From an optimization exercise on the open Yosys and OpenROAD flow, aimed at small area, a short achievable clock period and few clock cycles; shortcuts taken in it are not production practice. At most, simulation tests tie the RTL to the original design; equivalence was not proved. Some runs may be left out. An edit can pass the tests and still lose a function that they never use. No functional check of the RTL was part of runs 5 to 7.

--- flow/design.v: outline only ---
// module lr_sq: 947 lines
// module lr_mxy: 1683 lines
// module lr_q1: 267 lines
// module lr_q2: 347 lines
// module lr_dstage: 192 lines
// module lr_tm: 75 lines
// module lr_ta: 123 lines
// module lr_add28: 116 lines
// module lr_add20: 84 lines
// module lr_add10: 44 lines
// module lr_add9: 40 lines
// module LinearRegressor: 125 lines
// module lr_tstep: 14 lines
// module lr_b0: 13 lines
module LinearRegressor(input clk, rst, start, input [19:0] x_in, y_in, output [7:0] addr, output [19:0] Vect_E, output err_valid, output ready);
  // ...
==> flow/run.sh <==
#!/bin/bash
# synth_recipe.tcl (not shown) runs the flow's synth.tcl, then flattens the netlist and writes it again
# the make line also repeats each setting of config.mk as NAME=value (left out here)
make -C /OpenROAD-flow-scripts/flow DESIGN_CONFIG=/design/flow/config.mk WORK_HOME=/design/flow/orfs CLKGATE_MAP_FILE= SYNTH_SCRIPT=/design/flow/synth_recipe.tcl finish
==> flow/config.mk <==
export PLATFORM = sky130hd
export DESIGN_NAME = LinearRegressor
export DESIGN_NICKNAME = LinearRegressor
export VERILOG_FILES = /design/flow/design.v
export SDC_FILE = /design/flow/constraint.sdc
export NUM_CORES = 8
export LEC_CHECK = 0
export ABC_AREA = 1
export CAP_MARGIN = 20
export CORE_MARGIN = 2
export CORE_UTILIZATION = 45
export PLACE_DENSITY = 0.6
export SLEW_MARGIN = 20
==> flow/constraint.sdc <==
create_clock -name core_clock -period 360.0 [get_ports {clk}]
set_input_delay 72.0000 -clock core_clock [delete_from_list [all_inputs] [get_ports {clk}]]
set_output_delay 72.0000 -clock core_clock [all_outputs]
set_load 0.01 [all_outputs]
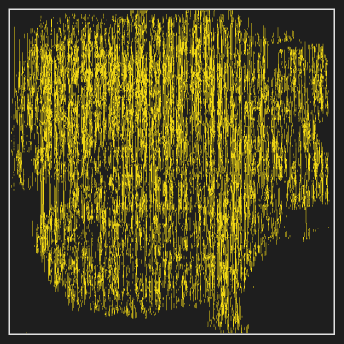
Run 1: met2 routing
Scale: 1 px per um.
longest straight run	125 um
nets with wire on the layer	5094
share of all routed wire	45%
main direction	vertical

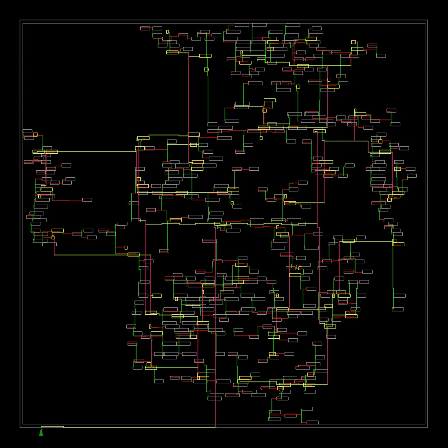
Run 1: clock routing
num sequential: 373
clock skew: 0.0352 ns
total CTS buffers: 50
worst skew pair latency: 0.66 ns

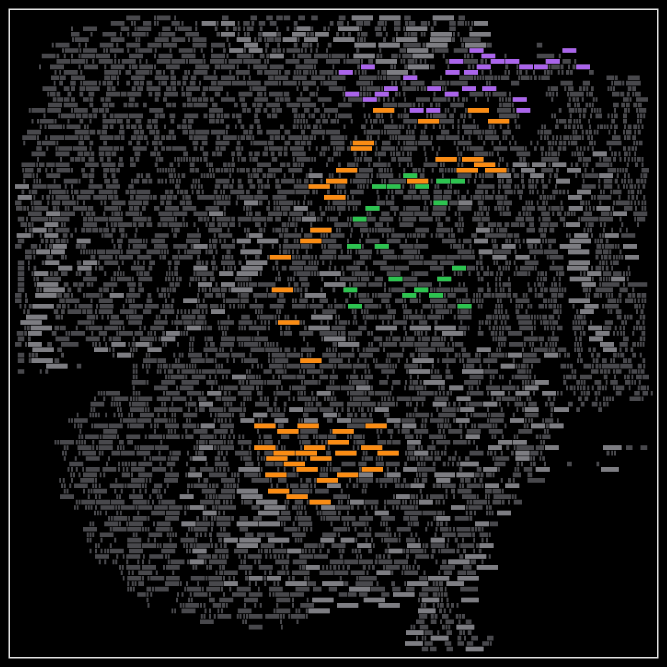
Run 1: sequential cells grouped by signal name
Scale: 2 px per um. Other sequential cells in the stronger gray, the rest of the logic in the fainter gray.
color	name in the netlist	sequential cells
orange	QN	46
purple	SY	28
green	A	20
not colored	279

==> run summary, run 1 <==
Final wirelength: 134 mm
Simple-Gate Fraction of Synth Area: 15.0%
Outcome: finished clean
CTS tree: built
Sequential area share after synthesis: 19.2%
Setup Total Neg Slack: 0 ns
Vias in the first global route: 36155
Root Driver: clkbuf_16
Largest family of logic cells by synthesized area: adder cells
Met1 usage: 37.2%
Synthesized cell area: 0.0460 mm^2
Fin nets: 6485
Drt first-iter violations: 3038
Crit path buf inv count: 1
Yosys top cell by area: fa_1
Hold Violations, Final: 0
GR peak layer: met2
Post-synth ARST share: 3.75%
Die Ht: 324 um
Synth Warn #: 1
Crit path max-delay family: flip-flops
Pin count of the biggest net entering global routing: 203
I/O pins: 73
First-pass DRT Iterations: 7
CP Max Fanout: 3
Fillers: 9914
Adder-Cell Fraction of Synth Area: 40.0%
Detailed-route DRC error count: 0
Core Box Area: 0.102 mm^2
CP required: 288.00 ns
First-pass GRT wire length: 213 mm
Cells after synthesis: 5474
GR Util met2: 42.4%
Min-Delay Path Class: reg -> reg
Initial antenna violation count: 5
Maxcap violations: 0
CP Capture Type: output port
Synthesized net count: 6537
Post-Synth XOR/XNOR Area: 5.15%
IO Port Bufs: 72
Synthesis-to-layout area growth: 8.52%
Startpoint Class: flop
Synth area leaders: fa_1, dfxtp_1, nand2_1, inv_1, edfxtp_1
Final ANT Viol Nets: 0
Slew Limit Headroom: 27.2%
Final period util: 20.5%
Routability cong.: 0.915
Crit. path cell count: 1
Final setup vio count: 0
RSZ-0062 raised after global routing: false
DP HPWL: 98.5 mm
Worst Hold Depth: 2
Final Hold Slack: 0.445 ns
Top FF cell, synth: dfxtp_1
Fmax: 0.0136 GHz
Fraction of layout cells with a size suffix above 1: 5.91%
Clock-pin slew on the worst setup and hold paths: 0.06 ns
Path depth of the worst reg2reg path: 156
Clock sinks: 373
Syn Area/Cell: 8.39 um^2
Width of the die: 324 um
Mux cell area share after synthesis: 0%
Initial Utilization: 45.2%
Worst Tran Pin Value: 1.09 ns
H-tree levels: 2
Compound-Gate Fraction of Synth Area: 8.35%
Cts repair resizes: 0
Area share of the largest cell type after synthesis: 32.7%
Postcts setup bufs: 0
Rows: 117
Worst-path cell chain: clkdlybuf4s50_1
Most numerous cell in the Yosys netlist: nand2_1
Gr ovfl total: 0
Die area: 0.105 mm^2
Critical Path Max Stage Delay: 0.54 ns
CP Class: reg -> out
DR WL/cell: 19.6 um
M3 GR Usage: 4.18%
Bufs on Longest Clock Path: 3
Synth cell count leaders: nand2_1, inv_1, fa_1
Hold_buf cts: 0
Pins Over Slew Limit: 0
Critical path's slowest cell: dfstp_2
#FFs+latches synth: 373
Reg2Reg Setup Slack: 308.10 ns
Via Count: 35413
Post-synth EDFFs: 130
Minimum clock period: 73.69 ns
GR Util All Layers: 26.6%
Netlist cell types: 63
Crit path DAT: 1.69 ns
Drt via density: 5.18
Testbench counts for the RTL of run 1, summed over its fixed seeds: cycles 27,843.
run 1: placed cells by master, fill, tap and decap left out, types with 7 or more instances in the layout:
cell,count
o311ai_0,22
or2_2,12
xor2_1,253
o21ai_2,8
nand2_4,8
buf_4,99
dfrtp_1,11
clkdlybuf4s50_1,72
xnor2_1,12
nor2_4,7
nand2_1,1214
nor4_1,7
clkinv_2,11
ha_1,269
o21ai_0,302
edfxtp_1,130
clkbuf_16,53
clkbuf_8,7
o22ai_1,208
nand4_1,29
o21ai_1,13
fa_1,751
a31oi_1,7
dfxtp_1,228
o21a_1,7
nand2_2,46
inv_2,17
nand3_1,84
nor2_1,218
a21oi_1,55
nor2_2,7
inv_1,1188
nor3_1,12
run 1: final cells by class:
cell class,instances,area (um^2),share of cell area (%)
multi-input cells,3613,31600,63.3
flip-flops and latches,373,8850,17.7
repair buffers,172,1480,2.98
diodes,1,2.50,0.00502
clock inverters,28,264,0.529
well taps,1368,1710,3.43
clock buffers,66,1450,2.90
inverters,1212,4550,9.13
run 1: per-layer routing:
metal  up-vias  wire, um
met5         -        12
met3       197     10200
met1     17534     59000
met2      1171     61100
li1      16509         -
met4         2      3970
run 1: metrics by stage:
step,util (%),cells,area [um^2],worst slack [ns]
2_1_floorplan,-,5474,46000,287.46
3_3_place_gp,47.4,6738,48100,286.95
3_5_place_dp,47.4,6738,48100,286.95
4_1_cts,49.1,6832,49900,286.26
5_1_grt,49.1,6832,49900,286.25
6_report,49.1,6833,49900,286.31
run 1: cell families after synthesis:
logic type	count (synthesis)
AOI/OAI and AO/OA	658
xor gates and xnor gates	267
adders and majority gates	1020
buffers and inverters	1488
DFF	373
and+or+nand+nor	1668
==> run 2: changes to the inputs <==
--- a/flow/design.v
+++ b/flow/design.v
@@ -3940,7 +3940,7 @@
 			p_joint <= last_sum | (p_joint & ~c27);
 			p_div <= last_joint | (p_div & ~c27);
 			p_res <= last_div | (p_res & ~c150);
-			cnt <= (p_idle | last_sum | last_joint | last_div | last_res) ? 8'd0 : (sk0 ? 8'd12 : cnt + 8'd1);
+			cnt <= (p_idle | last_joint | last_div | last_res) ? 8'd0 : (last_sum ? {5'd0, k0} : (sk0 ? 8'd12 : cnt + 8'd1));
 			ev <= p_res & (cnt != 8'd0);
 		end
 	end
@@ -3953,14 +3953,15 @@
 	reg [45:0] Q1;                      
 	reg [45:0] QN;                      
 	reg [7:0] rb, rd, R1h, R2h, h;
-	reg [19:0] A;
-	reg [17:0] M;                       
+	wire [19:0] A = SXY[19:0];
+	wire [17:0] M = SXY[37:20];          
 	reg skip;                           
 	reg ovf;
 	assign Vect_E = ~SXY[29:10];
 	wire load = ~(p_joint | p_div);
-	wire s = SX[27];
-	wire t = SY[27];
+	wire [4:0] bi = 5'd27 - cnt[4:0];      
+	wire s = SX[bi];
+	wire t = SY[bi];
 	wire [8:0] ra9 = {rb, s};
 	wire qa = ra9 >= 9'd150;
 	wire [7:0] rb_n = qa ? ra9 - 9'd150 : ra9[7:0];
@@ -4017,15 +4018,18 @@
 	wire [27:0] sx_o, sy_o;
 	wire sx_c, sy_c;
 	lr_add28 ASX(.a(SX & {28{keep}}), .b({8'd0, xr & {20{p_sum}}}), .ci(1'b0), .s(sx_o), .co(sx_c));
-	lr_add28 ASY(.a(SY & {28{keep}}), .b({8'd0, yr}), .ci(1'b0), .s(sy_o), .co(sy_c));
+	lr_add28 ASY(.a(SY & {28{keep}}), .b({8'd0, yr & {20{p_sum}}}), .ci(1'b0), .s(sy_o), .co(sy_c));
+	wire [4:0] lz = sx_o[27:23] | sy_o[27:23];
+	wire [2:0] k0 = lz[4] ? 3'd0 : lz[3] ? 3'd1 : lz[2] ? 3'd2 : lz[1] ? 3'd3 : lz[0] ? 3'd4 : 3'd5;
 	always @(posedge clk) begin
 		xr[19:10] <= load ? x_in[19:10] : (p_joint ? xr[18:9] : xr[19:10]);
 		xr[9:0] <= load ? x_in[9:0] : {xr[8:0], qa};
 		if (!p_div) yr <= load ? y_in : {yr[18:0], qc};
-		SX <= p_joint ? {SX[26:0], SX[27]} : sx_o;
-		SY <= p_joint ? {SY[26:0], SY[27]} : sy_o;
+		SX <= sx_o;
+		SY <= sy_o;
 		SXX <= (p_sum | (p_joint & jlow)) ? sq_o : (sk0 ? {22'd0, ~QN[45:22]} : r2);
-		SXY <= (p_joint & ~jlow) ? {SXY[43:0], 2'b00} : mx_o;
+		SXY[45:38] <= (p_joint & ~jlow) ? SXY[43:36] : mx_o[45:38];
+		SXY[37:0] <= p_div ? {M2, A2} : ((p_joint & ~jlow) ? {SXY[35:0], 2'b00} : mx_o[37:0]);
 		rb <= p_joint ? rb_n : 8'd0;
 		rd <= p_sum ? 8'd0 : (p_joint ? rd_n : rd);
 		R1h <= p_joint ? U1c[7:0] : 8'd0;
@@ -4035,8 +4039,6 @@
 		else if (p_res && cnt == 8'd0) Q1[19:0] <= b0;
 		if (p_joint) QN <= q2_n;
 		else if (p_div) QN <= {QN[43:0], q1, q2};
-		A <= p_div ? A2 : 20'd0;
-		M <= p_div ? M2 : 18'd0;
 		skip <= p_div & (skip | sk0);
 		ovf <= p_div & (ovf | o1 | o2);
 	end
--- a/flow/config.mk
+++ b/flow/config.mk
@@ -6,8 +6,9 @@
 export NUM_CORES = 8
 export LEC_CHECK = 0
 export ABC_AREA = 1
-export CAP_MARGIN = 20
+export CAP_MARGIN = 5
 export CORE_MARGIN = 2
 export CORE_UTILIZATION = 45
+export CTS_BUF_LIST = sky130_fd_sc_hd__clkbuf_4
 export PLACE_DENSITY = 0.6
-export SLEW_MARGIN = 20
+export SLEW_MARGIN = 5
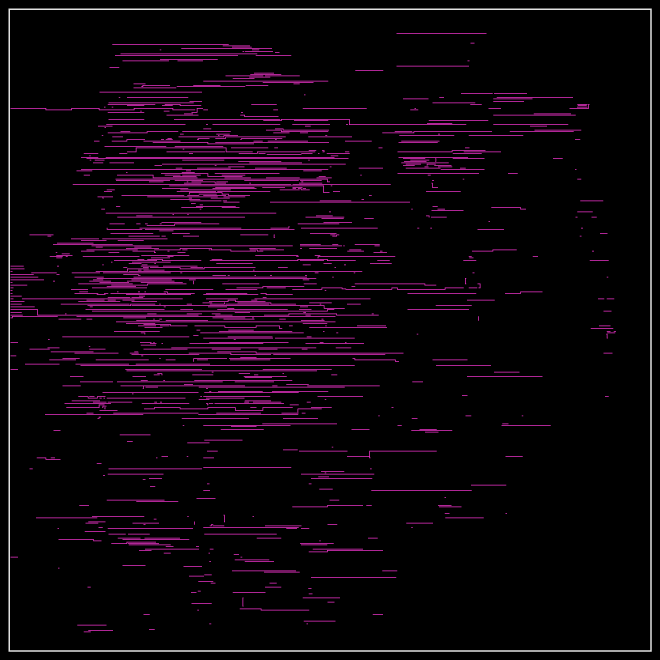
Run 2: met3 routing
Scale: 2 px per um.
nets with wire on the layer	370
share of all routed wire	9.4%
wire length on this layer	13800 um
main direction	horizontal

==> run summary, run 2 <==
Crit path max-delay family: flip-flops
Synthesis-to-layout area growth: 7.76%
Final setup vio count: 0
Most numerous cell in the Yosys netlist: inv_1
Critical Path Max Stage Delay: 1.04 ns
Reg2Reg Setup Slack: 306.52 ns
DR WL/cell: 21.7 um
Cts repair resizes: 0
Crit path DAT: 2.64 ns
#FFs+latches synth: 335
Fin cells: 6765
Crit path buf inv count: 1
Top FF cell, synth: dfxtp_1
DP HPWL: 109 mm
Final wirelength: 147 mm
Outcome: finished clean
Synth cell count leaders: inv_1, nand2_1, fa_1
Most frequent cells in the layout: inv_1, nand2_1, fa_1
GR Util All Layers: 29.3%
Drt via density: 5.37
Worst Tran Pin Value: 1.26 ns
Critical path's slowest cell: dfrtp_1
Min-Delay Path Class: reg -> reg
Slew Limit Headroom: 15.8%
CP Max Fanout: 32
Clock-pin slew on the worst setup and hold paths: 0.07 ns
CTS tree: built
Core Box Area: 0.0987 mm^2
Total CTS buffers: 98
Pins Over Slew Limit: 0
RSZ-0062 raised after global routing: false
CP required: 288.00 ns
Hold_buf cts: 0
I/O pins: 73
Fmax: 0.0134 GHz
Netlist cell types: 64
Sequential area share after synthesis: 18.0%
Clock sinks: 335
CP Capture Type: output port
Yosys top cell by area: fa_1
First-pass DRT Iterations: 7
Routability cong.: 0.982
Synthesized cell area: 0.0450 mm^2
Path depth of the worst reg2reg path: 158
Final period util: 20.7%
Setup Total Neg Slack: 0 ns
Drt first-iter violations: 2838
Worst-path cell chain: clkdlybuf4s50_1
Die Ht: 320 um
Worst Hold Depth: 2
Die area: 0.103 mm^2
First-pass GRT wire length: 226 mm
CP Class: reg -> out
Most common cell after layout, fill and taps aside: inv_1
Startpoint Class: flop
Post-synth ARST share: 4.18%
Vias in the first global route: 37630
Initial Utilization: 45.6%
Rows: 115
Postcts setup bufs: 0
Via Count: 36295
Area share of the largest cell type after synthesis: 33.4%
Final ANT Viol Nets: 0
Synth area leaders: fa_1, inv_1, edfxtp_1, nand2_1, dfxtp_1
Fillers: 9575
Initial antenna violation count: 7
Clock skew: 0.109 ns
Hold Violations, Final: 0
Root Driver: clkbuf_4
Detailed-route DRC error count: 0
Crit. path cell count: 1
Worst skew pair latency: 0.95 ns
Gr ovfl total: 0
Fin nets: 6455
Maxcap violations: 0
Syn Area/Cell: 8.38 um^2
Cells after synthesis: 5370
Synth Warn #: 1
Pin count of the biggest net entering global routing: 79
Bufs on Longest Clock Path: 3
Placed insts: 6575
IO Port Bufs: 72
Width of the die: 320 um
Fraction of layout cells with a size suffix above 1: 6.91%
Post-synth EDFFs: 130
Synthesized net count: 6437
Minimum clock period: 74.64 ns
H-tree levels: 3
Testbench counts for the RTL of run 2, summed over its fixed seeds: cycles 27,506.
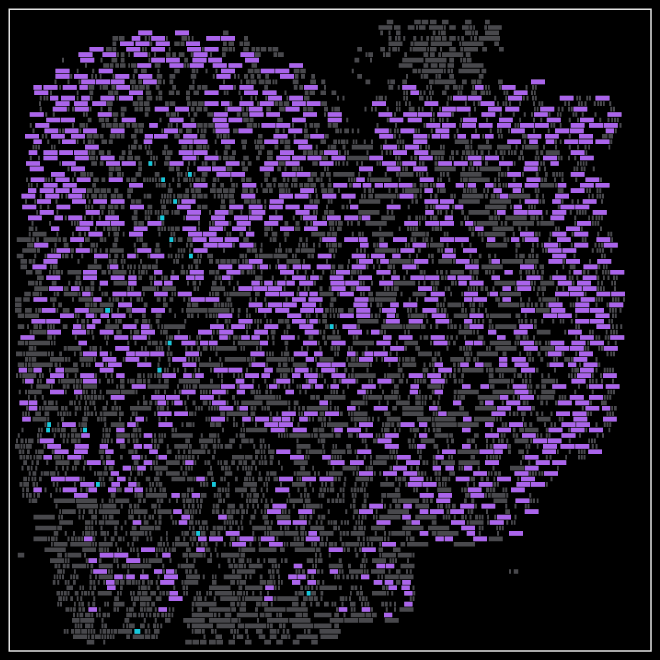
Run 2: gate families picked out
Scale: 2 px per um.
color	family	cells	most used
cyan	and/or cells	19	or2_2
purple	fa/ha/maj cells	1024	fa_1

[run 2: cell count changes after synthesis, moves of 11 or more]
cell      change
nand2_1     -182
nor2_1       +93
nand3_1      +62
inv_1        -61
dfxtp_1      -38
a21oi_1      +29
nand2_2      -25
o311ai_0     -21
o21ai_1      +15
o211ai_1     +14
o21ai_0      -13
clkbuf_1     -11
[run 2: kinds of logic (layout without fill, tap and decap cells)]
| kind of cell | Yosys count | count (layout) | share of synthesized area [%] |
|---|---|---|---|
| multiplexers | 1 | 1 | 0.0250 |
| flip-flops | 335 | 335 | 18.0 |
| AO/OA/AOI/OAI | 696 | 696 | 8.84 |
| AND/OR/NAND/NOR | 1604 | 1604 | 14.7 |
| other | 0 | 7 | 0 |
| buffers and inverters | 1437 | 1538 | 12.1 |
| adder cells (fa/ha/maj) | 1024 | 1024 | 41.0 |
| XOR/XNOR | 273 | 273 | 5.33 |
[run 2: final cells by class]
cell class / instances / area (um^2) / area share, %
inverters: 1170 / 4390 / 9.06
well taps: 1287 / 1610 / 3.32
diodes: 7 / 17.5 / 0.0361
repair buffers: 185 / 1570 / 3.24
clock buffers: 134 / 1010 / 2.08
multi-input cells: 3598 / 31500 / 65.0
clock inverters: 49 / 294 / 0.607
flip-flops and latches: 335 / 8090 / 16.7
[run 2: per-stage QoR]
| stage | setup WS (ns) | utilization [%] | hold slack, ns | instance area (um^2) |
|---|---|---|---|---|
| after global routing | 285.25 | 49.1 | 0.488 | 48500 |
| after floorplan | 287.46 | - | 0.426 | 45000 |
| final | 285.36 | 49.1 | 0.459 | 48500 |
| after CTS | 285.30 | 49.1 | 0.463 | 48500 |
| after detailed placement | 286.27 | 47.8 | 0.449 | 47200 |
| after global placement | 286.29 | 47.8 | 0.445 | 47200 |
[run 2: worst min-delay path, cell delays in order, from the launching register on]
cell and delay, ns:
dfxtp_1 0.31, nand2_1 0.06, nand2_1 0.04
[run 2: per-layer routing]
layer  GRT usage, %  part of all wire, %
met1           37.5                   40
met2           47.0                   45
met5              0                0.026
met3           7.08                  9.4
met4           13.1                  5.4
==> run 3: changes to the inputs <==
--- a/flow/config.mk
+++ b/flow/config.mk
@@ -6,9 +6,8 @@
 export NUM_CORES = 8
 export LEC_CHECK = 0
 export ABC_AREA = 1
-export CAP_MARGIN = 5
+export CAP_MARGIN = 20
 export CORE_MARGIN = 2
 export CORE_UTILIZATION = 45
-export CTS_BUF_LIST = sky130_fd_sc_hd__clkbuf_4
 export PLACE_DENSITY = 0.6
-export SLEW_MARGIN = 5
+export SLEW_MARGIN = 20
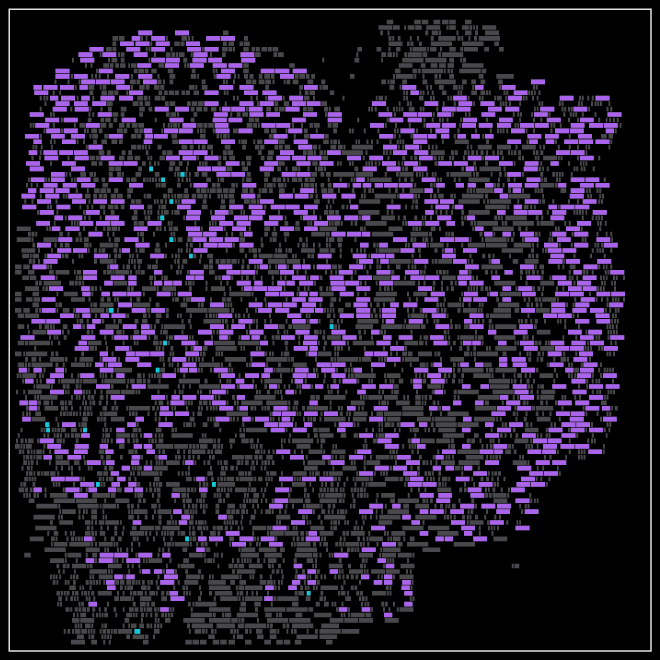
Run 3: gate families picked out
Scale: 2 px per um.
color	family	cells	most used
cyan	and/or cells	19	or2_2
purple	fa/ha/maj cells	1024	fa_1

==> run summary, run 3 <==
CP required: 288.00 ns
CP Class: reg -> out
Pins Over Slew Limit: 0
Mux cell area share after synthesis: 0.0250%
Final ANT Viol Nets: 0
Hold_buf cts: 0
I/O pins: 73
#FFs+latches synth: 335
Most numerous cell in the Yosys netlist: inv_1
Initial Utilization: 45.6%
Drt via density: 5.39
Worst Tran Pin Value: 1.09 ns
Yosys top cell by area: fa_1
Fin nets: 6400
Area share of the largest cell type after synthesis: 33.4%
Bufs on Longest Clock Path: 3
Core Box Area: 0.0987 mm^2
Top FF cell, synth: dfxtp_1
Total CTS buffers: 42
Sequential area share after synthesis: 18.0%
Pin count of the biggest net entering global routing: 79
Critical path's slowest cell: dfrtp_1
Synth area leaders: fa_1, inv_1, edfxtp_1, nand2_1, dfxtp_1
Netlist cell types: 64
Adder-Cell Fraction of Synth Area: 41.0%
Rows: 115
Width of the die: 320 um
Synth Warn #: 1
Synth cell count leaders: inv_1, nand2_1, fa_1
Most common cell after layout, fill and taps aside: inv_1
Drt first-iter violations: 3084
Most frequent cells in the layout: inv_1, nand2_1, fa_1
Startpoint Class: flop
Post-Synth XOR/XNOR Area: 5.33%
CTS tree: built
Worst Hold Depth: 2
H-tree levels: 2
Cts repair resizes: 0
Synthesis-to-layout area growth: 7.96%
Fillers: 9508
Cells after synthesis: 5370
Die area: 0.103 mm^2
Worst-path cell chain: clkdlybuf4s50_1
Routability cong.: 0.982
Path depth of the worst reg2reg path: 158
CP Capture Type: output port
Postcts setup bufs: 0
Crit path buf inv count: 1
Fraction of layout cells with a size suffix above 1: 5.50%
Minimum clock period: 74.33 ns
Vias in the first global route: 36945
Final period util: 20.6%
Placed insts: 6575
Crit path DAT: 2.33 ns
Root Driver: clkbuf_16
First-pass GRT wire length: 225 mm
Via Count: 35883
Simple-Gate Fraction of Synth Area: 14.7%
Final wirelength: 146 mm
Slew Limit Headroom: 27.5%
Initial antenna violation count: 3
Largest family of logic cells by synthesized area: adder cells
DP HPWL: 109 mm
Syn Area/Cell: 8.38 um^2
Outcome: finished clean
Clock skew: 0.0218 ns
First-pass DRT Iterations: 7
Setup Total Neg Slack: 0 ns
Compound-Gate Fraction of Synth Area: 8.84%
Min-Delay Path Class: reg -> reg
Crit path max-delay family: flip-flops
Maxcap violations: 0
Post-synth ARST share: 4.18%
Clock sinks: 335
Synthesized cell area: 0.0450 mm^2
RSZ-0062 raised after global routing: false
Final setup vio count: 0
Synthesized net count: 6437
Clock-pin slew on the worst setup and hold paths: 0.06 ns
CP Max Fanout: 32
Die Ht: 320 um
Worst skew pair latency: 0.59 ns
Hold Violations, Final: 0
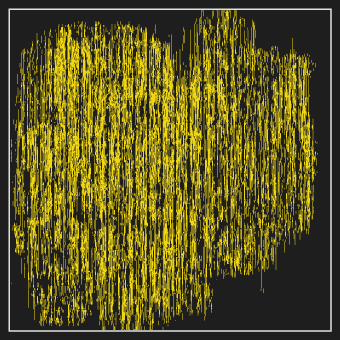
Run 3: met2 routing
Scale: 1 px per um.
wire length on this layer	67.3 mm
longest straight run	112 um

==> run 3: cell families (layout without fill, tap and decap cells) <==
| kind of cell | count (synthesis) | after routing |
|---|---|---|
| compound gates | 696 | 696 |
| fa+ha+maj | 1024 | 1024 |
| buf+inv | 1437 | 1432 |
| flops | 335 | 335 |
| simple gates | 1604 | 1604 |
| mux | 1 | 1 |
| xor+xnor | 273 | 273 |
| other cells | 0 | 2 |
==> run 3: per-stage QoR <==
stage	hold WS, ns	cell area [um^2]	utilization (%)	worst slack [ns]
floorplan	0.426	45000	-	287.46
detailed placement	0.453	47200	47.8	286.27
CTS	0.465	48500	49.2	285.64
global route	0.482	48600	49.2	285.58
global placement	0.445	47200	47.8	286.29
finish	0.463	48600	49.2	285.67
==> run 3: cell type report <==
class                           count  area, um^2  area share [%]
Multi-Input combinational cell   3598       31500            64.9
Sequential cell                   335        8090            16.6
Inverter                         1170        4390            9.05
Tap cell                         1287        1610            3.32
Timing Repair Buffer              186        1600            3.29
Clock buffer                       52        1110            2.28
Clock inverter                     24         256           0.528
Antenna cell                        2        5.00          0.0103
==> run 3: routing by layer <==
| layer | track usage, % | up-vias | share of wire (%) |
|---|---|---|---|
| li1 | - | 16333 | - |
| met1 | 38.1 | 17752 | 41 |
| met2 | 47.4 | 1448 | 46 |
| met3 | 5.87 | 350 | 8.7 |
| met4 | 11.6 | 0 | 4.8 |
| met5 | 0 | - | 0 |
==> run 4: changes to the inputs <==
==> flow/flow/run.sh (new file) <==
#!/bin/bash
# Layout flow: the standard synthesis, then flow/invopt.py re-chooses the inverters
# around the full adders (flip-flops, ports and cell names kept), then the standard
# layout from that netlist.  Each tool's output goes to its own log in this folder.
set -euo pipefail
R=orfs/results/${FLOW_PLATFORM}/LinearRegressor/base
bash standard.sh synth > synth.log 2>&1
cp "$R/1_2_yosys.v" "$R/1_2_yosys.std.v"
python3 flow/invopt.py "$R/1_2_yosys.std.v" "$R/1_2_yosys.v" 300 > invopt.log 2>&1
bash standard.sh > layout.log 2>&1
==> flow/flow/invopt.py (new file) <==
#!/usr/bin/env python3
"""Inverter clean-up on the synthesized netlist.

Yosys maps full adders onto fixed fa cells after ABC has chosen signal polarities, so the
netlist carries many inverters between adders.  This pass removes every inverter and puts
back as few as it can, choosing for each full adder whether it works on inverted signals
(FA(~a,~b,~c) = (~s,~co)) and for some gates whether to use their inverting or
non-inverting form (nand2 <-> and2, ...).  Flip-flops, ports and all other cells are kept
as they are, with the same names.
usage: invopt.py in.v out.v"""
import re, sys, collections

src = open(sys.argv[1]).read()
m = re.search(r'module\s+(\w+)\s*\((.*?)\);(.*)endmodule', src, re.S)
mod_name, portlist, body = m.group(1), m.group(2), m.group(3)
item_re = re.compile(r'(\s*(?:input|output|wire|inout)\b[^;]*;)|(\s*(sky130_fd_sc_hd__\w+)\s+(\\\S+|\S+)\s*\((.*?)\);)', re.S)
pin_re = re.compile(r'\.(\w+)\(\s*(\\\S+\s|[^()\s]+)\s*\)')
decls, cells = [], []
for im in item_re.finditer(body):
    if im.group(1):
        decls.append(im.group(1).strip())
    else:
        cells.append([im.group(3), im.group(4), {p: n.strip() for p, n in pin_re.findall(im.group(5))}])
assert item_re.sub('', body).strip() == ''

ports = set()
for d in decls:
    dm = re.match(r'(input|output|inout)\s*(\[(\d+):(\d+)\])?\s*(\S+)\s*;', d)
    if dm:
        if dm.group(2):
            a, b = int(dm.group(3)), int(dm.group(4))
            ports.update(f"{dm.group(5)}[{i}]" for i in range(min(a, b), max(a, b) + 1))
        else:
            ports.add(dm.group(5))

P = 'sky130_fd_sc_hd__'
INV_AREA = 3.7536
# inverting form (output Y) <-> non-inverting form (output X), with areas
SIB = {}
for a, b, aa, ba in [
        ('nand2_1', 'and2_1', 3.7536, 6.256), ('nor2_1', 'or2_1', 3.7536, 6.256),
        ('nand3_1', 'and3_1', 5.0048, 6.256), ('nor3_1', 'or3_1', 5.0048, 6.256),
        ('nand4_1', 'and4_1', 6.256, 8.7584), ('nor4_1', 'or4_1', 6.256, 7.5072),
        ('a21oi_1', 'a21o_1', 5.0048, 7.5072), ('o21ai_0', 'o21a_1', 5.0048, 7.5072),
        ('o21ai_1', 'o21a_1', 5.0048, 7.5072), ('a22oi_1', 'a22o_1', 7.5072, 8.7584),
        ('o22ai_1', 'o22a_1', 6.256, 8.7584), ('a211oi_1', 'a211o_1', 7.5072, 8.7584),
        ('o211ai_1', 'o211a_1', 7.5072, 10.0096), ('a31oi_1', 'a31o_1', 6.256, 8.7584),
        ('o31ai_1', 'o31a_1', 7.5072, 8.7584), ('nand2b_1', 'and2b_1', 6.256, 7.5072),
        ('nor2b_1', 'or2b_1', 6.256, 7.5072), ('a32oi_1', 'a32o_1', 8.7584, 10.0096),
        ('o32ai_1', 'o32a_1', 8.7584, 10.0096), ('a221oi_1', 'a221o_1', 8.7584, 10.0096),
        ('o221ai_1', 'o221a_1', 8.7584, 11.2608), ('a2bb2oi_1', 'a2bb2o_1', 8.7584, 10.0096),
        ('o2bb2ai_1', 'o2bb2a_1', 8.7584, 10.0096), ('a21boi_0', 'a21bo_1', 7.5072, 10.0096),
        ('o21bai_1', 'o21ba_1', 7.5072, 10.0096), ('a311oi_1', 'a311o_1', 8.7584, 10.0096),
        ('o311ai_0', 'o311a_1', 8.7584, 10.0096), ('a41oi_1', 'a41o_1', 8.7584, 10.0096),
        ('o41ai_1', 'o41a_1', 8.7584, 11.2608), ('nand3b_1', 'and3b_1', 7.5072, 8.7584),
        ('nor3b_1', 'or3b_1', 7.5072, 8.7584)]:
    SIB[P + a] = (P + b, 'Y', 'X', ba - aa)
    SIB[P + b] = (P + a, 'X', 'Y', aa - ba)
SIB[P + 'xor2_1'] = (P + 'xnor2_1', 'X', 'Y', 0.0)
SIB[P + 'xnor2_1'] = (P + 'xor2_1', 'Y', 'X', 0.0)

OUT = {'X', 'Y', 'Q', 'Q_N', 'COUT', 'SUM', 'HI', 'LO'}
def is_inv(t): return re.match(P + r'(inv|clkinv|clkinvlp)_\d+$', t) is not None
def is_fa(t): return t == P + 'fa_1'

drv = {}
for ci, (t, n, p) in enumerate(cells):
    for pin, net in p.items():
        if pin in OUT: drv[net] = ci

def root(net):
    par = 0
    while net in drv and is_inv(cells[drv[net]][0]):
        net = cells[drv[net]][2]['A']; par ^= 1
    return net, par

keep_inv = {ci for ci, c in enumerate(cells) if is_inv(c[0]) and c[2]['Y'] in ports}
cons = collections.defaultdict(list)   # root -> [(ci, pin, parity)]
for ci, (t, n, p) in enumerate(cells):
    if is_inv(t) and ci not in keep_inv: continue
    for pin, net in p.items():
        if pin in OUT: continue
        r, par = root(net)
        cons[r].append((ci, pin, par))

var = {}          # ci -> 0/1  (FA flip, or gate swap)
frozen = set()
for ci, (t, n, p) in enumerate(cells):
    if is_fa(t) or (t in SIB and ci not in keep_inv):
        var[ci] = 0
        if any(net in ports for pin, net in p.items() if pin in OUT): frozen.add(ci)
def avail(r):
    d = drv.get(r)
    return var.get(d, 0) if d is not None else 0
def need(r):
    a = avail(r)
    for ci, pin, par in cons[r]:
        f = var[ci] if is_fa(cells[ci][0]) else 0
        if par ^ f != a: return 1
    return 0
def affected(ci):
    t, n, p = cells[ci]
    rs = {net for pin, net in p.items() if pin in OUT}
    if is_fa(t): rs |= {root(p[x])[0] for x in ('A', 'B', 'CIN')}
    return rs
def local_cost(ci, rs):
    c = sum(need(r) for r in rs) * INV_AREA
    if cells[ci][0] in SIB and var[ci]: c += SIB[cells[ci][0]][3]
    return c
import random
rng = random.Random(1)
order = [ci for ci in var if ci not in frozen]
aff = {ci: affected(ci) for ci in order}
def total():
    return sum(need(r) for r in cons) * INV_AREA + sum(SIB[cells[ci][0]][3] for ci in var if var[ci] and cells[ci][0] in SIB)
def descend():
    for it in range(100):
        improved = False
        rng.shuffle(order)
        for ci in order:
            rs = aff[ci]
            before = local_cost(ci, rs)
            var[ci] ^= 1
            if local_cost(ci, rs) < before - 1e-9: improved = True
            else: var[ci] ^= 1
        if not improved: break
descend()
best = dict(var); bestc = total()
for restart in range(int(sys.argv[3]) if len(sys.argv) > 3 else 20):
    # perturb: flip a random 5% of the variables, then descend again
    for ci in rng.sample(order, max(1, len(order) // 20)): var[ci] ^= 1
    descend()
    c = total()
    if c < bestc - 1e-9: best = dict(var); bestc = c
    else: var.update(best)
var.update(best)

# rebuild
newcells, newwires, invnet = [], [], {}
def phys(r, want):
    if want == avail(r): return r
    if r not in invnet:
        nm = f"_invopt_{len(invnet)}_"
        invnet[r] = nm
        newwires.append(nm)
        newcells.append([P + 'inv_1', nm + 'i', {'A': r, 'Y': nm}])
    return invnet[r]
nflip = nswap = 0
for ci, (t, n, p) in enumerate(cells):
    if is_inv(t) and ci not in keep_inv: continue
    f = var.get(ci, 0)
    q = {}
    for pin, net in p.items():
        if pin in OUT: q[pin] = net
        else:
            r, par = root(net)
            q[pin] = phys(r, par ^ (f if is_fa(t) else 0))
    if f and t in SIB:
        nt, o_old, o_new, _ = SIB[t]
        q[o_new] = q.pop(o_old); t = nt; nswap += 1
    elif f: nflip += 1
    newcells.append([t, n, q])
def fmt(x): return x + ' ' if x.startswith('\\') else x
out = [f"/* inverters re-chosen by invopt.py */", f"module {mod_name}({portlist});"]
out += ["  " + d for d in decls] + [f"  wire {w};" for w in newwires]
for t, n, p in newcells:
    out.append(f"  {t} {fmt(n)} (" + ", ".join(f".{k}({fmt(v)})" for k, v in p.items()) + ");")
out.append("endmodule")
open(sys.argv[2], 'w').write("\n".join(out) + "\n")
ninv = sum(1 for c in cells if is_inv(c[0]))
print(f"invopt: inverters {ninv} -> {len(invnet) + len(keep_inv)}; "
      f"full adders flipped {nflip}, gates swapped {nswap}", file=sys.stderr)
==> flow/standard.sh (new file) <==
#!/bin/bash
# synth_recipe.tcl (not shown) runs the flow's synth.tcl, then flattens the netlist and writes it again
# the make line also repeats each setting of config.mk as NAME=value (left out here)
make -C /OpenROAD-flow-scripts/flow DESIGN_CONFIG=/design/flow/config.mk WORK_HOME=/design/flow/orfs CLKGATE_MAP_FILE= SYNTH_SCRIPT=/design/flow/synth_recipe.tcl "${@:-finish}"
removed: flow/run.sh
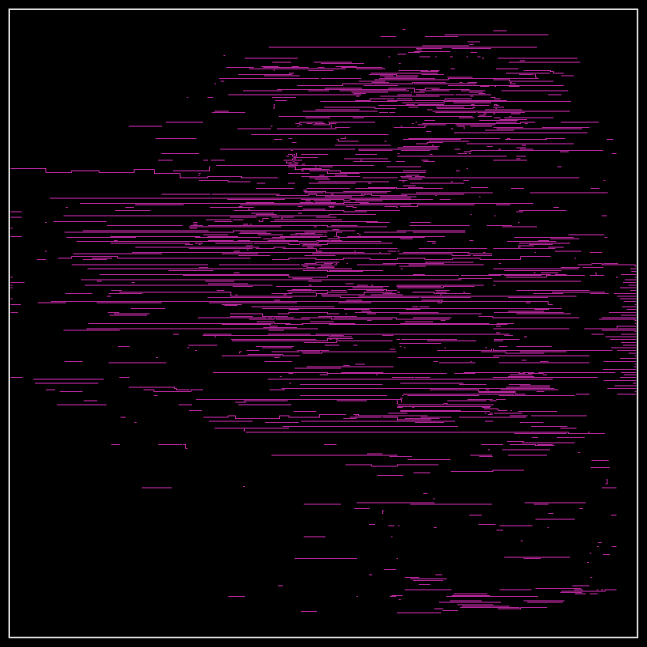
Run 4: met3 routing
Scale: 2 px per um.
share of all routed wire	12%
longest straight run	195 um
nets with wire on the layer	441
wire length on this layer	18000 um
main direction	horizontal

==> run summary, run 4 <==
Outcome: finished clean
Crit path max-delay family: buffers and inverters
Detailed-route DRC error count: 0
Rows: 113
Via Count: 34302
Vias in the first global route: 34569
Width of the die: 313 um
Minimum clock period: 73.95 ns
DP HPWL: 111 mm
Path depth of the worst reg2reg path: 154
CTS tree: built
Synthesized net count: 5795
Drt via density: 5.73
Min-Delay Path Class: reg -> reg
Hold Violations, Final: 0
Crit. path cell count: 1
CP Capture Type: output port
Startpoint Class: flop
First-pass GRT wire length: 222 mm
IO Port Bufs: 72
Maxcap violations: 0
Final ANT Viol Nets: 0
Critical Path Max Stage Delay: 0.66 ns
CP Max Fanout: 10
Postcts setup bufs: 0
CP Class: reg -> out
Gr ovfl total: 0
Synth Warn #: 1
Total CTS buffers: 45
First-pass DRT Iterations: 6
Synthesis-to-layout area growth: 8.61%
Worst skew pair latency: 0.64 ns
Pins Over Slew Limit: 0
Die area: 0.0982 mm^2
Critical path's slowest cell: clkdlybuf4s50_1
Routability cong.: 0.972
CP required: 288.00 ns
Cells after synthesis: 4728
Final period util: 20.5%
Final setup vio count: 0
RSZ-0062 raised after global routing: false
Crit path buf inv count: 1
Pin count of the biggest net entering global routing: 102
DR WL/cell: 24.5 um
Final wirelength: 147 mm
Fin nets: 5755
Worst Tran Pin Value: 1.14 ns
Reg2Reg Setup Slack: 310.13 ns
Synthesized cell area: 0.0431 mm^2
Most common cell after layout, fill and taps aside: nand2_1
Most frequent cells in the layout: nand2_1, fa_1, inv_1
Syn Area/Cell: 9.11 um^2
Worst-path cell chain: clkdlybuf4s50_1
Core Box Area: 0.0949 mm^2
Final Hold Slack: 0.449 ns
Initial Utilization: 45.4%
Worst Hold Depth: 2
Bufs on Longest Clock Path: 3
Clock-pin slew on the worst setup and hold paths: 0.06 ns
Hold_buf cts: 0
Drt first-iter violations: 3795
Initial antenna violation count: 15
Setup Total Neg Slack: 0 ns
Cts repair resizes: 0
Crit path DAT: 1.95 ns
H-tree levels: 2
Fraction of layout cells with a size suffix above 1: 5.84%
Fmax: 0.0135 GHz
I/O pins: 73
Clock sinks: 335
Root Driver: clkbuf_16
Clock skew: 0.0308 ns
Slew Limit Headroom: 23.9%
Die Ht: 313 um
GR Util All Layers: 30.4%
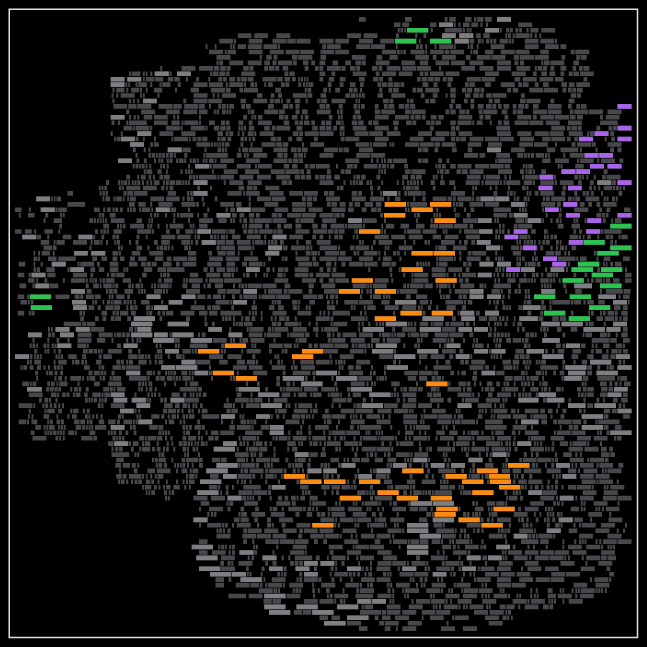
Run 4: sequential cells grouped by signal name
Scale: 2 px per um. Other sequential cells in the stronger gray, the rest of the logic in the fainter gray.
color	name in the netlist	sequential cells
purple	SY	28
orange	QN	46
green	yr	20
not colored	241

[run 4: final cells by class]
cell class	count	area, um^2
Antenna cell	2	5.00
Clock buffer	61	1270
Clock inverter	22	294
Fill cell	8927	48100
Inverter	528	1980
Multi-Input combinational cell	3598	32000
Sequential cell	335	8090
Tap cell	1265	1580
Timing Repair Buffer	180	1550
[run 4: metal layers]
metal,routed length (um),share of wire [%],up-vias,track usage (%)
met5,54,0.037,-,0
met4,6150,4.2,8,10.4
met3,18000,12,339,9.30
met2,62300,42,1798,44.7
met1,60200,41,17105,42.6
li1,-,-,15052,-
[run 4: per-stage QoR]
stage | instances | instance area (um^2) | setup WS, ns | utilization, %
floorplan | 4728 | 43100 | 287.46 | -
global placement | 5904 | 45200 | 286.73 | 47.6
detailed placement | 5904 | 45200 | 286.73 | 47.6
CTS | 5987 | 46700 | 286.04 | 49.3
global route | 5989 | 46800 | 286.02 | 49.3
finish | 5991 | 46800 | 286.05 | 49.3
==> run 5: changes to the inputs <==
--- a/flow/design.v
+++ b/flow/design.v
@@ -3916,10 +3916,64 @@
   assign s = {n_17, n_15, n_13, n_11, n_9, n_7, n_5, n_3, n_1};
   assign co = n_18;
 endmodule
+module lr_add8(input [7:0] a, b, input ci, output [7:0] s, output co);
+  wire n_1;
+  wire n_2;
+  wire n_3;
+  wire n_4;
+  wire n_5;
+  wire n_6;
+  wire n_7;
+  wire n_8;
+  wire n_9;
+  wire n_10;
+  wire n_11;
+  wire n_12;
+  wire n_13;
+  wire n_14;
+  wire n_15;
+  wire n_16;
+  assign n_1 = a[0] ^ b[0] ^ ci;
+  assign n_2 = (a[0] & b[0]) | (a[0] & ci) | (b[0] & ci);
+  assign n_3 = n_2 ^ a[1] ^ b[1];
+  assign n_4 = (n_2 & a[1]) | (n_2 & b[1]) | (a[1] & b[1]);
+  assign n_5 = n_4 ^ a[2] ^ b[2];
+  assign n_6 = (n_4 & a[2]) | (n_4 & b[2]) | (a[2] & b[2]);
+  assign n_7 = n_6 ^ a[3] ^ b[3];
+  assign n_8 = (n_6 & a[3]) | (n_6 & b[3]) | (a[3] & b[3]);
+  assign n_9 = n_8 ^ a[4] ^ b[4];
+  assign n_10 = (n_8 & a[4]) | (n_8 & b[4]) | (a[4] & b[4]);
+  assign n_11 = n_10 ^ a[5] ^ b[5];
+  assign n_12 = (n_10 & a[5]) | (n_10 & b[5]) | (a[5] & b[5]);
+  assign n_13 = n_12 ^ a[6] ^ b[6];
+  assign n_14 = (n_12 & a[6]) | (n_12 & b[6]) | (a[6] & b[6]);
+  assign n_15 = n_14 ^ a[7] ^ b[7];
+  assign n_16 = (n_14 & a[7]) | (n_14 & b[7]) | (a[7] & b[7]);
+  assign s = {n_15, n_13, n_11, n_9, n_7, n_5, n_3, n_1};
+  assign co = n_16;
+endmodule
 module LinearRegressor(input clk, rst, start, input [19:0] x_in, y_in, output [7:0] addr, output [19:0] Vect_E, output err_valid, output ready);
+	function [7:0] radd8; input [7:0] a, b; integer i; reg c;
+		begin c = 1'b0; for (i = 0; i < 8; i = i + 1) begin radd8[i] = a[i] ^ b[i] ^ c; c = (a[i] & b[i]) | (a[i] & c) | (b[i] & c); end end
+	endfunction
+	function [10:0] radd11; input [10:0] a, b; input ci; integer i; reg c;
+		begin c = ci; for (i = 0; i < 11; i = i + 1) begin radd11[i] = a[i] ^ b[i] ^ c; c = (a[i] & b[i]) | (a[i] & c) | (b[i] & c); end end
+	endfunction
+	function [10:0] red150; input [10:0] U; reg [2:0] e; reg [7:0] c;
+		begin
+			e = (U >= 11'd1050) ? 3'd7 : (U >= 11'd900) ? 3'd6 : (U >= 11'd750) ? 3'd5 : (U >= 11'd600) ? 3'd4 :
+			    (U >= 11'd450) ? 3'd3 : (U >= 11'd300) ? 3'd2 : (U >= 11'd150) ? 3'd1 : 3'd0;
+			case (e)    
+				3'd0: c = 8'd0; 3'd1: c = 8'd106; 3'd2: c = 8'd212; 3'd3: c = 8'd62;
+				3'd4: c = 8'd168; 3'd5: c = 8'd18; 3'd6: c = 8'd124; default: c = 8'd230;
+			endcase
+			red150 = {e, radd8(U[7:0], c)};
+		end
+	endfunction
 	reg p_idle, p_sum, p_joint, p_div, p_res;
 	reg [7:0] cnt;
 	reg ev;
+	reg [7:0] ar;                      
 	wire c150 = (cnt == 8'd150);
 	wire c27 = (cnt == 8'd27);
 	wire last_sum = p_sum & c150;
@@ -3930,21 +3984,24 @@
 	wire keep = ~first;
 	wire jlow = cnt < 8'd5;             
 	wire dlive = cnt < 8'd23;           
+	wire [7:0] cnt_n;
 	always @(posedge clk, posedge rst) begin
 		if (rst) begin
 			p_idle <= 1'b1; p_sum <= 1'b0; p_joint <= 1'b0; p_div <= 1'b0; p_res <= 1'b0;
-			cnt <= 8'd0; ev <= 1'b0;
+			cnt <= 8'd0; ar <= 8'd0; ev <= 1'b0;
 		end else begin
 			p_idle <= (p_idle & ~start) | last_res;
 			p_sum <= (p_idle & start) | (p_sum & ~c150);
 			p_joint <= last_sum | (p_joint & ~c27);
 			p_div <= last_joint | (p_div & ~c27);
 			p_res <= last_div | (p_res & ~c150);
-			cnt <= (p_idle | last_joint | last_div | last_res) ? 8'd0 : (last_sum ? {5'd0, k0} : (sk0 ? 8'd12 : cnt + 8'd1));
+			cnt <= cnt_n;
+			ar <= cnt_n;
 			ev <= p_res & (cnt != 8'd0);
 		end
 	end
-	assign addr = cnt;
+	assign cnt_n = (p_idle | last_joint | last_div | last_res) ? 8'd0 : (last_sum ? {5'd0, k0} : (sk0 ? 8'd12 : radd8(cnt, 8'd1)));
+	assign addr = ar;
 	assign ready = p_idle;
 	assign err_valid = ev;
 	reg [19:0] xr, yr;
@@ -3964,28 +4021,18 @@
 	wire t = SY[bi];
 	wire [8:0] ra9 = {rb, s};
 	wire qa = ra9 >= 9'd150;
-	wire [7:0] rb_n = qa ? ra9 - 9'd150 : ra9[7:0];
+	wire [7:0] rb_n = radd8(ra9[7:0], qa ? 8'd106 : 8'd0);       
 	wire [8:0] rc9 = {rd, t};
 	wire qc = rc9 >= 9'd150;
-	wire [7:0] rd_n = qc ? rc9 - 9'd150 : rc9[7:0];
-	wire [10:0] U1 = {1'b0, R1h, 2'b00} + (s ? {1'b0, rb, 2'b01} : 11'd0);
-	wire u1a = U1 >= 11'd600;
-	wire [10:0] U1a = u1a ? U1 - 11'd600 : U1;
-	wire u1b = U1a >= 11'd300;
-	wire [10:0] U1b = u1b ? U1a - 11'd300 : U1a;
-	wire u1c = U1b >= 11'd150;
-	wire [10:0] U1c = u1c ? U1b - 11'd150 : U1b;
-	wire [2:0] e1 = {u1a, u1b, u1c};
+	wire [7:0] rd_n = radd8(rc9[7:0], qc ? 8'd106 : 8'd0);
+	wire [10:0] U1 = radd11({1'b0, R1h, 2'b00}, s ? {1'b0, rb, 2'b01} : 11'd0, 1'b0);
+	wire [10:0] V1 = red150(U1);
+	wire [2:0] e1 = V1[10:8];
 	wire [45:0] q1_n;
 	lr_q1 HQ1(.q({Q1[43:0], ~SXX[45:44]}), .xa(s ? xr : 20'd0), .e(e1), .s(q1_n));
-	wire [10:0] U2 = {1'b0, R2h, 2'b00} + (s ? {2'b0, rd, 1'b0} : 11'd0) + (t ? {2'b0, rb, 1'b0} : 11'd0) + {10'd0, s & t};
-	wire u2a = U2 >= 11'd600;
-	wire [10:0] U2a = u2a ? U2 - 11'd600 : U2;
-	wire u2b = U2a >= 11'd300;
-	wire [10:0] U2b = u2b ? U2a - 11'd300 : U2a;
-	wire u2c = U2b >= 11'd150;
-	wire [10:0] U2c = u2c ? U2b - 11'd150 : U2b;
-	wire [2:0] e2 = {u2a, u2b, u2c};
+	wire [10:0] U2 = radd11(radd11({1'b0, R2h, 2'b00}, s ? {2'b0, rd, 1'b0} : 11'd0, s & t), t ? {2'b0, rb, 1'b0} : 11'd0, 1'b0);
+	wire [10:0] V2 = red150(U2);
+	wire [2:0] e2 = V2[10:8];
 	wire [45:0] q2_n;
 	lr_q2 HQ2(.q({QN[43:0], ~SXY[45:44]}), .ya(s ? yr : 20'd0), .xb(t ? xr : 20'd0), .e(e2), .s(q2_n));
 	wire big = ~&Q1[45:24];
@@ -4032,8 +4079,8 @@
 		SXY[37:0] <= p_div ? {M2, A2} : ((p_joint & ~jlow) ? {SXY[35:0], 2'b00} : mx_o[37:0]);
 		rb <= p_joint ? rb_n : 8'd0;
 		rd <= p_sum ? 8'd0 : (p_joint ? rd_n : rd);
-		R1h <= p_joint ? U1c[7:0] : 8'd0;
-		R2h <= p_joint ? U2c[7:0] : 8'd0;
+		R1h <= p_joint ? V1[7:0] : 8'd0;
+		R2h <= p_joint ? V2[7:0] : 8'd0;
 		if (p_joint && cnt == 8'd17) h <= rb_n;
 		if (p_joint) Q1 <= q1_n;
 		else if (p_res && cnt == 8'd0) Q1[19:0] <= b0;
@@ -4046,12 +4093,14 @@
 module lr_tstep(input q, input [19:0] A, input [17:0] M, m, input [9:0] g, output [19:0] An, output [17:0] Mn, output ov);
 	wire [18:0] S;
 	lr_tm TM(.q(q), .M(M), .m(m), .S(S));
-	wire [8:0] U = S[18:10];
+	wire [8:0] U = S[18:10];            
 	wire ua = U >= 9'd300;
-	wire [8:0] Ua = ua ? U - 9'd300 : U;
-	wire ub = Ua >= 9'd150;
-	wire [8:0] Ub = ub ? Ua - 9'd150 : Ua;
-	assign Mn = {Ub[7:0], S[9:0]};
+	wire ub = ~ua & (U >= 9'd150);
+	wire [7:0] c = ua ? 8'd212 : (ub ? 8'd106 : 8'd0);    
+	wire [7:0] bs;
+	wire bc;
+	lr_add8 AB(.a(U[7:0]), .b(c), .ci(1'b0), .s(bs), .co(bc));
+	assign Mn = {bs, S[9:0]};
 	wire [20:0] As;
 	lr_ta TA(.q(q), .A(A), .g(g), .e({ua, ub}), .An(As));
 	assign An = As[19:0];
@@ -4062,10 +4111,14 @@
 	wire [19:0] D;
 	wire nb;
 	lr_add20 AD(.a(c), .b(~A), .ci(1'b1), .s(D), .co(nb));
-	wire bgt = B > d;
+	wire [8:0] z;
+	wire zc;
+	lr_add9 AZ(.a({1'b0, d}), .b({1'b1, ~B}), .ci(1'b1), .s(z), .co(zc));    
+	wire [8:0] z16 = z + 9'd16;
+	wire bgt = z[8];                     
+	wire zneg = z16[8];                  
+	wire zbig = ~z16[8] & (z16[7:0] >= 8'd150);
 	wire wrap = ovf | ~nb | ((D == 20'd0) & bgt);
-	wire zneg = {1'b0, B} > {1'b0, d} + 9'd16;
-	wire zbig = {1'b0, d} >= {1'b0, B} + 9'd134;
 	wire [19:0] corr = wrap ? (zneg ? K - 20'd1 : (zbig ? K + 20'd1 : K)) : (bgt ? 20'hFFFFF : 20'd0);
 	wire bc;
 	lr_add20 AB(.a(D), .b(corr), .ci(1'b0), .s(b0), .co(bc));
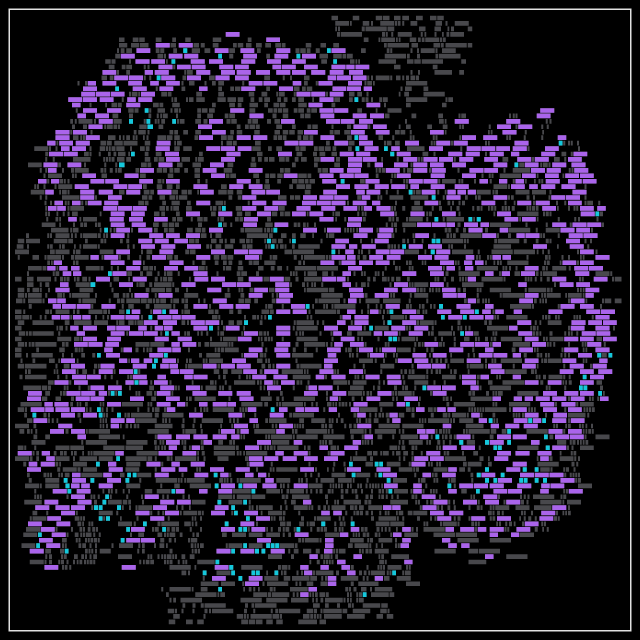
Run 5: gate families picked out
Scale: 2 px per um.
color	family	cells	most used
purple	fa/ha/maj cells	1037	fa_1
cyan	and/or cells	171	and2_1

==> run summary, run 5 <==
Die area: 0.0961 mm^2
IO Port Bufs: 72
I/O pins: 73
Min-Delay Path Class: reg -> reg
Initial antenna violation count: 5
Fraction of layout cells with a size suffix above 1: 5.69%
H-tree levels: 2
Worst skew pair latency: 0.62 ns
Final period util: 20.6%
Hold Violations, Final: 0
Rows: 112
Final setup vio count: 0
Worst-path cell chain: clkdlybuf4s50_1
Drt via density: 5.63
Synthesis-to-layout area growth: 7.72%
Startpoint Class: flop
Fmax: 0.0135 GHz
CP required: 288.00 ns
Drt first-iter violations: 2712
Synthesized cell area: 0.0421 mm^2
Outcome: finished clean
DP HPWL: 102 mm
Total CTS buffers: 45
Crit. path cell count: 1
Critical path's slowest cell: dfrtp_1
Bufs on Longest Clock Path: 3
Hold_buf cts: 0
Most frequent cells in the layout: nand2_1, fa_1, inv_1
Crit path DAT: 2.28 ns
Crit path buf inv count: 1
Final cell utilization of the core: 48.8%
Pins Over Slew Limit: 0
Minimum clock period: 74.28 ns
Vias in the first global route: 33216
Final wirelength: 139 mm
Routability cong.: 0.980
Reg2Reg Setup Slack: 308.96 ns
CP Capture Type: output port
CP Max Fanout: 31
Clock-pin slew on the worst setup and hold paths: 0.06 ns
Final ANT Viol Nets: 0
First-pass DRT Iterations: 6
Slew Limit Headroom: 25.6%
Initial Utilization: 45.3%
CP Class: reg -> out
Path depth of the worst reg2reg path: 156
Core Box Area: 0.0930 mm^2
First-pass GRT wire length: 211 mm
CTS tree: built
Root Driver: clkbuf_16
Syn Area/Cell: 9.50 um^2
Die Ht: 310 um
Setup Total Neg Slack: 0 ns
Cells after synthesis: 4437
Postcts setup bufs: 0
Worst Hold Depth: 2
Fin nets: 5457
RSZ-0062 raised after global routing: false
DR WL/cell: 24.5 um
Synth Warn #: 1
Detailed-route DRC error count: 0
Maxcap violations: 0
Gr ovfl total: 0
Most common cell after layout, fill and taps aside: nand2_1
Critical Path Max Stage Delay: 0.98 ns
Worst Tran Pin Value: 1.12 ns
Via Count: 31948
Width of the die: 310 um
Cts repair resizes: 0
Crit path max-delay family: flip-flops
GR Util All Layers: 29.8%
Pin count of the biggest net entering global routing: 89
Synthesized net count: 5517
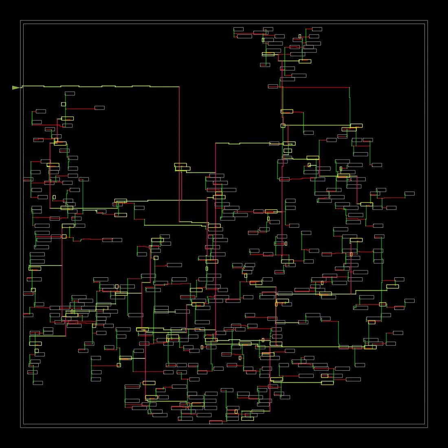
Run 5: clock routing
clock sinks: 335
num sequential: 335
Clock Buffer Count: 63
clock skew: 0.0346 ns

-- run 5: layout make-up --
type / instances / area [um^2]
Tap cell: 1254 / 1570
Multi-Input combinational cell: 3320 / 30900
Antenna cell: 3 / 7.51
Clock buffer: 63 / 1300
Inverter: 514 / 1930
Clock inverter: 20 / 188
Fill cell: 8856 / 47700
Sequential cell: 335 / 8080
Timing Repair Buffer: 161 / 1390
-- run 5: per-stage QoR --
stage | std cells | hold slack, ns | setup WS (ns) | cell area, um^2
6_report | 5670 | 0.458 | 285.72 | 45400
5_1_grt | 5667 | 0.473 | 285.60 | 45400
4_1_cts | 5667 | 0.462 | 285.66 | 45400
3_5_place_dp | 5584 | 0.440 | 286.32 | 43900
3_3_place_gp | 5584 | 0.438 | 286.34 | 43900
2_1_floorplan | 4437 | 0.426 | 287.46 | 42100
-- run 5: tightest hold or removal path, cell delays in order (launching register included) --
cell and delay [ns]:
dfxtp_1 0.32, nand2_1 0.06, nand2_1 0.04
-- run 5: layer usage --
| layer | up-vias | GRT usage (%) | share of wire, % |
|---|---|---|---|
| li1 | 13924 | - | - |
| met1 | 16223 | 38.7 | 40 |
| met2 | 1448 | 47.4 | 46 |
| met3 | 349 | 6.55 | 9.0 |
| met4 | 4 | 14.1 | 5.6 |
| met5 | - | 0 | 0.014 |
==> run 6: changes to the inputs <==
--- a/flow/design.v
+++ b/flow/design.v
@@ -3973,7 +3973,6 @@
 	reg p_idle, p_sum, p_joint, p_div, p_res;
 	reg [7:0] cnt;
 	reg ev;
-	reg [7:0] ar;                      
 	wire c150 = (cnt == 8'd150);
 	wire c27 = (cnt == 8'd27);
 	wire last_sum = p_sum & c150;
@@ -3988,7 +3987,7 @@
 	always @(posedge clk, posedge rst) begin
 		if (rst) begin
 			p_idle <= 1'b1; p_sum <= 1'b0; p_joint <= 1'b0; p_div <= 1'b0; p_res <= 1'b0;
-			cnt <= 8'd0; ar <= 8'd0; ev <= 1'b0;
+			cnt <= 8'd0; ev <= 1'b0;
 		end else begin
 			p_idle <= (p_idle & ~start) | last_res;
 			p_sum <= (p_idle & start) | (p_sum & ~c150);
@@ -3996,12 +3995,11 @@
 			p_div <= last_joint | (p_div & ~c27);
 			p_res <= last_div | (p_res & ~c150);
 			cnt <= cnt_n;
-			ar <= cnt_n;
 			ev <= p_res & (cnt != 8'd0);
 		end
 	end
-	assign cnt_n = (p_idle | last_joint | last_div | last_res) ? 8'd0 : (last_sum ? {5'd0, k0} : (sk0 ? 8'd12 : radd8(cnt, 8'd1)));
-	assign addr = ar;
+	assign cnt_n = (p_idle | (last_joint & ~big) | last_div | last_res) ? 8'd0 : (last_sum ? {5'd0, k0} : ((last_joint & big) ? 8'd12 : radd8(cnt, 8'd1)));
+	assign addr = cnt;
 	assign ready = p_idle;
 	assign err_valid = ev;
 	reg [19:0] xr, yr;
@@ -4035,17 +4033,16 @@
 	wire [2:0] e2 = V2[10:8];
 	wire [45:0] q2_n;
 	lr_q2 HQ2(.q({QN[43:0], ~SXY[45:44]}), .ya(s ? yr : 20'd0), .xb(t ? xr : 20'd0), .e(e2), .s(q2_n));
-	wire big = ~&Q1[45:24];
-	wire sk0 = p_div & (cnt == 8'd0) & big;
-	wire n1 = (skip ? ~QN[23] : ~QN[45]) & dlive & p_div;
-	wire n2 = (skip ? ~QN[22] : ~QN[44]) & dlive & p_div;
+	wire big = ~&q1_n[45:24];
+	wire n1 = (skip ? ~QN[21] : ~QN[45]) & dlive & p_div;
+	wire n2 = (skip ? ~QN[20] : ~QN[44]) & dlive & p_div;
 	wire [45:0] d1, d2;
 	wire co1, co2;
 	lr_dstage DS1(.rn({SXX, n1}), .nv(Q1), .d(d1), .co(co1));
-	wire q1 = co1 & p_div & ~sk0;
+	wire q1 = co1 & p_div;
 	wire [45:0] r1 = q1 ? d1 : {SXX[44:0], n1};
 	lr_dstage DS2(.rn({r1, n2}), .nv(Q1), .d(d2), .co(co2));
-	wire q2 = co2 & p_div & ~sk0;
+	wire q2 = co2 & p_div;
 	wire [45:0] r2 = q2 ? d2 : {r1[44:0], n2};
 	wire [17:0] m = {h, SX[9:0]};        
 	wire [9:0] g = xr[19:10];            
@@ -4074,7 +4071,7 @@
 		if (!p_div) yr <= load ? y_in : {yr[18:0], qc};
 		SX <= sx_o;
 		SY <= sy_o;
-		SXX <= (p_sum | (p_joint & jlow)) ? sq_o : (sk0 ? {22'd0, ~QN[45:22]} : r2);
+		SXX <= (p_sum | (p_joint & jlow)) ? sq_o : ((last_joint & big) ? {22'd0, ~q2_n[45:22]} : r2);
 		SXY[45:38] <= (p_joint & ~jlow) ? SXY[43:36] : mx_o[45:38];
 		SXY[37:0] <= p_div ? {M2, A2} : ((p_joint & ~jlow) ? {SXY[35:0], 2'b00} : mx_o[37:0]);
 		rb <= p_joint ? rb_n : 8'd0;
@@ -4086,7 +4083,7 @@
 		else if (p_res && cnt == 8'd0) Q1[19:0] <= b0;
 		if (p_joint) QN <= q2_n;
 		else if (p_div) QN <= {QN[43:0], q1, q2};
-		skip <= p_div & (skip | sk0);
+		skip <= (last_joint & big) | (p_div & skip);
 		ovf <= p_div & (ovf | o1 | o2);
 	end
 endmodule
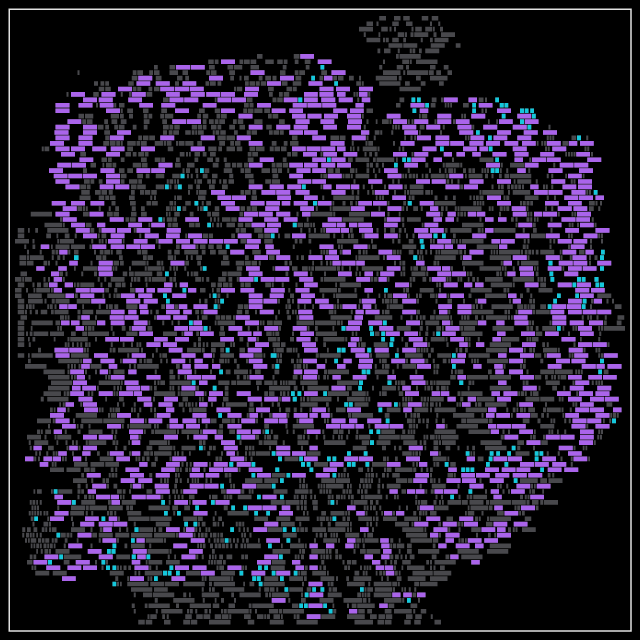
Run 6: gate families picked out
Scale: 2 px per um.
color	family	cells	most used	where
cyan	and/or cells	237	and2_1	widely spread
purple	fa/ha/maj cells	1037	fa_1	widely spread

==> run summary, run 6 <==
Drt first-iter violations: 2827
Drt via density: 5.66
CP Capture Type: output port
Worst-path cell chain: clkdlybuf4s50_1
Die Ht: 310 um
Synthesized net count: 5430
First-pass DRT Iterations: 8
Pins Over Slew Limit: 0
Maxcap violations: 0
Slew Limit Headroom: 28.9%
Placed insts: 5512
Fraction of layout cells with a size suffix above 1: 6.27%
Final wirelength: 139 mm
Min-Delay Path Class: reg -> reg
DP HPWL: 103 mm
Critical Path Max Stage Delay: 0.77 ns
Worst skew pair latency: 0.61 ns
Most common cell after layout, fill and taps aside: fa_1
DR WL/cell: 24.8 um
Detailed-route DRC error count: 0
Minimum clock period: 74.04 ns
Worst Tran Pin Value: 1.06 ns
Crit path buf inv count: 1
CTS tree: built
IO Port Bufs: 72
Via Count: 31690
Bufs on Longest Clock Path: 3
RSZ-0062 raised after global routing: false
Final ANT Viol Nets: 0
GR Util All Layers: 29.7%
Fin nets: 5384
M3 GR Usage: 7.76%
Setup Total Neg Slack: 0 ns
CP Max Fanout: 17
Final Hold Slack: 0.463 ns
Initial Utilization: 45.3%
Fmax: 0.0135 GHz
Path depth of the worst reg2reg path: 152
Crit path max-delay family: flip-flops
I/O pins: 73
Clock-pin slew on the worst setup and hold paths: 0.06 ns
Critical path's slowest cell: dfrtp_1
Rows: 112
Core Box Area: 0.0930 mm^2
Fin cells: 5599
Startpoint Class: flop
Hold Violations, Final: 0
Cts repair resizes: 0
Final period util: 20.6%
Gr ovfl total: 0
CP required: 288.00 ns
Postcts setup bufs: 0
Syn Area/Cell: 9.69 um^2
Routability cong.: 0.996
Cells after synthesis: 4350
Total CTS buffers: 44
GR Util met2: 46.7%
First-pass GRT wire length: 210 mm
Pin count of the biggest net entering global routing: 81
Most frequent cells in the layout: fa_1, nand2_1, inv_1
GR peak layer: met2
Synthesized cell area: 0.0422 mm^2
Width of the die: 310 um
Hold_buf cts: 0
Final cell utilization of the core: 49.1%
Clock skew: 0.0387 ns
Initial antenna violation count: 6
Root Driver: clkbuf_16
Clock sinks: 335
Worst Hold Depth: 2
Synth Warn #: 1
Met1 usage: 38.6%
Synthesis-to-layout area growth: 8.29%
Vias in the first global route: 32901
Crit. path cell count: 1
Die area: 0.0962 mm^2
Crit path DAT: 2.04 ns
Reg2Reg Setup Slack: 311.77 ns
Outcome: finished clean
CP Class: reg -> out
Final setup vio count: 0
H-tree levels: 2
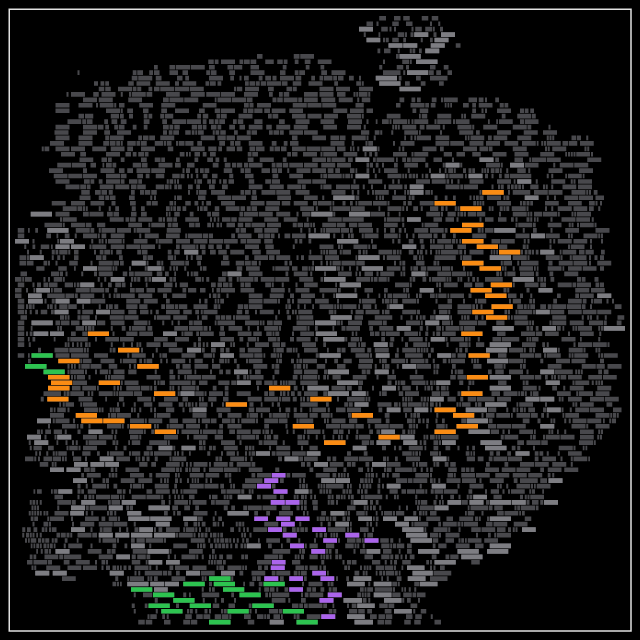
Run 6: sequential cells grouped by signal name
Scale: 2 px per um. Other sequential cells in the stronger gray, the rest of the logic in the fainter gray.
color	name in the netlist	sequential cells
orange	QN	46
green	yr	20
purple	SY	28
not colored	241

[run 6: cell type report]
class / instances / area (um^2)
fillers: 8760 / 47400
multi-input cells: 3244 / 31100
flip-flops and latches: 335 / 8090
inverters: 508 / 1910
well taps: 1254 / 1570
repair buffers: 171 / 1460
clock buffers: 59 / 1290
clock inverters: 23 / 240
diodes: 5 / 12.5
[run 6: metal layers]
metal  share of wire, %  routed length (um)
met1                 39               54400
met5              0.028                  39
met4                5.5                7690
met3                 10               14000
met2                 45               62400
[run 6: through the flow]
| stage | cell area [um^2] | setup WS [ns] |
|---|---|---|
| after floorplan | 42200 | 287.46 |
| after global placement | 44100 | 286.62 |
| after detailed placement | 44100 | 286.61 |
| after CTS | 45600 | 285.95 |
| after global routing | 45700 | 285.92 |
| final | 45700 | 285.96 |
[run 6: worst reg2reg max path, delay by kind of cell, from the launching register on]
| kind | cells | cell delay (ns) |
|---|---|---|
| AO/OA/AOI/OAI | 5 | 0.61 |
| XOR/XNOR | 2 | 0.27 |
| adder cells (fa/ha/maj) | 124 | 42.20 |
| buffers and inverters | 12 | 2.42 |
| flip-flops | 1 | 0.77 |
| AND/OR/NAND/NOR | 9 | 1.80 |
==> run 7: changes to the inputs <==
==> flow/flow/run.sh (replaced) <==
#!/bin/bash
# Layout flow: the standard synthesis, then flow/invopt.py re-chooses the inverters
# around the full adders (flip-flops, ports and cell names kept), then the standard
# layout from that netlist, with the port buffers of flow/ports.env.  Each tool's output
# goes to its own log in this folder.
set -euo pipefail
R=orfs/results/${FLOW_PLATFORM}/LinearRegressor/base
bash standard.sh synth > synth.log 2>&1
cp "$R/1_2_yosys.v" "$R/1_2_yosys.std.v"
python3 flow/invopt.py "$R/1_2_yosys.std.v" "$R/1_2_yosys.v" 300 > invopt.log 2>&1
if [[ -f flow/ports.env ]]; then source flow/ports.env; fi
bash standard.sh > layout.log 2>&1
==> flow/flow/ports.env (new file) <==
export BUFFER_PORTS_ARGS="-buffer_cell sky130_fd_sc_hd__buf_2"
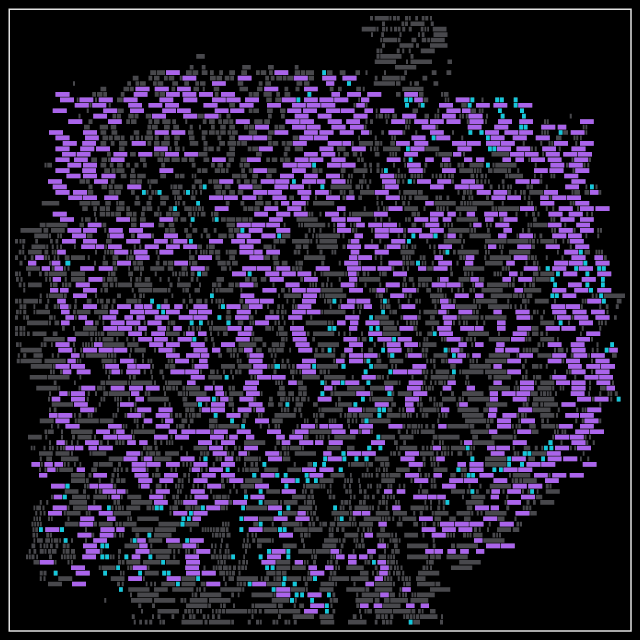
Run 7: gate families picked out
Scale: 2 px per um.
color	family	cells	most used	where
purple	fa/ha/maj cells	1037	fa_1	widely spread
cyan	and/or cells	237	and2_1	widely spread

==> run summary, run 7 <==
I/O pins: 73
Min-Delay Path Class: reg -> reg
Via Count: 31609
Final Hold Slack: 0.465 ns
Hold_buf cts: 0
Critical path's slowest cell: dfrtp_1
Synthesized cell area: 0.0422 mm^2
GR Util All Layers: 29.9%
Critical Path Max Stage Delay: 0.75 ns
Path depth of the worst reg2reg path: 156
CP Capture Type: output port
Slew Limit Headroom: 27.0%
Dpl cell area: 0.0438 mm^2
Minimum clock period: 73.61 ns
Die Ht: 310 um
Crit path DAT: 1.61 ns
Final period util: 20.4%
Gr ovfl total: 0
Clock-pin slew on the worst setup and hold paths: 0.06 ns
First-pass DRT Iterations: 5
Setup WS post-layout: 286.39 ns
Worst-path cell chain: buf_2
IO Port Bufs: 72
Root Driver: clkbuf_16
Clock sinks: 335
Syn Area/Cell: 9.69 um^2
CP required: 288.00 ns
Crit path max-delay family: flip-flops
Pins Over Slew Limit: 0
Pin count of the biggest net entering global routing: 81
Rows: 112
Final wirelength: 139 mm
Worst Tran Pin Value: 1.08 ns
H-tree levels: 2
Most frequent cells in the layout: fa_1, nand2_1, inv_1
Postcts setup bufs: 0
Final ANT Viol Nets: 0
Synth Warn #: 1
DR WL/cell: 24.7 um
Hold Violations, Final: 0
Clock skew: 0.0216 ns
Reg2Reg Setup Slack: 312.15 ns
Bufs on Longest Clock Path: 3
Total CTS buffers: 43
Outcome: finished clean
FF/Latch Area: 0.00809 mm^2
Drt first-iter violations: 2832
Detailed-route DRC error count: 0
Vias in the first global route: 33302
Routability cong.: 0.997
CP Max Fanout: 17
Width of the die: 310 um
Die area: 0.0962 mm^2
Startpoint Class: flop
Worst Hold Depth: 2
Fin nets: 5385
Final setup vio count: 0
Initial Utilization: 45.3%
CP Class: reg -> out
Cells after synthesis: 4350
First-pass GRT wire length: 212 mm
Fmax: 0.0136 GHz
Maxcap violations: 0
RSZ-0062 raised after global routing: false
Worst skew pair latency: 0.61 ns
Cts repair resizes: 0
CTS tree: built
Initial antenna violation count: 8
Core Box Area: 0.0930 mm^2
Synthesis-to-layout area growth: 7.19%
Setup WS pre-CTS: 287.02 ns
Crit path buf inv count: 1
Fillers: 8800
Crit. path cell count: 1
Setup Total Neg Slack: 0 ns
Synthesized net count: 5430
Area taken by multi-input logic gates: 0.0311 mm^2
Drt via density: 5.64
DP HPWL: 104 mm
Most common cell after layout, fill and taps aside: fa_1
Fraction of layout cells with a size suffix above 1: 7.79%
Fin area: 0.0452 mm^2
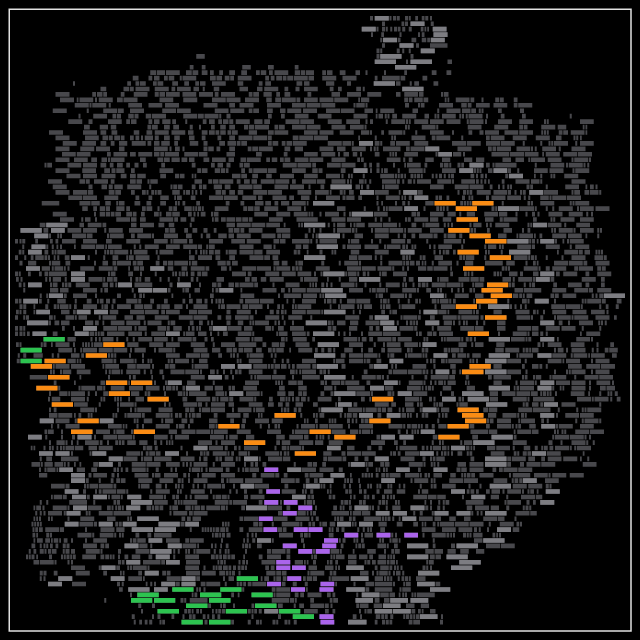
Run 7: sequential cells grouped by signal name
Scale: 2 px per um. Other sequential cells in the stronger gray, the rest of the logic in the fainter gray.
color	name in the netlist	sequential cells
green	yr	20
orange	QN	46
purple	SY	28
not colored	241

[run 7: through the flow]
stage / std cells / utilization [%]
2_1_floorplan: 4350 / -
3_3_place_gp: 5514 / 47.0
3_5_place_dp: 5514 / 47.0
4_1_cts: 5594 / 48.6
5_1_grt: 5595 / 48.6
6_report: 5601 / 48.6
[run 7: cell type report]
class / instances / area share (%)
Antenna cell: 7 / 0.0388
Sequential cell: 335 / 17.9
Inverter: 508 / 4.22
Clock inverter: 22 / 0.459
Tap cell: 1254 / 3.47
Multi-Input combinational cell: 3244 / 68.8
Timing Repair Buffer: 173 / 2.47
Clock buffer: 58 / 2.66
[run 7: metal layers]
metal	GRT usage (%)	vias to the layer above	routed length, um
met5	0	-	23
met4	14.0	4	8020
met3	7.39	382	13900
met2	46.9	1466	62300
met1	38.9	15988	54300
li1	-	13769	-
==> run 8: changes to the inputs <==
--- a/flow/design.v
+++ b/flow/design.v
@@ -3509,7 +3509,7 @@
   assign n_36 = M[17] & n_34;
   assign S = {n_35, n_33, n_31, n_29, n_27, n_25, n_23, n_21, n_19, n_17, n_15, n_13, n_11, n_9, n_7, n_5, n_3, n_1, (q & m[0])};
 endmodule
-module lr_ta(input q, input [19:0] A, input [9:0] g, input [1:0] e, output [20:0] An);
+module lr_ta(input q, inj, input [20:0] A, input [9:0] g, input [1:0] e, output [21:0] An);
   wire n_1;
   wire n_2;
   wire n_3;
@@ -3570,46 +3570,48 @@
   wire n_58;
   wire n_59;
   wire n_60;
-  assign n_1 = A[0] ^ (q & g[1]) ^ e[1];
-  assign n_2 = (A[0] & (q & g[1])) | (A[0] & e[1]) | ((q & g[1]) & e[1]);
-  assign n_3 = n_2 ^ A[1] ^ (q & g[2]);
-  assign n_4 = (n_2 & A[1]) | (n_2 & (q & g[2])) | (A[1] & (q & g[2]));
-  assign n_5 = n_4 ^ A[2] ^ (q & g[3]);
-  assign n_6 = (n_4 & A[2]) | (n_4 & (q & g[3])) | (A[2] & (q & g[3]));
-  assign n_7 = n_6 ^ A[3] ^ (q & g[4]);
-  assign n_8 = (n_6 & A[3]) | (n_6 & (q & g[4])) | (A[3] & (q & g[4]));
-  assign n_9 = n_8 ^ A[4] ^ (q & g[5]);
-  assign n_10 = (n_8 & A[4]) | (n_8 & (q & g[5])) | (A[4] & (q & g[5]));
-  assign n_11 = n_10 ^ A[5] ^ (q & g[6]);
-  assign n_12 = (n_10 & A[5]) | (n_10 & (q & g[6])) | (A[5] & (q & g[6]));
-  assign n_13 = n_12 ^ A[6] ^ (q & g[7]);
-  assign n_14 = (n_12 & A[6]) | (n_12 & (q & g[7])) | (A[6] & (q & g[7]));
-  assign n_15 = n_14 ^ A[7] ^ (q & g[8]);
-  assign n_16 = (n_14 & A[7]) | (n_14 & (q & g[8])) | (A[7] & (q & g[8]));
-  assign n_17 = n_16 ^ A[8] ^ (q & g[9]);
-  assign n_18 = (n_16 & A[8]) | (n_16 & (q & g[9])) | (A[8] & (q & g[9]));
-  assign n_19 = (q & g[0]) ^ e[0];
-  assign n_20 = (q & g[0]) & e[0];
-  assign n_21 = n_1 ^ n_20;
-  assign n_22 = n_1 & n_20;
-  assign n_23 = n_3 ^ n_22;
-  assign n_24 = n_3 & n_22;
-  assign n_25 = n_5 ^ n_24;
-  assign n_26 = n_5 & n_24;
-  assign n_27 = n_7 ^ n_26;
-  assign n_28 = n_7 & n_26;
-  assign n_29 = n_9 ^ n_28;
-  assign n_30 = n_9 & n_28;
-  assign n_31 = n_11 ^ n_30;
-  assign n_32 = n_11 & n_30;
-  assign n_33 = n_13 ^ n_32;
-  assign n_34 = n_13 & n_32;
-  assign n_35 = n_15 ^ n_34;
-  assign n_36 = n_15 & n_34;
-  assign n_37 = n_17 ^ n_36;
-  assign n_38 = n_17 & n_36;
-  assign n_39 = n_18 ^ A[9] ^ n_38;
-  assign n_40 = (n_18 & A[9]) | (n_18 & n_38) | (A[9] & n_38);
+  wire n_61;
+  wire n_62;
+  assign n_1 = inj ^ (q & g[0]) ^ e[0];
+  assign n_2 = (inj & (q & g[0])) | (inj & e[0]) | ((q & g[0]) & e[0]);
+  assign n_3 = A[0] ^ (q & g[1]) ^ e[1];
+  assign n_4 = (A[0] & (q & g[1])) | (A[0] & e[1]) | ((q & g[1]) & e[1]);
+  assign n_5 = n_4 ^ A[1] ^ (q & g[2]);
+  assign n_6 = (n_4 & A[1]) | (n_4 & (q & g[2])) | (A[1] & (q & g[2]));
+  assign n_7 = n_6 ^ A[2] ^ (q & g[3]);
+  assign n_8 = (n_6 & A[2]) | (n_6 & (q & g[3])) | (A[2] & (q & g[3]));
+  assign n_9 = n_8 ^ A[3] ^ (q & g[4]);
+  assign n_10 = (n_8 & A[3]) | (n_8 & (q & g[4])) | (A[3] & (q & g[4]));
+  assign n_11 = n_10 ^ A[4] ^ (q & g[5]);
+  assign n_12 = (n_10 & A[4]) | (n_10 & (q & g[5])) | (A[4] & (q & g[5]));
+  assign n_13 = n_12 ^ A[5] ^ (q & g[6]);
+  assign n_14 = (n_12 & A[5]) | (n_12 & (q & g[6])) | (A[5] & (q & g[6]));
+  assign n_15 = n_14 ^ A[6] ^ (q & g[7]);
+  assign n_16 = (n_14 & A[6]) | (n_14 & (q & g[7])) | (A[6] & (q & g[7]));
+  assign n_17 = n_16 ^ A[7] ^ (q & g[8]);
+  assign n_18 = (n_16 & A[7]) | (n_16 & (q & g[8])) | (A[7] & (q & g[8]));
+  assign n_19 = n_18 ^ A[8] ^ (q & g[9]);
+  assign n_20 = (n_18 & A[8]) | (n_18 & (q & g[9])) | (A[8] & (q & g[9]));
+  assign n_21 = n_2 ^ n_3;
+  assign n_22 = n_2 & n_3;
+  assign n_23 = n_5 ^ n_22;
+  assign n_24 = n_5 & n_22;
+  assign n_25 = n_7 ^ n_24;
+  assign n_26 = n_7 & n_24;
+  assign n_27 = n_9 ^ n_26;
+  assign n_28 = n_9 & n_26;
+  assign n_29 = n_11 ^ n_28;
+  assign n_30 = n_11 & n_28;
+  assign n_31 = n_13 ^ n_30;
+  assign n_32 = n_13 & n_30;
+  assign n_33 = n_15 ^ n_32;
+  assign n_34 = n_15 & n_32;
+  assign n_35 = n_17 ^ n_34;
+  assign n_36 = n_17 & n_34;
+  assign n_37 = n_19 ^ n_36;
+  assign n_38 = n_19 & n_36;
+  assign n_39 = n_20 ^ A[9] ^ n_38;
+  assign n_40 = (n_20 & A[9]) | (n_20 & n_38) | (A[9] & n_38);
   assign n_41 = A[10] ^ n_40;
   assign n_42 = A[10] & n_40;
   assign n_43 = A[11] ^ n_42;
@@ -3630,7 +3632,9 @@
   assign n_58 = A[18] & n_56;
   assign n_59 = A[19] ^ n_58;
   assign n_60 = A[19] & n_58;
-  assign An = {n_59, n_57, n_55, n_53, n_51, n_49, n_47, n_45, n_43, n_41, n_39, n_37, n_35, n_33, n_31, n_29, n_27, n_25, n_23, n_21, n_19};
+  assign n_61 = A[20] ^ n_60;
+  assign n_62 = A[20] & n_60;
+  assign An = {n_61, n_59, n_57, n_55, n_53, n_51, n_49, n_47, n_45, n_43, n_41, n_39, n_37, n_35, n_33, n_31, n_29, n_27, n_25, n_23, n_21, n_1};
 endmodule
 module lr_add28(input [27:0] a, b, input ci, output [27:0] s, output co);
   wire n_1;
@@ -3956,6 +3960,9 @@
 	function [7:0] radd8; input [7:0] a, b; integer i; reg c;
 		begin c = 1'b0; for (i = 0; i < 8; i = i + 1) begin radd8[i] = a[i] ^ b[i] ^ c; c = (a[i] & b[i]) | (a[i] & c) | (b[i] & c); end end
 	endfunction
+	function [3:0] radd4; input [3:0] a, b; integer i; reg c;
+		begin c = 1'b0; for (i = 0; i < 4; i = i + 1) begin radd4[i] = a[i] ^ b[i] ^ c; c = (a[i] & b[i]) | (a[i] & c) | (b[i] & c); end end
+	endfunction
 	function [10:0] radd11; input [10:0] a, b; input ci; integer i; reg c;
 		begin c = ci; for (i = 0; i < 11; i = i + 1) begin radd11[i] = a[i] ^ b[i] ^ c; c = (a[i] & b[i]) | (a[i] & c) | (b[i] & c); end end
 	endfunction
@@ -4008,8 +4015,8 @@
 	reg [45:0] Q1;                      
 	reg [45:0] QN;                      
 	reg [7:0] rb, rd, R1h, R2h, h;
-	wire [19:0] A = SXY[19:0];
-	wire [17:0] M = SXY[37:20];          
+	wire [20:0] A = SXY[20:0];           
+	wire [17:0] M = SXY[38:21];          
 	reg skip;                           
 	reg ovf;
 	assign Vect_E = ~SXY[29:10];
@@ -4047,13 +4054,16 @@
 	wire [17:0] m = {h, SX[9:0]};        
 	wire [9:0] g = xr[19:10];            
 	wire [17:0] M1, M2;
-	wire [19:0] A1, A2;
+	wire [20:0] A1, A2;
 	wire o1, o2;
-	lr_tstep TS1(.q(q1), .A(A), .M(M), .m(m), .g(g), .An(A1), .Mn(M1), .ov(o1));
-	lr_tstep TS2(.q(q2), .A(A1), .M(M1), .m(m), .g(g), .An(A2), .Mn(M2), .ov(o2));
-	wire [19:0] c = yr;
+	wire late = cnt >= 8'd18;
+	wire [3:0] ci = radd4(cnt[3:0], 4'd14);           
+	wire inj1 = late & ~yr[5'd19 - {ci, 1'b0}];
+	wire inj2 = late & ~yr[5'd18 - {ci, 1'b0}];
+	lr_tstep TS1(.q(q1), .inj(inj1), .A(A), .M(M), .m(m), .g(g), .An(A1), .Mn(M1), .ov(o1));
+	lr_tstep TS2(.q(q2), .inj(inj2), .A(A1), .M(M1), .m(m), .g(g), .An(A2), .Mn(M2), .ov(o2));
 	wire [19:0] b0;
-	lr_b0 FB0(.c(c), .d(rd), .A(A), .B(M[17:10]), .ovf(ovf), .b0(b0));
+	lr_b0 FB0(.F(A), .d(rd), .B(M[17:10]), .ovf(ovf), .b0(b0));
 	wire [45:0] sq_o;
 	lr_sq SQ(.x(xr), .acc(SXX & {46{keep}}), .s(sq_o));
 	wire [45:0] mx_o;
@@ -4072,8 +4082,8 @@
 		SX <= sx_o;
 		SY <= sy_o;
 		SXX <= (p_sum | (p_joint & jlow)) ? sq_o : ((last_joint & big) ? {22'd0, ~q2_n[45:22]} : r2);
-		SXY[45:38] <= (p_joint & ~jlow) ? SXY[43:36] : mx_o[45:38];
-		SXY[37:0] <= p_div ? {M2, A2} : ((p_joint & ~jlow) ? {SXY[35:0], 2'b00} : mx_o[37:0]);
+		SXY[45:39] <= (p_joint & ~jlow) ? SXY[43:37] : mx_o[45:39];
+		SXY[38:0] <= p_div ? {M2, A2} : ((p_joint & ~jlow) ? {SXY[36:0], 2'b00} : mx_o[38:0]);
 		rb <= p_joint ? rb_n : 8'd0;
 		rd <= p_sum ? 8'd0 : (p_joint ? rd_n : rd);
 		R1h <= p_joint ? V1[7:0] : 8'd0;
@@ -4081,13 +4091,14 @@
 		if (p_joint && cnt == 8'd17) h <= rb_n;
 		if (p_joint) Q1 <= q1_n;
 		else if (p_res && cnt == 8'd0) Q1[19:0] <= b0;
-		if (p_joint) QN <= q2_n;
-		else if (p_div) QN <= {QN[43:0], q1, q2};
+		QN[45:20] <= p_joint ? q2_n[45:20] : QN[43:18];
+		if (p_joint) QN[19:0] <= q2_n[19:0];
+		else if (p_div) QN[19:0] <= {QN[17:0], q1, q2};
 		skip <= (last_joint & big) | (p_div & skip);
 		ovf <= p_div & (ovf | o1 | o2);
 	end
 endmodule
-module lr_tstep(input q, input [19:0] A, input [17:0] M, m, input [9:0] g, output [19:0] An, output [17:0] Mn, output ov);
+module lr_tstep(input q, inj, input [20:0] A, input [17:0] M, m, input [9:0] g, output [20:0] An, output [17:0] Mn, output ov);
 	wire [18:0] S;
 	lr_tm TM(.q(q), .M(M), .m(m), .S(S));
 	wire [8:0] U = S[18:10];            
@@ -4098,16 +4109,13 @@
 	wire bc;
 	lr_add8 AB(.a(U[7:0]), .b(c), .ci(1'b0), .s(bs), .co(bc));
 	assign Mn = {bs, S[9:0]};
-	wire [20:0] As;
-	lr_ta TA(.q(q), .A(A), .g(g), .e({ua, ub}), .An(As));
-	assign An = As[19:0];
-	assign ov = A[19] | As[20];
+	wire [21:0] As;
+	lr_ta TA(.q(q), .inj(inj), .A(A), .g(g), .e({ua, ub}), .An(As));
+	assign An = As[20:0];
+	assign ov = A[20] | As[21];
 endmodule
-module lr_b0(input [19:0] c, input [7:0] d, input [19:0] A, input [7:0] B, input ovf, output [19:0] b0);
+module lr_b0(input [20:0] F, input [7:0] d, input [7:0] B, input ovf, output [19:0] b0);
 	localparam [19:0] K = 20'h1b4e8;     
-	wire [19:0] D;
-	wire nb;
-	lr_add20 AD(.a(c), .b(~A), .ci(1'b1), .s(D), .co(nb));
 	wire [8:0] z;
 	wire zc;
 	lr_add9 AZ(.a({1'b0, d}), .b({1'b1, ~B}), .ci(1'b1), .s(z), .co(zc));    
@@ -4115,8 +4123,8 @@
 	wire bgt = z[8];                     
 	wire zneg = z16[8];                  
 	wire zbig = ~z16[8] & (z16[7:0] >= 8'd150);
-	wire wrap = ovf | ~nb | ((D == 20'd0) & bgt);
+	wire wrap = ovf | F[20] | ((&F[19:0]) & bgt);
 	wire [19:0] corr = wrap ? (zneg ? K - 20'd1 : (zbig ? K + 20'd1 : K)) : (bgt ? 20'hFFFFF : 20'd0);
 	wire bc;
-	lr_add20 AB(.a(D), .b(corr), .ci(1'b0), .s(b0), .co(bc));
+	lr_add20 AB(.a(~F[19:0]), .b(corr), .ci(1'b0), .s(b0), .co(bc));
 endmodule
--- a/flow/config.mk
+++ b/flow/config.mk
@@ -9,5 +9,7 @@
 export CAP_MARGIN = 20
 export CORE_MARGIN = 2
 export CORE_UTILIZATION = 45
+export CTS_CLUSTER_DIAMETER = 100
+export CTS_CLUSTER_SIZE = 20
 export PLACE_DENSITY = 0.6
 export SLEW_MARGIN = 20
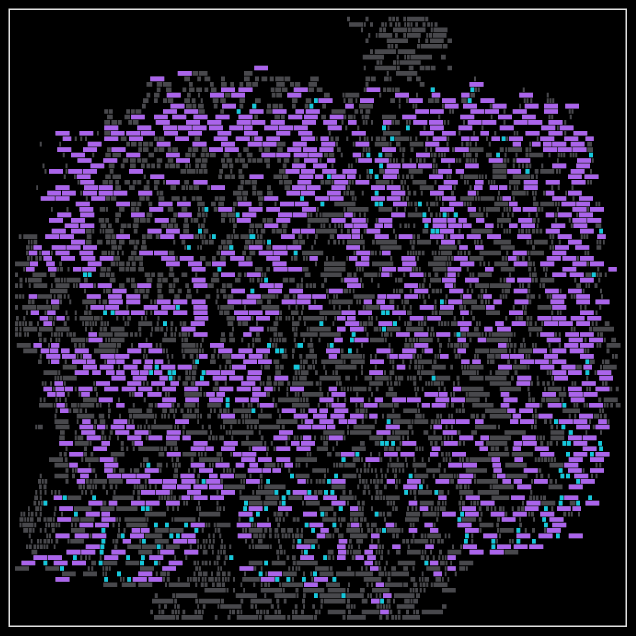
Run 8: gate families picked out
Scale: 2 px per um.
color	family	cells	most used	where
purple	fa/ha/maj cells	1023	fa_1	widely spread
cyan	and/or cells	194	and2_1	widely spread

==> run summary, run 8 <==
Outcome: finished clean
Minimum clock period: 73.52 ns
Maxcap violations: 0
Crit path max-delay family: flip-flops
Initial Utilization: 45.4%
Metal2 WL: 62.4 mm
DR top layer: met5
Width of the die: 308 um
CP required: 288.00 ns
CP Class: reg -> out
DP HPWL: 102 mm
Final setup vio count: 0
Total CTS buffers: 26
Vias in the first global route: 32802
Cts repair resizes: 0
Reg2Reg Setup Slack: 310.22 ns
Synthesis-to-layout area growth: 5.68%
Final cell utilization of the core: 48.0%
Drt via density: 5.67
Cells after synthesis: 4412
Final period util: 20.4%
Most common cell after layout, fill and taps aside: nand2_1
IO Port Bufs: 72
CP Max Fanout: 10
Critical Path Max Stage Delay: 0.66 ns
CTS tree: built
Clock skew: 0.0513 ns
Gr ovfl total: 0
Fraction of layout cells with a size suffix above 1: 6.58%
Rows: 111
Clock sinks: 335
Setup Total Neg Slack: 0 ns
Worst Tran Pin Value: 1.08 ns
Pins Over Slew Limit: 0
Final ANT Viol Nets: 0
Hold Violations, Final: 0
Final wirelength: 136 mm
Critical path's slowest cell: dfrtp_1
Core Box Area: 0.0915 mm^2
Die Ht: 308 um
Wl on met1: 53.5 mm
Die area: 0.0947 mm^2
Initial antenna violation count: 6
H-tree levels: 1
Worst skew pair latency: 0.64 ns
First-pass DRT Iterations: 5
Crit path buf inv count: 1
Slew Limit Headroom: 28.0%
First-pass GRT wire length: 208 mm
Drt first-iter violations: 2949
Path depth of the worst reg2reg path: 157
Bufs on Longest Clock Path: 3
Fmax: 0.0136 GHz
Synth Warn #: 1
CP Capture Type: output port
Most frequent cells in the layout: nand2_1, fa_1, inv_1
RSZ-0062 raised after global routing: false
Worst-path cell chain: buf_2
Syn Area/Cell: 9.41 um^2
Synthesized cell area: 0.0415 mm^2
Routed wl met3: 12.4 mm
Hold_buf cts: 0
Via Count: 31419
Synthesized net count: 5478
DR WL/cell: 24.5 um
Detailed-route DRC error count: 0
Crit. path cell count: 1
Worst Hold Depth: 2
Min-Delay Path Class: reg -> reg
Routability cong.: 0.969
Root Driver: clkbuf_16
Clock-pin slew on the worst setup and hold paths: 0.09 ns
Crit path DAT: 1.52 ns
Fin nets: 5405
Postcts setup bufs: 0
I/O pins: 73
Startpoint Class: flop
GR Util All Layers: 29.5%
Pin count of the biggest net entering global routing: 81
Testbench counts for the RTL of run 8, summed over its fixed seeds: cycles 27,427.
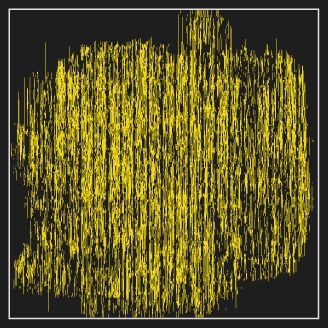
Run 8: met2 routing
Scale: 1 px per um.
wire length on this layer	62.4 mm
nets with wire on the layer	4420
longest straight run	99.4 um
share of all routed wire	46%

run 8: final cells by class:
cell class | instances | area (um^2)
Multi-Input combinational cell | 3309 | 30700
Sequential cell | 335 | 7820
Clock buffer | 32 | 694
Inverter | 501 | 1880
Fill cell | 8746 | 47600
Clock inverter | 16 | 195
Antenna cell | 1 | 2.50
Tap cell | 1186 | 1480
Timing Repair Buffer | 166 | 1070
run 8: metrics by stage:
stage	hold slack, ns	area, um^2	cells	setup WS, ns
4_1_cts	0.443	43900	5545	286.43
3_3_place_gp	0.431	43000	5497	287.14
6_report	0.448	43900	5546	286.48
5_1_grt	0.466	43900	5545	286.41
2_1_floorplan	0.423	41500	4412	287.46
3_5_place_dp	0.436	43000	5497	287.13
run 8: layer usage:
metal / GRT usage, % / vias up
li1: - / 13846
met1: 38.6 / 15802
met2: 47.7 / 1426
met3: 5.33 / 341
met4: 13.5 / 4
met5: 0 / -
==> run 9: changes to the inputs <==
--- a/flow/config.mk
+++ b/flow/config.mk
@@ -9,7 +9,7 @@
 export CAP_MARGIN = 20
 export CORE_MARGIN = 2
 export CORE_UTILIZATION = 45
-export CTS_CLUSTER_DIAMETER = 100
-export CTS_CLUSTER_SIZE = 20
+export CTS_CLUSTER_DIAMETER = 150
+export CTS_CLUSTER_SIZE = 16
 export PLACE_DENSITY = 0.6
 export SLEW_MARGIN = 20
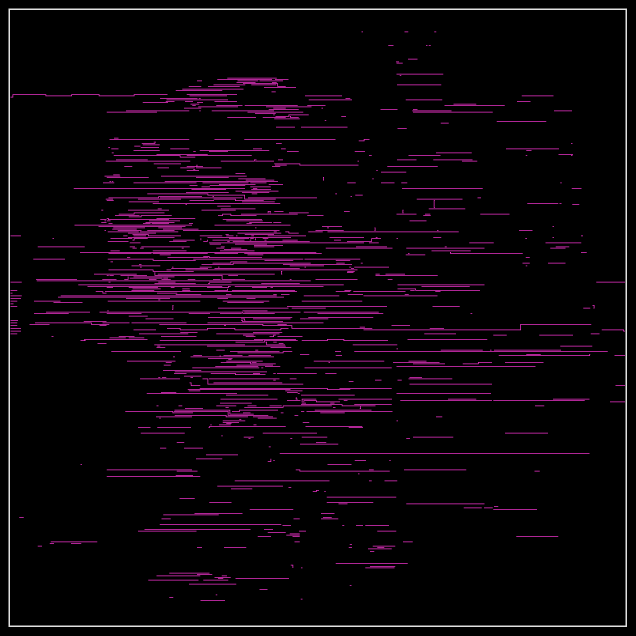
Run 9: met3 routing
Scale: 2 px per um.
share of all routed wire	8.9%
main direction	horizontal
longest straight run	155 um
nets with wire on the layer	347
wire length on this layer	12100 um

==> run summary, run 9 <==
Outcome: finished clean
Worst Hold Depth: 2
Path depth of the worst reg2reg path: 157
Final period util: 20.4%
Setup Total Neg Slack: 0 ns
Routability cong.: 0.969
Maxcap violations: 0
CP Capture Type: output port
Synthesized cell area: 0.0415 mm^2
Placed insts: 5497
Rows: 111
Metal2 WL: 62.8 mm
Min-Delay Path Class: reg -> reg
Most frequent cells in the layout: nand2_1, fa_1, inv_1
Gr ovfl total: 0
DP HPWL: 102 mm
CP Class: reg -> out
Critical path's slowest cell: dfrtp_1
RSZ-0062 raised after global routing: false
Pins Over Slew Limit: 0
Fraction of layout cells with a size suffix above 1: 6.24%
Worst Tran Pin Value: 1.06 ns
Hold Violations, Final: 0
GR Util All Layers: 29.5%
Critical Path Max Stage Delay: 0.68 ns
I/O pins: 73
Drt via density: 5.69
Root Driver: clkbuf_16
Vias in the first global route: 32814
Startpoint Class: flop
Final wirelength: 136 mm
Cells after synthesis: 4412
Drt first-iter violations: 3005
DR WL/cell: 24.6 um
Crit path buf inv count: 1
Reg2Reg Setup Slack: 310.21 ns
Fin nets: 5404
Crit path max-delay family: flip-flops
Slew Limit Headroom: 28.6%
DR top layer: met5
Wl on met1: 53.7 mm
Final setup vio count: 0
IO Port Bufs: 72
Width of the die: 308 um
Hold_buf cts: 0
Clock-pin slew on the worst setup and hold paths: 0.08 ns
CTS tree: built
Antenna fix cells: 0
Syn Area/Cell: 9.41 um^2
CP Max Fanout: 10
Detailed-route DRC error count: 0
Die area: 0.0947 mm^2
First-pass GRT wire length: 208 mm
Clock sinks: 335
Routed wl met3: 12.1 mm
Cts repair resizes: 0
Fin cells: 5542
Worst-path cell chain: buf_2
Synthesis-to-layout area growth: 5.29%
CP required: 288.00 ns
Die Ht: 308 um
Synth Warn #: 1
Core Box Area: 0.0915 mm^2
Postcts setup bufs: 0
Synthesized net count: 5478
Crit. path cell count: 1
Bufs on Longest Clock Path: 3
Initial antenna violation count: 8
Final ANT Viol Nets: 0
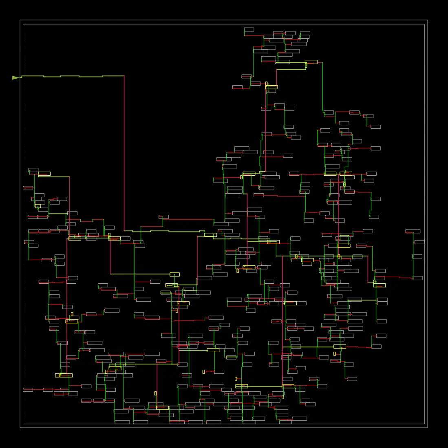
Run 9: clock routing
total CTS buffers: 25
Clock Buffer Count: 42
clock skew: 0.0399 ns
worst skew pair latency: 0.62 ns

[run 9: layer usage]
| layer | global-route usage (%) | up-vias |
|---|---|---|
| met5 | 0 | - |
| met4 | 13.3 | 6 |
| met3 | 5.64 | 323 |
| met2 | 47.8 | 1436 |
| met1 | 38.4 | 15943 |
| li1 | - | 13827 |
[run 9: layout make-up]
cell class	count	area, um^2
clock buffers	42	689
inverters	501	1880
clock inverters	3	40.0
well taps	1186	1480
fillers	8742	47800
flip-flops and latches	335	7820
multi-input cells	3309	30700
repair buffers	166	1070
[run 9: through the flow]
| step | utilization (%) | area (um^2) | hold WS (ns) | setup WS, ns |
|---|---|---|---|---|
| final | 47.8 | 43700 | 0.449 | 286.47 |
| after global routing | 47.8 | 43700 | 0.479 | 286.44 |
| after floorplan | - | 41500 | 0.423 | 287.46 |
| after global placement | 47.0 | 43000 | 0.431 | 287.14 |
| after detailed placement | 47.0 | 43000 | 0.436 | 287.13 |
| after CTS | 47.8 | 43700 | 0.450 | 286.46 |
[run 9: worst reg2reg max path, delay by kind of cell (launching register included)]
kind,cells,cell delay (ns)
AO/OA/AOI/OAI,4,1.25
flip-flops,1,0.39
adder cells (fa/ha/maj),129,44.85
XOR/XNOR,2,0.31
buffers and inverters,15,1.73
AND/OR/NAND/NOR,7,1.17
==> run 10: changes to the inputs <==
--- a/flow/config.mk
+++ b/flow/config.mk
@@ -6,10 +6,10 @@
 export NUM_CORES = 8
 export LEC_CHECK = 0
 export ABC_AREA = 1
-export CAP_MARGIN = 20
+export CAP_MARGIN = 0
 export CORE_MARGIN = 2
 export CORE_UTILIZATION = 45
 export CTS_CLUSTER_DIAMETER = 150
 export CTS_CLUSTER_SIZE = 16
 export PLACE_DENSITY = 0.6
-export SLEW_MARGIN = 20
+export SLEW_MARGIN = 0
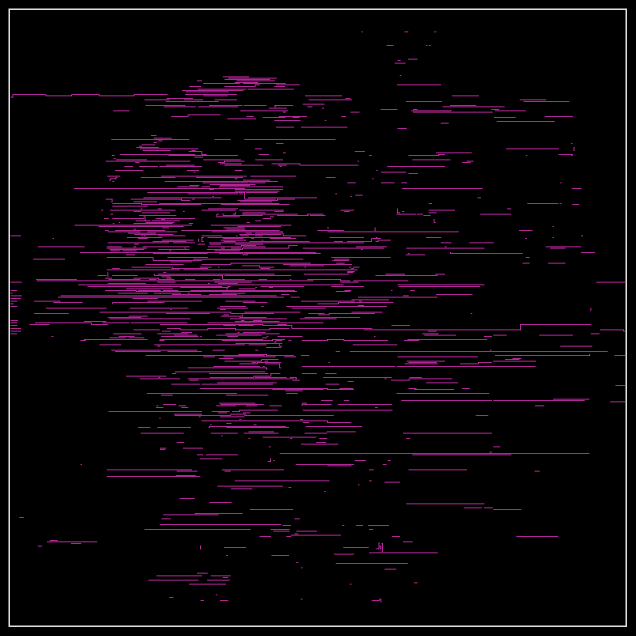
Run 10: met3 routing
Scale: 2 px per um.
wire length on this layer	12200 um
nets with wire on the layer	352
share of all routed wire	8.9%
main direction	horizontal

==> run summary, run 10 <==
First-pass DRT Iterations: 6
IO Port Bufs: 72
Rows: 111
Fin area: 0.0437 mm^2
Gr ovfl total: 0
Maxcap violations: 0
Width of the die: 308 um
Setup Total Neg Slack: 0 ns
Startpoint Class: flop
Crit path buf inv count: 1
Vias in the first global route: 32814
Final wirelength: 136 mm
Area taken by multi-input logic gates: 0.0307 mm^2
Cts repair resizes: 0
Fin cells: 5542
Worst-path cell chain: buf_2
Die Ht: 308 um
Initial antenna violation count: 8
Placed insts: 5497
Clock sinks: 335
RSZ-0062 raised after global routing: false
Reg2Reg Setup Slack: 310.21 ns
Syn Area/Cell: 9.41 um^2
Pins Over Slew Limit: 0
CP Class: reg -> out
Die area: 0.0947 mm^2
Postcts setup bufs: 0
Drt via density: 5.68
Critical path's slowest cell: dfrtp_1
Core Box Area: 0.0915 mm^2
Fraction of layout cells with a size suffix above 1: 6.24%
Synthesized net count: 5478
Final Hold Slack: 0.449 ns
Bufs on Longest Clock Path: 3
Fin nets: 5404
Worst Tran Pin Value: 1.18 ns
Synthesized cell area: 0.0415 mm^2
Fmax: 0.0136 GHz
Crit. path cell count: 1
Total CTS buffers: 25
Clock skew: 0.0392 ns
CTS tree: built
Cells after synthesis: 4412
Worst skew pair latency: 0.62 ns
Drt first-iter violations: 3071
CP required: 288.00 ns
Initial Utilization: 45.4%
Synthesis-to-layout area growth: 5.27%
Hold_buf cts: 0
Outcome: finished clean
CP Max Fanout: 10
Crit path DAT: 1.55 ns
Pin count of the biggest net entering global routing: 81
Path depth of the worst reg2reg path: 157
CP Capture Type: output port
I/O pins: 73
Critical Path Max Stage Delay: 0.70 ns
Crit path max-delay family: flip-flops
First-pass GRT wire length: 208 mm
Detailed-route DRC error count: 0
Antenna fix cells: 0
Dpl cell area: 0.0430 mm^2
DP HPWL: 102 mm
DR WL/cell: 24.6 um
GR Util All Layers: 29.5%
Most common cell after layout, fill and taps aside: nand2_1
Root Driver: clkbuf_16
Synth Warn #: 1
Worst Hold Depth: 2
Most frequent cells in the layout: nand2_1, fa_1, inv_1
Hold Violations, Final: 0
Routability cong.: 0.969
Final period util: 20.4%
Min-Delay Path Class: reg -> reg
FF/Latch Area: 0.00782 mm^2
Final ANT Viol Nets: 0
Slew Limit Headroom: 21.2%
Minimum clock period: 73.55 ns
Clock-pin slew on the worst setup and hold paths: 0.08 ns
Fillers: 8746
H-tree levels: 1
Final setup vio count: 0
Via Count: 31483
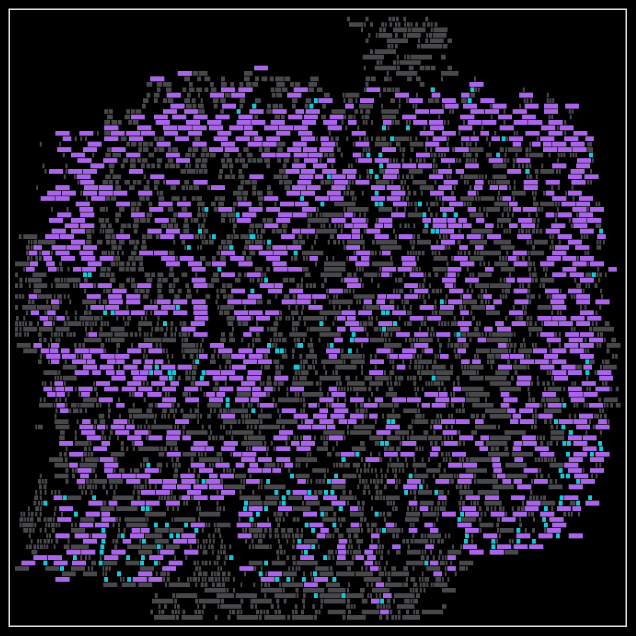
Run 10: gate families picked out
Scale: 2 px per um.
color	family	cells	most used	where
cyan	and/or cells	194	and2_1	widely spread
purple	fa/ha/maj cells	1023	fa_1	widely spread

==> run 10: cell type report <==
type                            count  area share, %
Tap cell                         1186           3.39
Timing Repair Buffer              166           2.44
Clock inverter                      3         0.0916
Clock buffer                       42           1.58
Multi-Input combinational cell   3309           70.3
Inverter                          501           4.30
Sequential cell                   335           17.9
==> run 10: per-stage QoR <==
stage               worst slack, ns  util [%]
finish                       286.45      47.8
detailed placement           287.13      47.0
floorplan                    287.46         -
CTS                          286.46      47.8
global route                 286.44      47.8
global placement             287.14      47.0
==> run 10: routing by layer <==
layer | global-route usage, % | wire length, um | up-vias
li1 | - | - | 13824
met3 | 5.64 | 12200 | 311
met4 | 13.3 | 7590 | 6
met2 | 47.8 | 62700 | 1408
met1 | 38.4 | 53800 | 15934
met5 | 0 | 41 | -
## Run 11: large edit since run 10, in outline
flow/design.v: 4130 -> 4050 lines; modules unchanged: 12
  lr_mxy: edited, 1683 -> 1603 lines
  LinearRegressor: edited, 142 -> 142 lines
  lr_b0: edited, 14 -> 14 lines
==> module lr_b0 as of run 11 <==
module lr_b0(input [20:0] F, input [7:0] d, input [7:0] B, input ovf, output [19:0] nb0);
	localparam [19:0] K = 20'h1b4e8;     
	wire [8:0] z;
	wire zc;
	lr_add9 AZ(.a({1'b0, d}), .b({1'b1, ~B}), .ci(1'b1), .s(z), .co(zc));    
	wire [8:0] z16 = z + 9'd16;
	wire bgt = z[8];                     
	wire zneg = z16[8];                  
	wire zbig = ~z16[8] & (z16[7:0] >= 8'd150);
	wire wrap = ovf | F[20] | ((&F[19:0]) & bgt);
	wire [19:0] ncorr = wrap ? (zneg ? 20'd1 - K : (zbig ? 20'hFFFFF - K : 20'd0 - K)) : (bgt ? 20'd1 : 20'd0);
	wire bc;
	lr_add20 AB(.a(F[19:0]), .b(ncorr), .ci(1'b1), .s(nb0), .co(bc));
endmodule
--- a/flow/flow/run.sh
+++ b/flow/flow/run.sh
@@ -8,5 +8,5 @@
 bash standard.sh synth > synth.log 2>&1
 cp "$R/1_2_yosys.v" "$R/1_2_yosys.std.v"
-python3 flow/invopt.py "$R/1_2_yosys.std.v" "$R/1_2_yosys.v" 300 > invopt.log 2>&1
+python3 flow/invopt.py "$R/1_2_yosys.std.v" "$R/1_2_yosys.v" 3000000 > invopt.log 2>&1
 if [[ -f flow/ports.env ]]; then source flow/ports.env; fi
 bash standard.sh > layout.log 2>&1
--- a/flow/flow/invopt.py
+++ b/flow/flow/invopt.py
@@ -108,5 +108,5 @@
     if cells[ci][0] in SIB and var[ci]: c += SIB[cells[ci][0]][3]
     return c
-import random
+import random, math
 rng = random.Random(1)
 order = [ci for ci in var if ci not in frozen]
@@ -114,4 +114,11 @@
 def total():
     return sum(need(r) for r in cons) * INV_AREA + sum(SIB[cells[ci][0]][3] for ci in var if var[ci] and cells[ci][0] in SIB)
+def delta(ci):
+    rs = aff[ci]
+    before = local_cost(ci, rs)
+    var[ci] ^= 1
+    after = local_cost(ci, rs)
+    var[ci] ^= 1
+    return after - before
 def descend():
     for it in range(100):
@@ -119,21 +126,21 @@
         rng.shuffle(order)
         for ci in order:
-            rs = aff[ci]
-            before = local_cost(ci, rs)
-            var[ci] ^= 1
-            if local_cost(ci, rs) < before - 1e-9: improved = True
-            else: var[ci] ^= 1
+            if delta(ci) < -1e-9: var[ci] ^= 1; improved = True
         if not improved: break
 descend()
-best = dict(var); bestc = total()
-for restart in range(int(sys.argv[3]) if len(sys.argv) > 3 else 20):
-    # perturb: flip a random 5% of the variables, then descend again
-    for ci in rng.sample(order, max(1, len(order) // 20)): var[ci] ^= 1
-    descend()
-    c = total()
-    if c < bestc - 1e-9: best = dict(var); bestc = c
-    else: var.update(best)
+moves = int(sys.argv[3]) if len(sys.argv) > 3 else 300000
+cur = total(); best = dict(var); bestc = cur
+T0, T1 = 3.0, 0.1
+n = len(order)
+for k in range(moves):
+    T = T0 * (T1 / T0) ** (k / moves)
+    ci = order[rng.randrange(n)]
+    d = delta(ci)
+    if d <= 0 or rng.random() < math.exp(-d / T):
+        var[ci] ^= 1; cur += d
+        if cur < bestc - 1e-9 and (k & 255) == 0 or cur < bestc - 3:
+            bestc = cur; best = dict(var)
 var.update(best)
-
+descend()
 # rebuild
 newcells, newwires, invnet = [], [], {}
--- a/flow/config.mk
+++ b/flow/config.mk
@@ -7,5 +7,5 @@
 export LEC_CHECK = 0
 export ABC_AREA = 1
-export CAP_MARGIN = 0
+export CAP_MARGIN = 20
 export CORE_MARGIN = 2
 export CORE_UTILIZATION = 45
@@ -13,3 +13,3 @@
 export CTS_CLUSTER_SIZE = 16
 export PLACE_DENSITY = 0.6
-export SLEW_MARGIN = 0
+export SLEW_MARGIN = 20
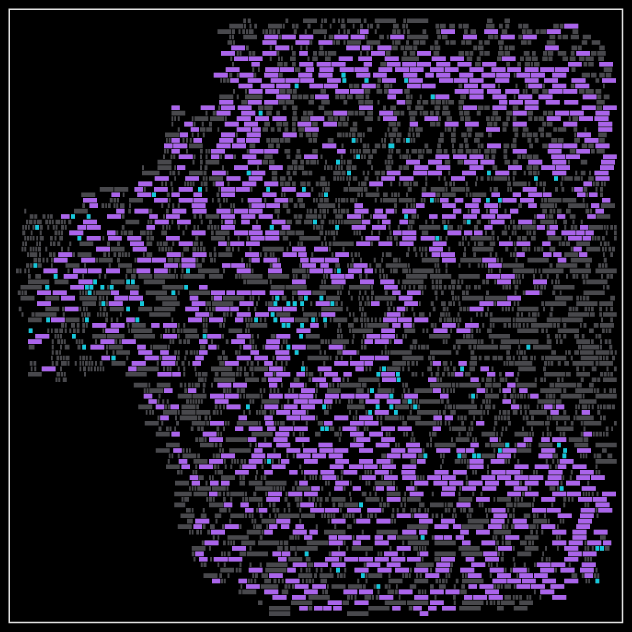
Run 11: gate families picked out
Scale: 2 px per um.
color	family	cells	most used
purple	fa/ha/maj cells	1002	fa_1
cyan	and/or cells	121	and2_1

==> run summary, run 11 <==
Routability cong.: 0.965
Min-Delay Path Class: reg -> reg
Synthesis-to-layout area growth: 5.59%
Detailed-route DRC error count: 0
Crit path DAT: 1.59 ns
Core Box Area: 0.0901 mm^2
Path depth of the worst reg2reg path: 160
First-pass DRT Iterations: 6
Worst Hold Depth: 2
Fmax: 0.0136 GHz
Maxcap violations: 0
Final ANT Viol Nets: 0
Die area: 0.0936 mm^2
Synth Warn #: 1
Setup Total Neg Slack: 0 ns
Final wirelength: 133 mm
Crit path max-delay family: buffers and inverters
Wl on met1: 56.4 mm
DP HPWL: 98.3 mm
Hold_buf cts: 0
Die Ht: 306 um
Postcts setup bufs: 0
Gr ovfl total: 0
Critical path's slowest cell: buf_4
Pins Over Slew Limit: 0
Reg2Reg Setup Slack: 306.35 ns
Initial antenna violation count: 7
Fraction of layout cells with a size suffix above 1: 6.76%
Most frequent cells in the layout: nand2_1, fa_1, inv_1
Syn Area/Cell: 9.51 um^2
Outcome: finished clean
Cts repair resizes: 0
Rows: 110
Most common cell after layout, fill and taps aside: nand2_1
Via Count: 31033
DR top layer: met5
Initial Utilization: 45.5%
Worst-path cell chain: buf_4, buf_2
Pin count of the biggest net entering global routing: 82
Synthesized net count: 5360
Width of the die: 306 um
Startpoint Class: flop
Critical Path Max Stage Delay: 0.42 ns
First-pass GRT wire length: 203 mm
Worst Tran Pin Value: 1.03 ns
Final setup vio count: 0
Crit. path cell count: 2
GR Util All Layers: 29.0%
CP required: 288.00 ns
Hold Violations, Final: 0
Slew Limit Headroom: 31.0%
Worst skew pair latency: 0.63 ns
Clock sinks: 335
Clock skew: 0.0348 ns
RSZ-0062 raised after global routing: false
Drt first-iter violations: 3585
Final period util: 20.4%
Vias in the first global route: 31656
DR WL/cell: 24.4 um
Bufs on Longest Clock Path: 3
I/O pins: 73
CP Capture Type: output port
CP Max Fanout: 45
Minimum clock period: 73.59 ns
CP Class: reg -> out
Fin nets: 5299
IO Port Bufs: 72
CTS tree: built
Crit path buf inv count: 2
Total CTS buffers: 26
Cells after synthesis: 4315
Metal2 WL: 55.8 mm
H-tree levels: 1
Routed wl met3: 16.0 mm
Clock-pin slew on the worst setup and hold paths: 0.08 ns
Drt via density: 5.69
Synthesized cell area: 0.0410 mm^2
Root Driver: clkbuf_16
Testbench counts for the RTL of run 11, summed over its fixed seeds: cycles 27,427.
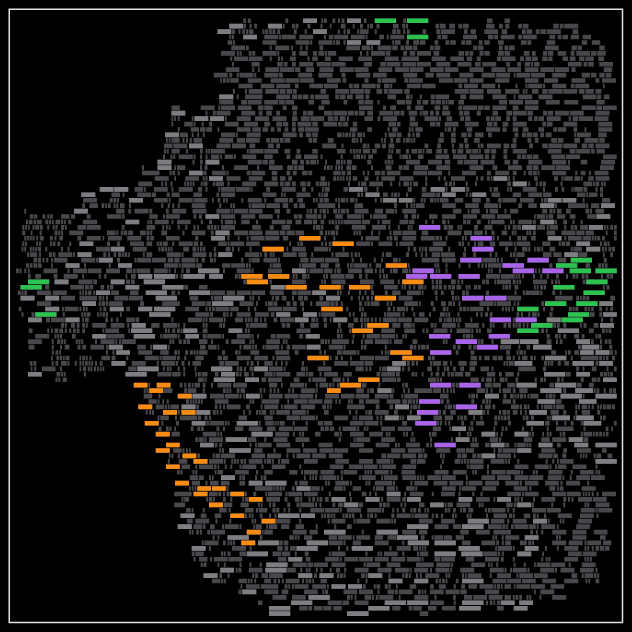
Run 11: sequential cells grouped by signal name
Scale: 2 px per um. Other sequential cells in the stronger gray, the rest of the logic in the fainter gray.
color	name in the netlist	sequential cells
green	yr	20
purple	SY	28
orange	QN	46
not colored	241

[run 11: cell types whose count changed in the layout (fill, tap and decap cells not counted), sizes merged, moves of 29 or more]
| cell | before | now |
|---|---|---|
| xnor2 | 75 | 109 |
| and2 | 158 | 88 |
| xor2 | 159 | 126 |
| fa | 778 | 749 |
| nand2 | 809 | 778 |
[run 11: stage by stage]
step	cells	setup WS [ns]	hold WS (ns)	utilization (%)	cell area, um^2
CTS	5450	286.39	0.420	48.0	43300
global placement	5402	287.06	0.436	47.2	42500
finish	5451	286.41	0.418	48.0	43300
global route	5450	286.36	0.446	48.0	43300
detailed placement	5402	287.06	0.438	47.2	42500
floorplan	4315	287.46	0.423	-	41000
[run 11: cell type report]
| cell class | count | area [um^2] |
|---|---|---|
| flip-flops and latches | 335 | 8110 |
| well taps | 1176 | 1470 |
| diodes | 1 | 2.50 |
| inverters | 508 | 1910 |
| clock buffers | 43 | 714 |
| clock inverters | 5 | 57.6 |
| repair buffers | 169 | 1090 |
| multi-input cells | 3214 | 30000 |
| fillers | 8546 | 46800 |
[run 11: worst min-delay path, cell delays in order (launching register included)]
cell and delay [ns]:
dfxtp_1 0.31, nand2_1 0.06, nand2_1 0.04
[run 11: layer usage]
layer  global-route usage (%)  up-vias
met4                     8.49       10
met1                     42.2    15557
met2                     42.4     1596
met3                     7.65      223
met5                        0        -
li1                         -    13647

==> layout pictures side by side <==
Met2 routing.
Scale: 1 px per um.
picture 1
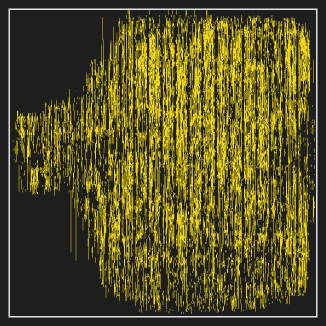
picture 2
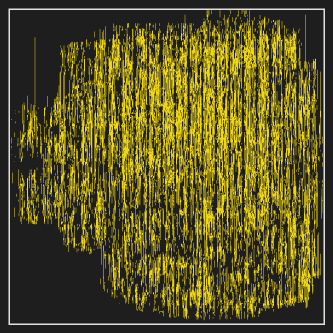
picture 3
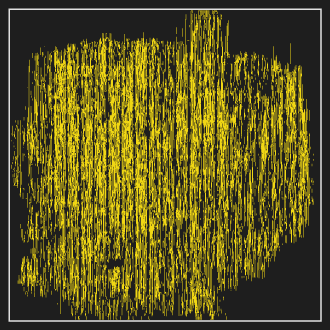
picture 4
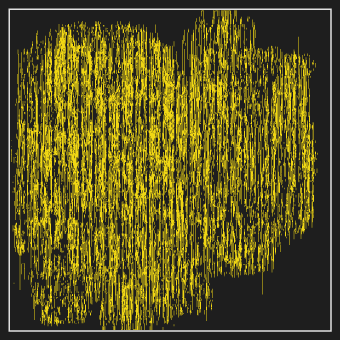
- picture 3 = run 7
- picture 2 = run 4
- picture 4 = run 2
- picture 1 = run 11


==> layout pictures side by side <==
Gate families picked out.
Scale: 2 px per um.
(a)
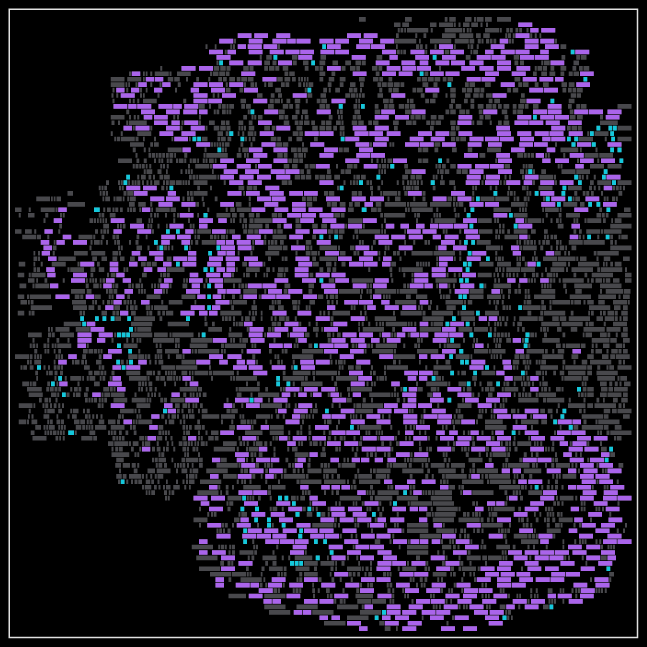
(b)
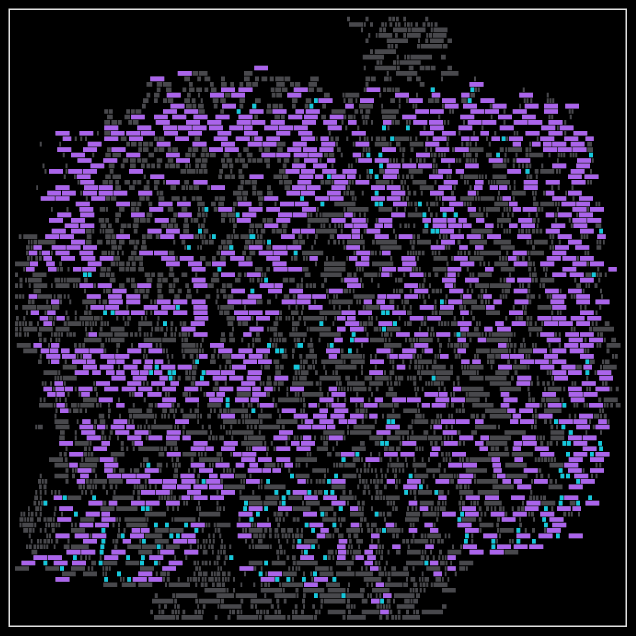
(c)
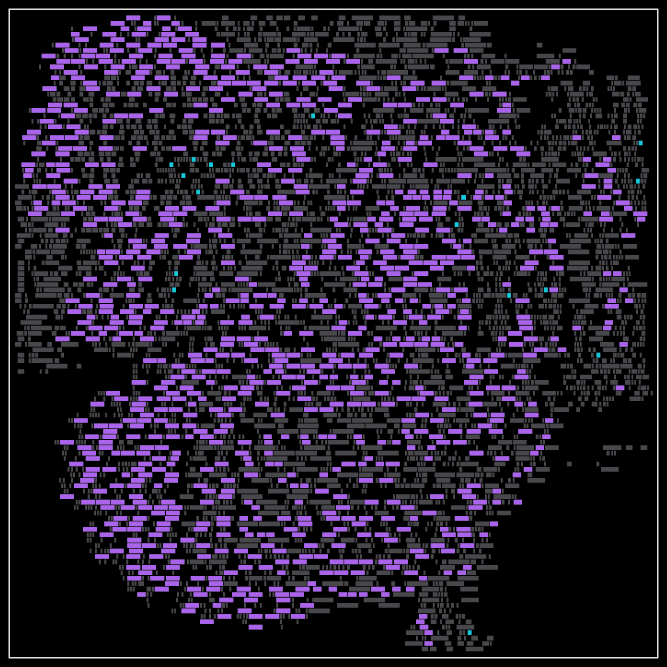
Run 1 is (c).
Run 9 is (b).
Run 4 is (a).

Key to (a):
color	family	cells	most used	where
purple	fa/ha/maj cells	1024	fa_1	widely spread
cyan	and/or cells	197	and2_1	widely spread

re-timing with driven ports:
How much do the figures lean on ideal ports? The routed layouts below were timed once more, with nothing changed but the port constraints. Step 1, drivers: a clkbuf_16 drives clk and a buf_2 each remaining input, both assumed. Step 2 adds t to the input delays and takes it off the output delays; t is the mean of the earliest and latest rising clock arrival at the registers after step 1. Input paths then give back, and output paths get back, about the clock's delay inside the block. Three values: ideal ports, drivers, drivers and shift; two values: the first two.
run	t, ns	slack for setup (ns)	worst slew at a driven data input, ns	cell pins on the clock port's net
run 1	0.706	286.307 / 286.243 / 286.949	0.05	1
run 2	0.963	285.357 / 285.292 / 286.255	0.04	1
run 3	0.647	285.669 / 285.601 / 286.248	0.04	1
run 4	0.688	286.053 / 285.990 / 286.677	0.07	1
run 5	0.672	285.717 / 285.651 / 286.323	0.05	1
run 6	0.663	285.963 / 285.894 / 286.556	0.04	1
run 7	0.669	286.391 / 286.325 / 286.993	0.03	1
run 8	0.681	286.478 / 286.409 / 287.090	0.04	1
run 9	0.668	286.470 / 286.402 / 287.070	0.04	1
run 10	0.667	286.454 / 286.386 / 287.052	0.03	1
run 11	0.678	286.409 / 286.344 / 287.022	0.06	1
After both steps setup and hold are still met in every run listed.
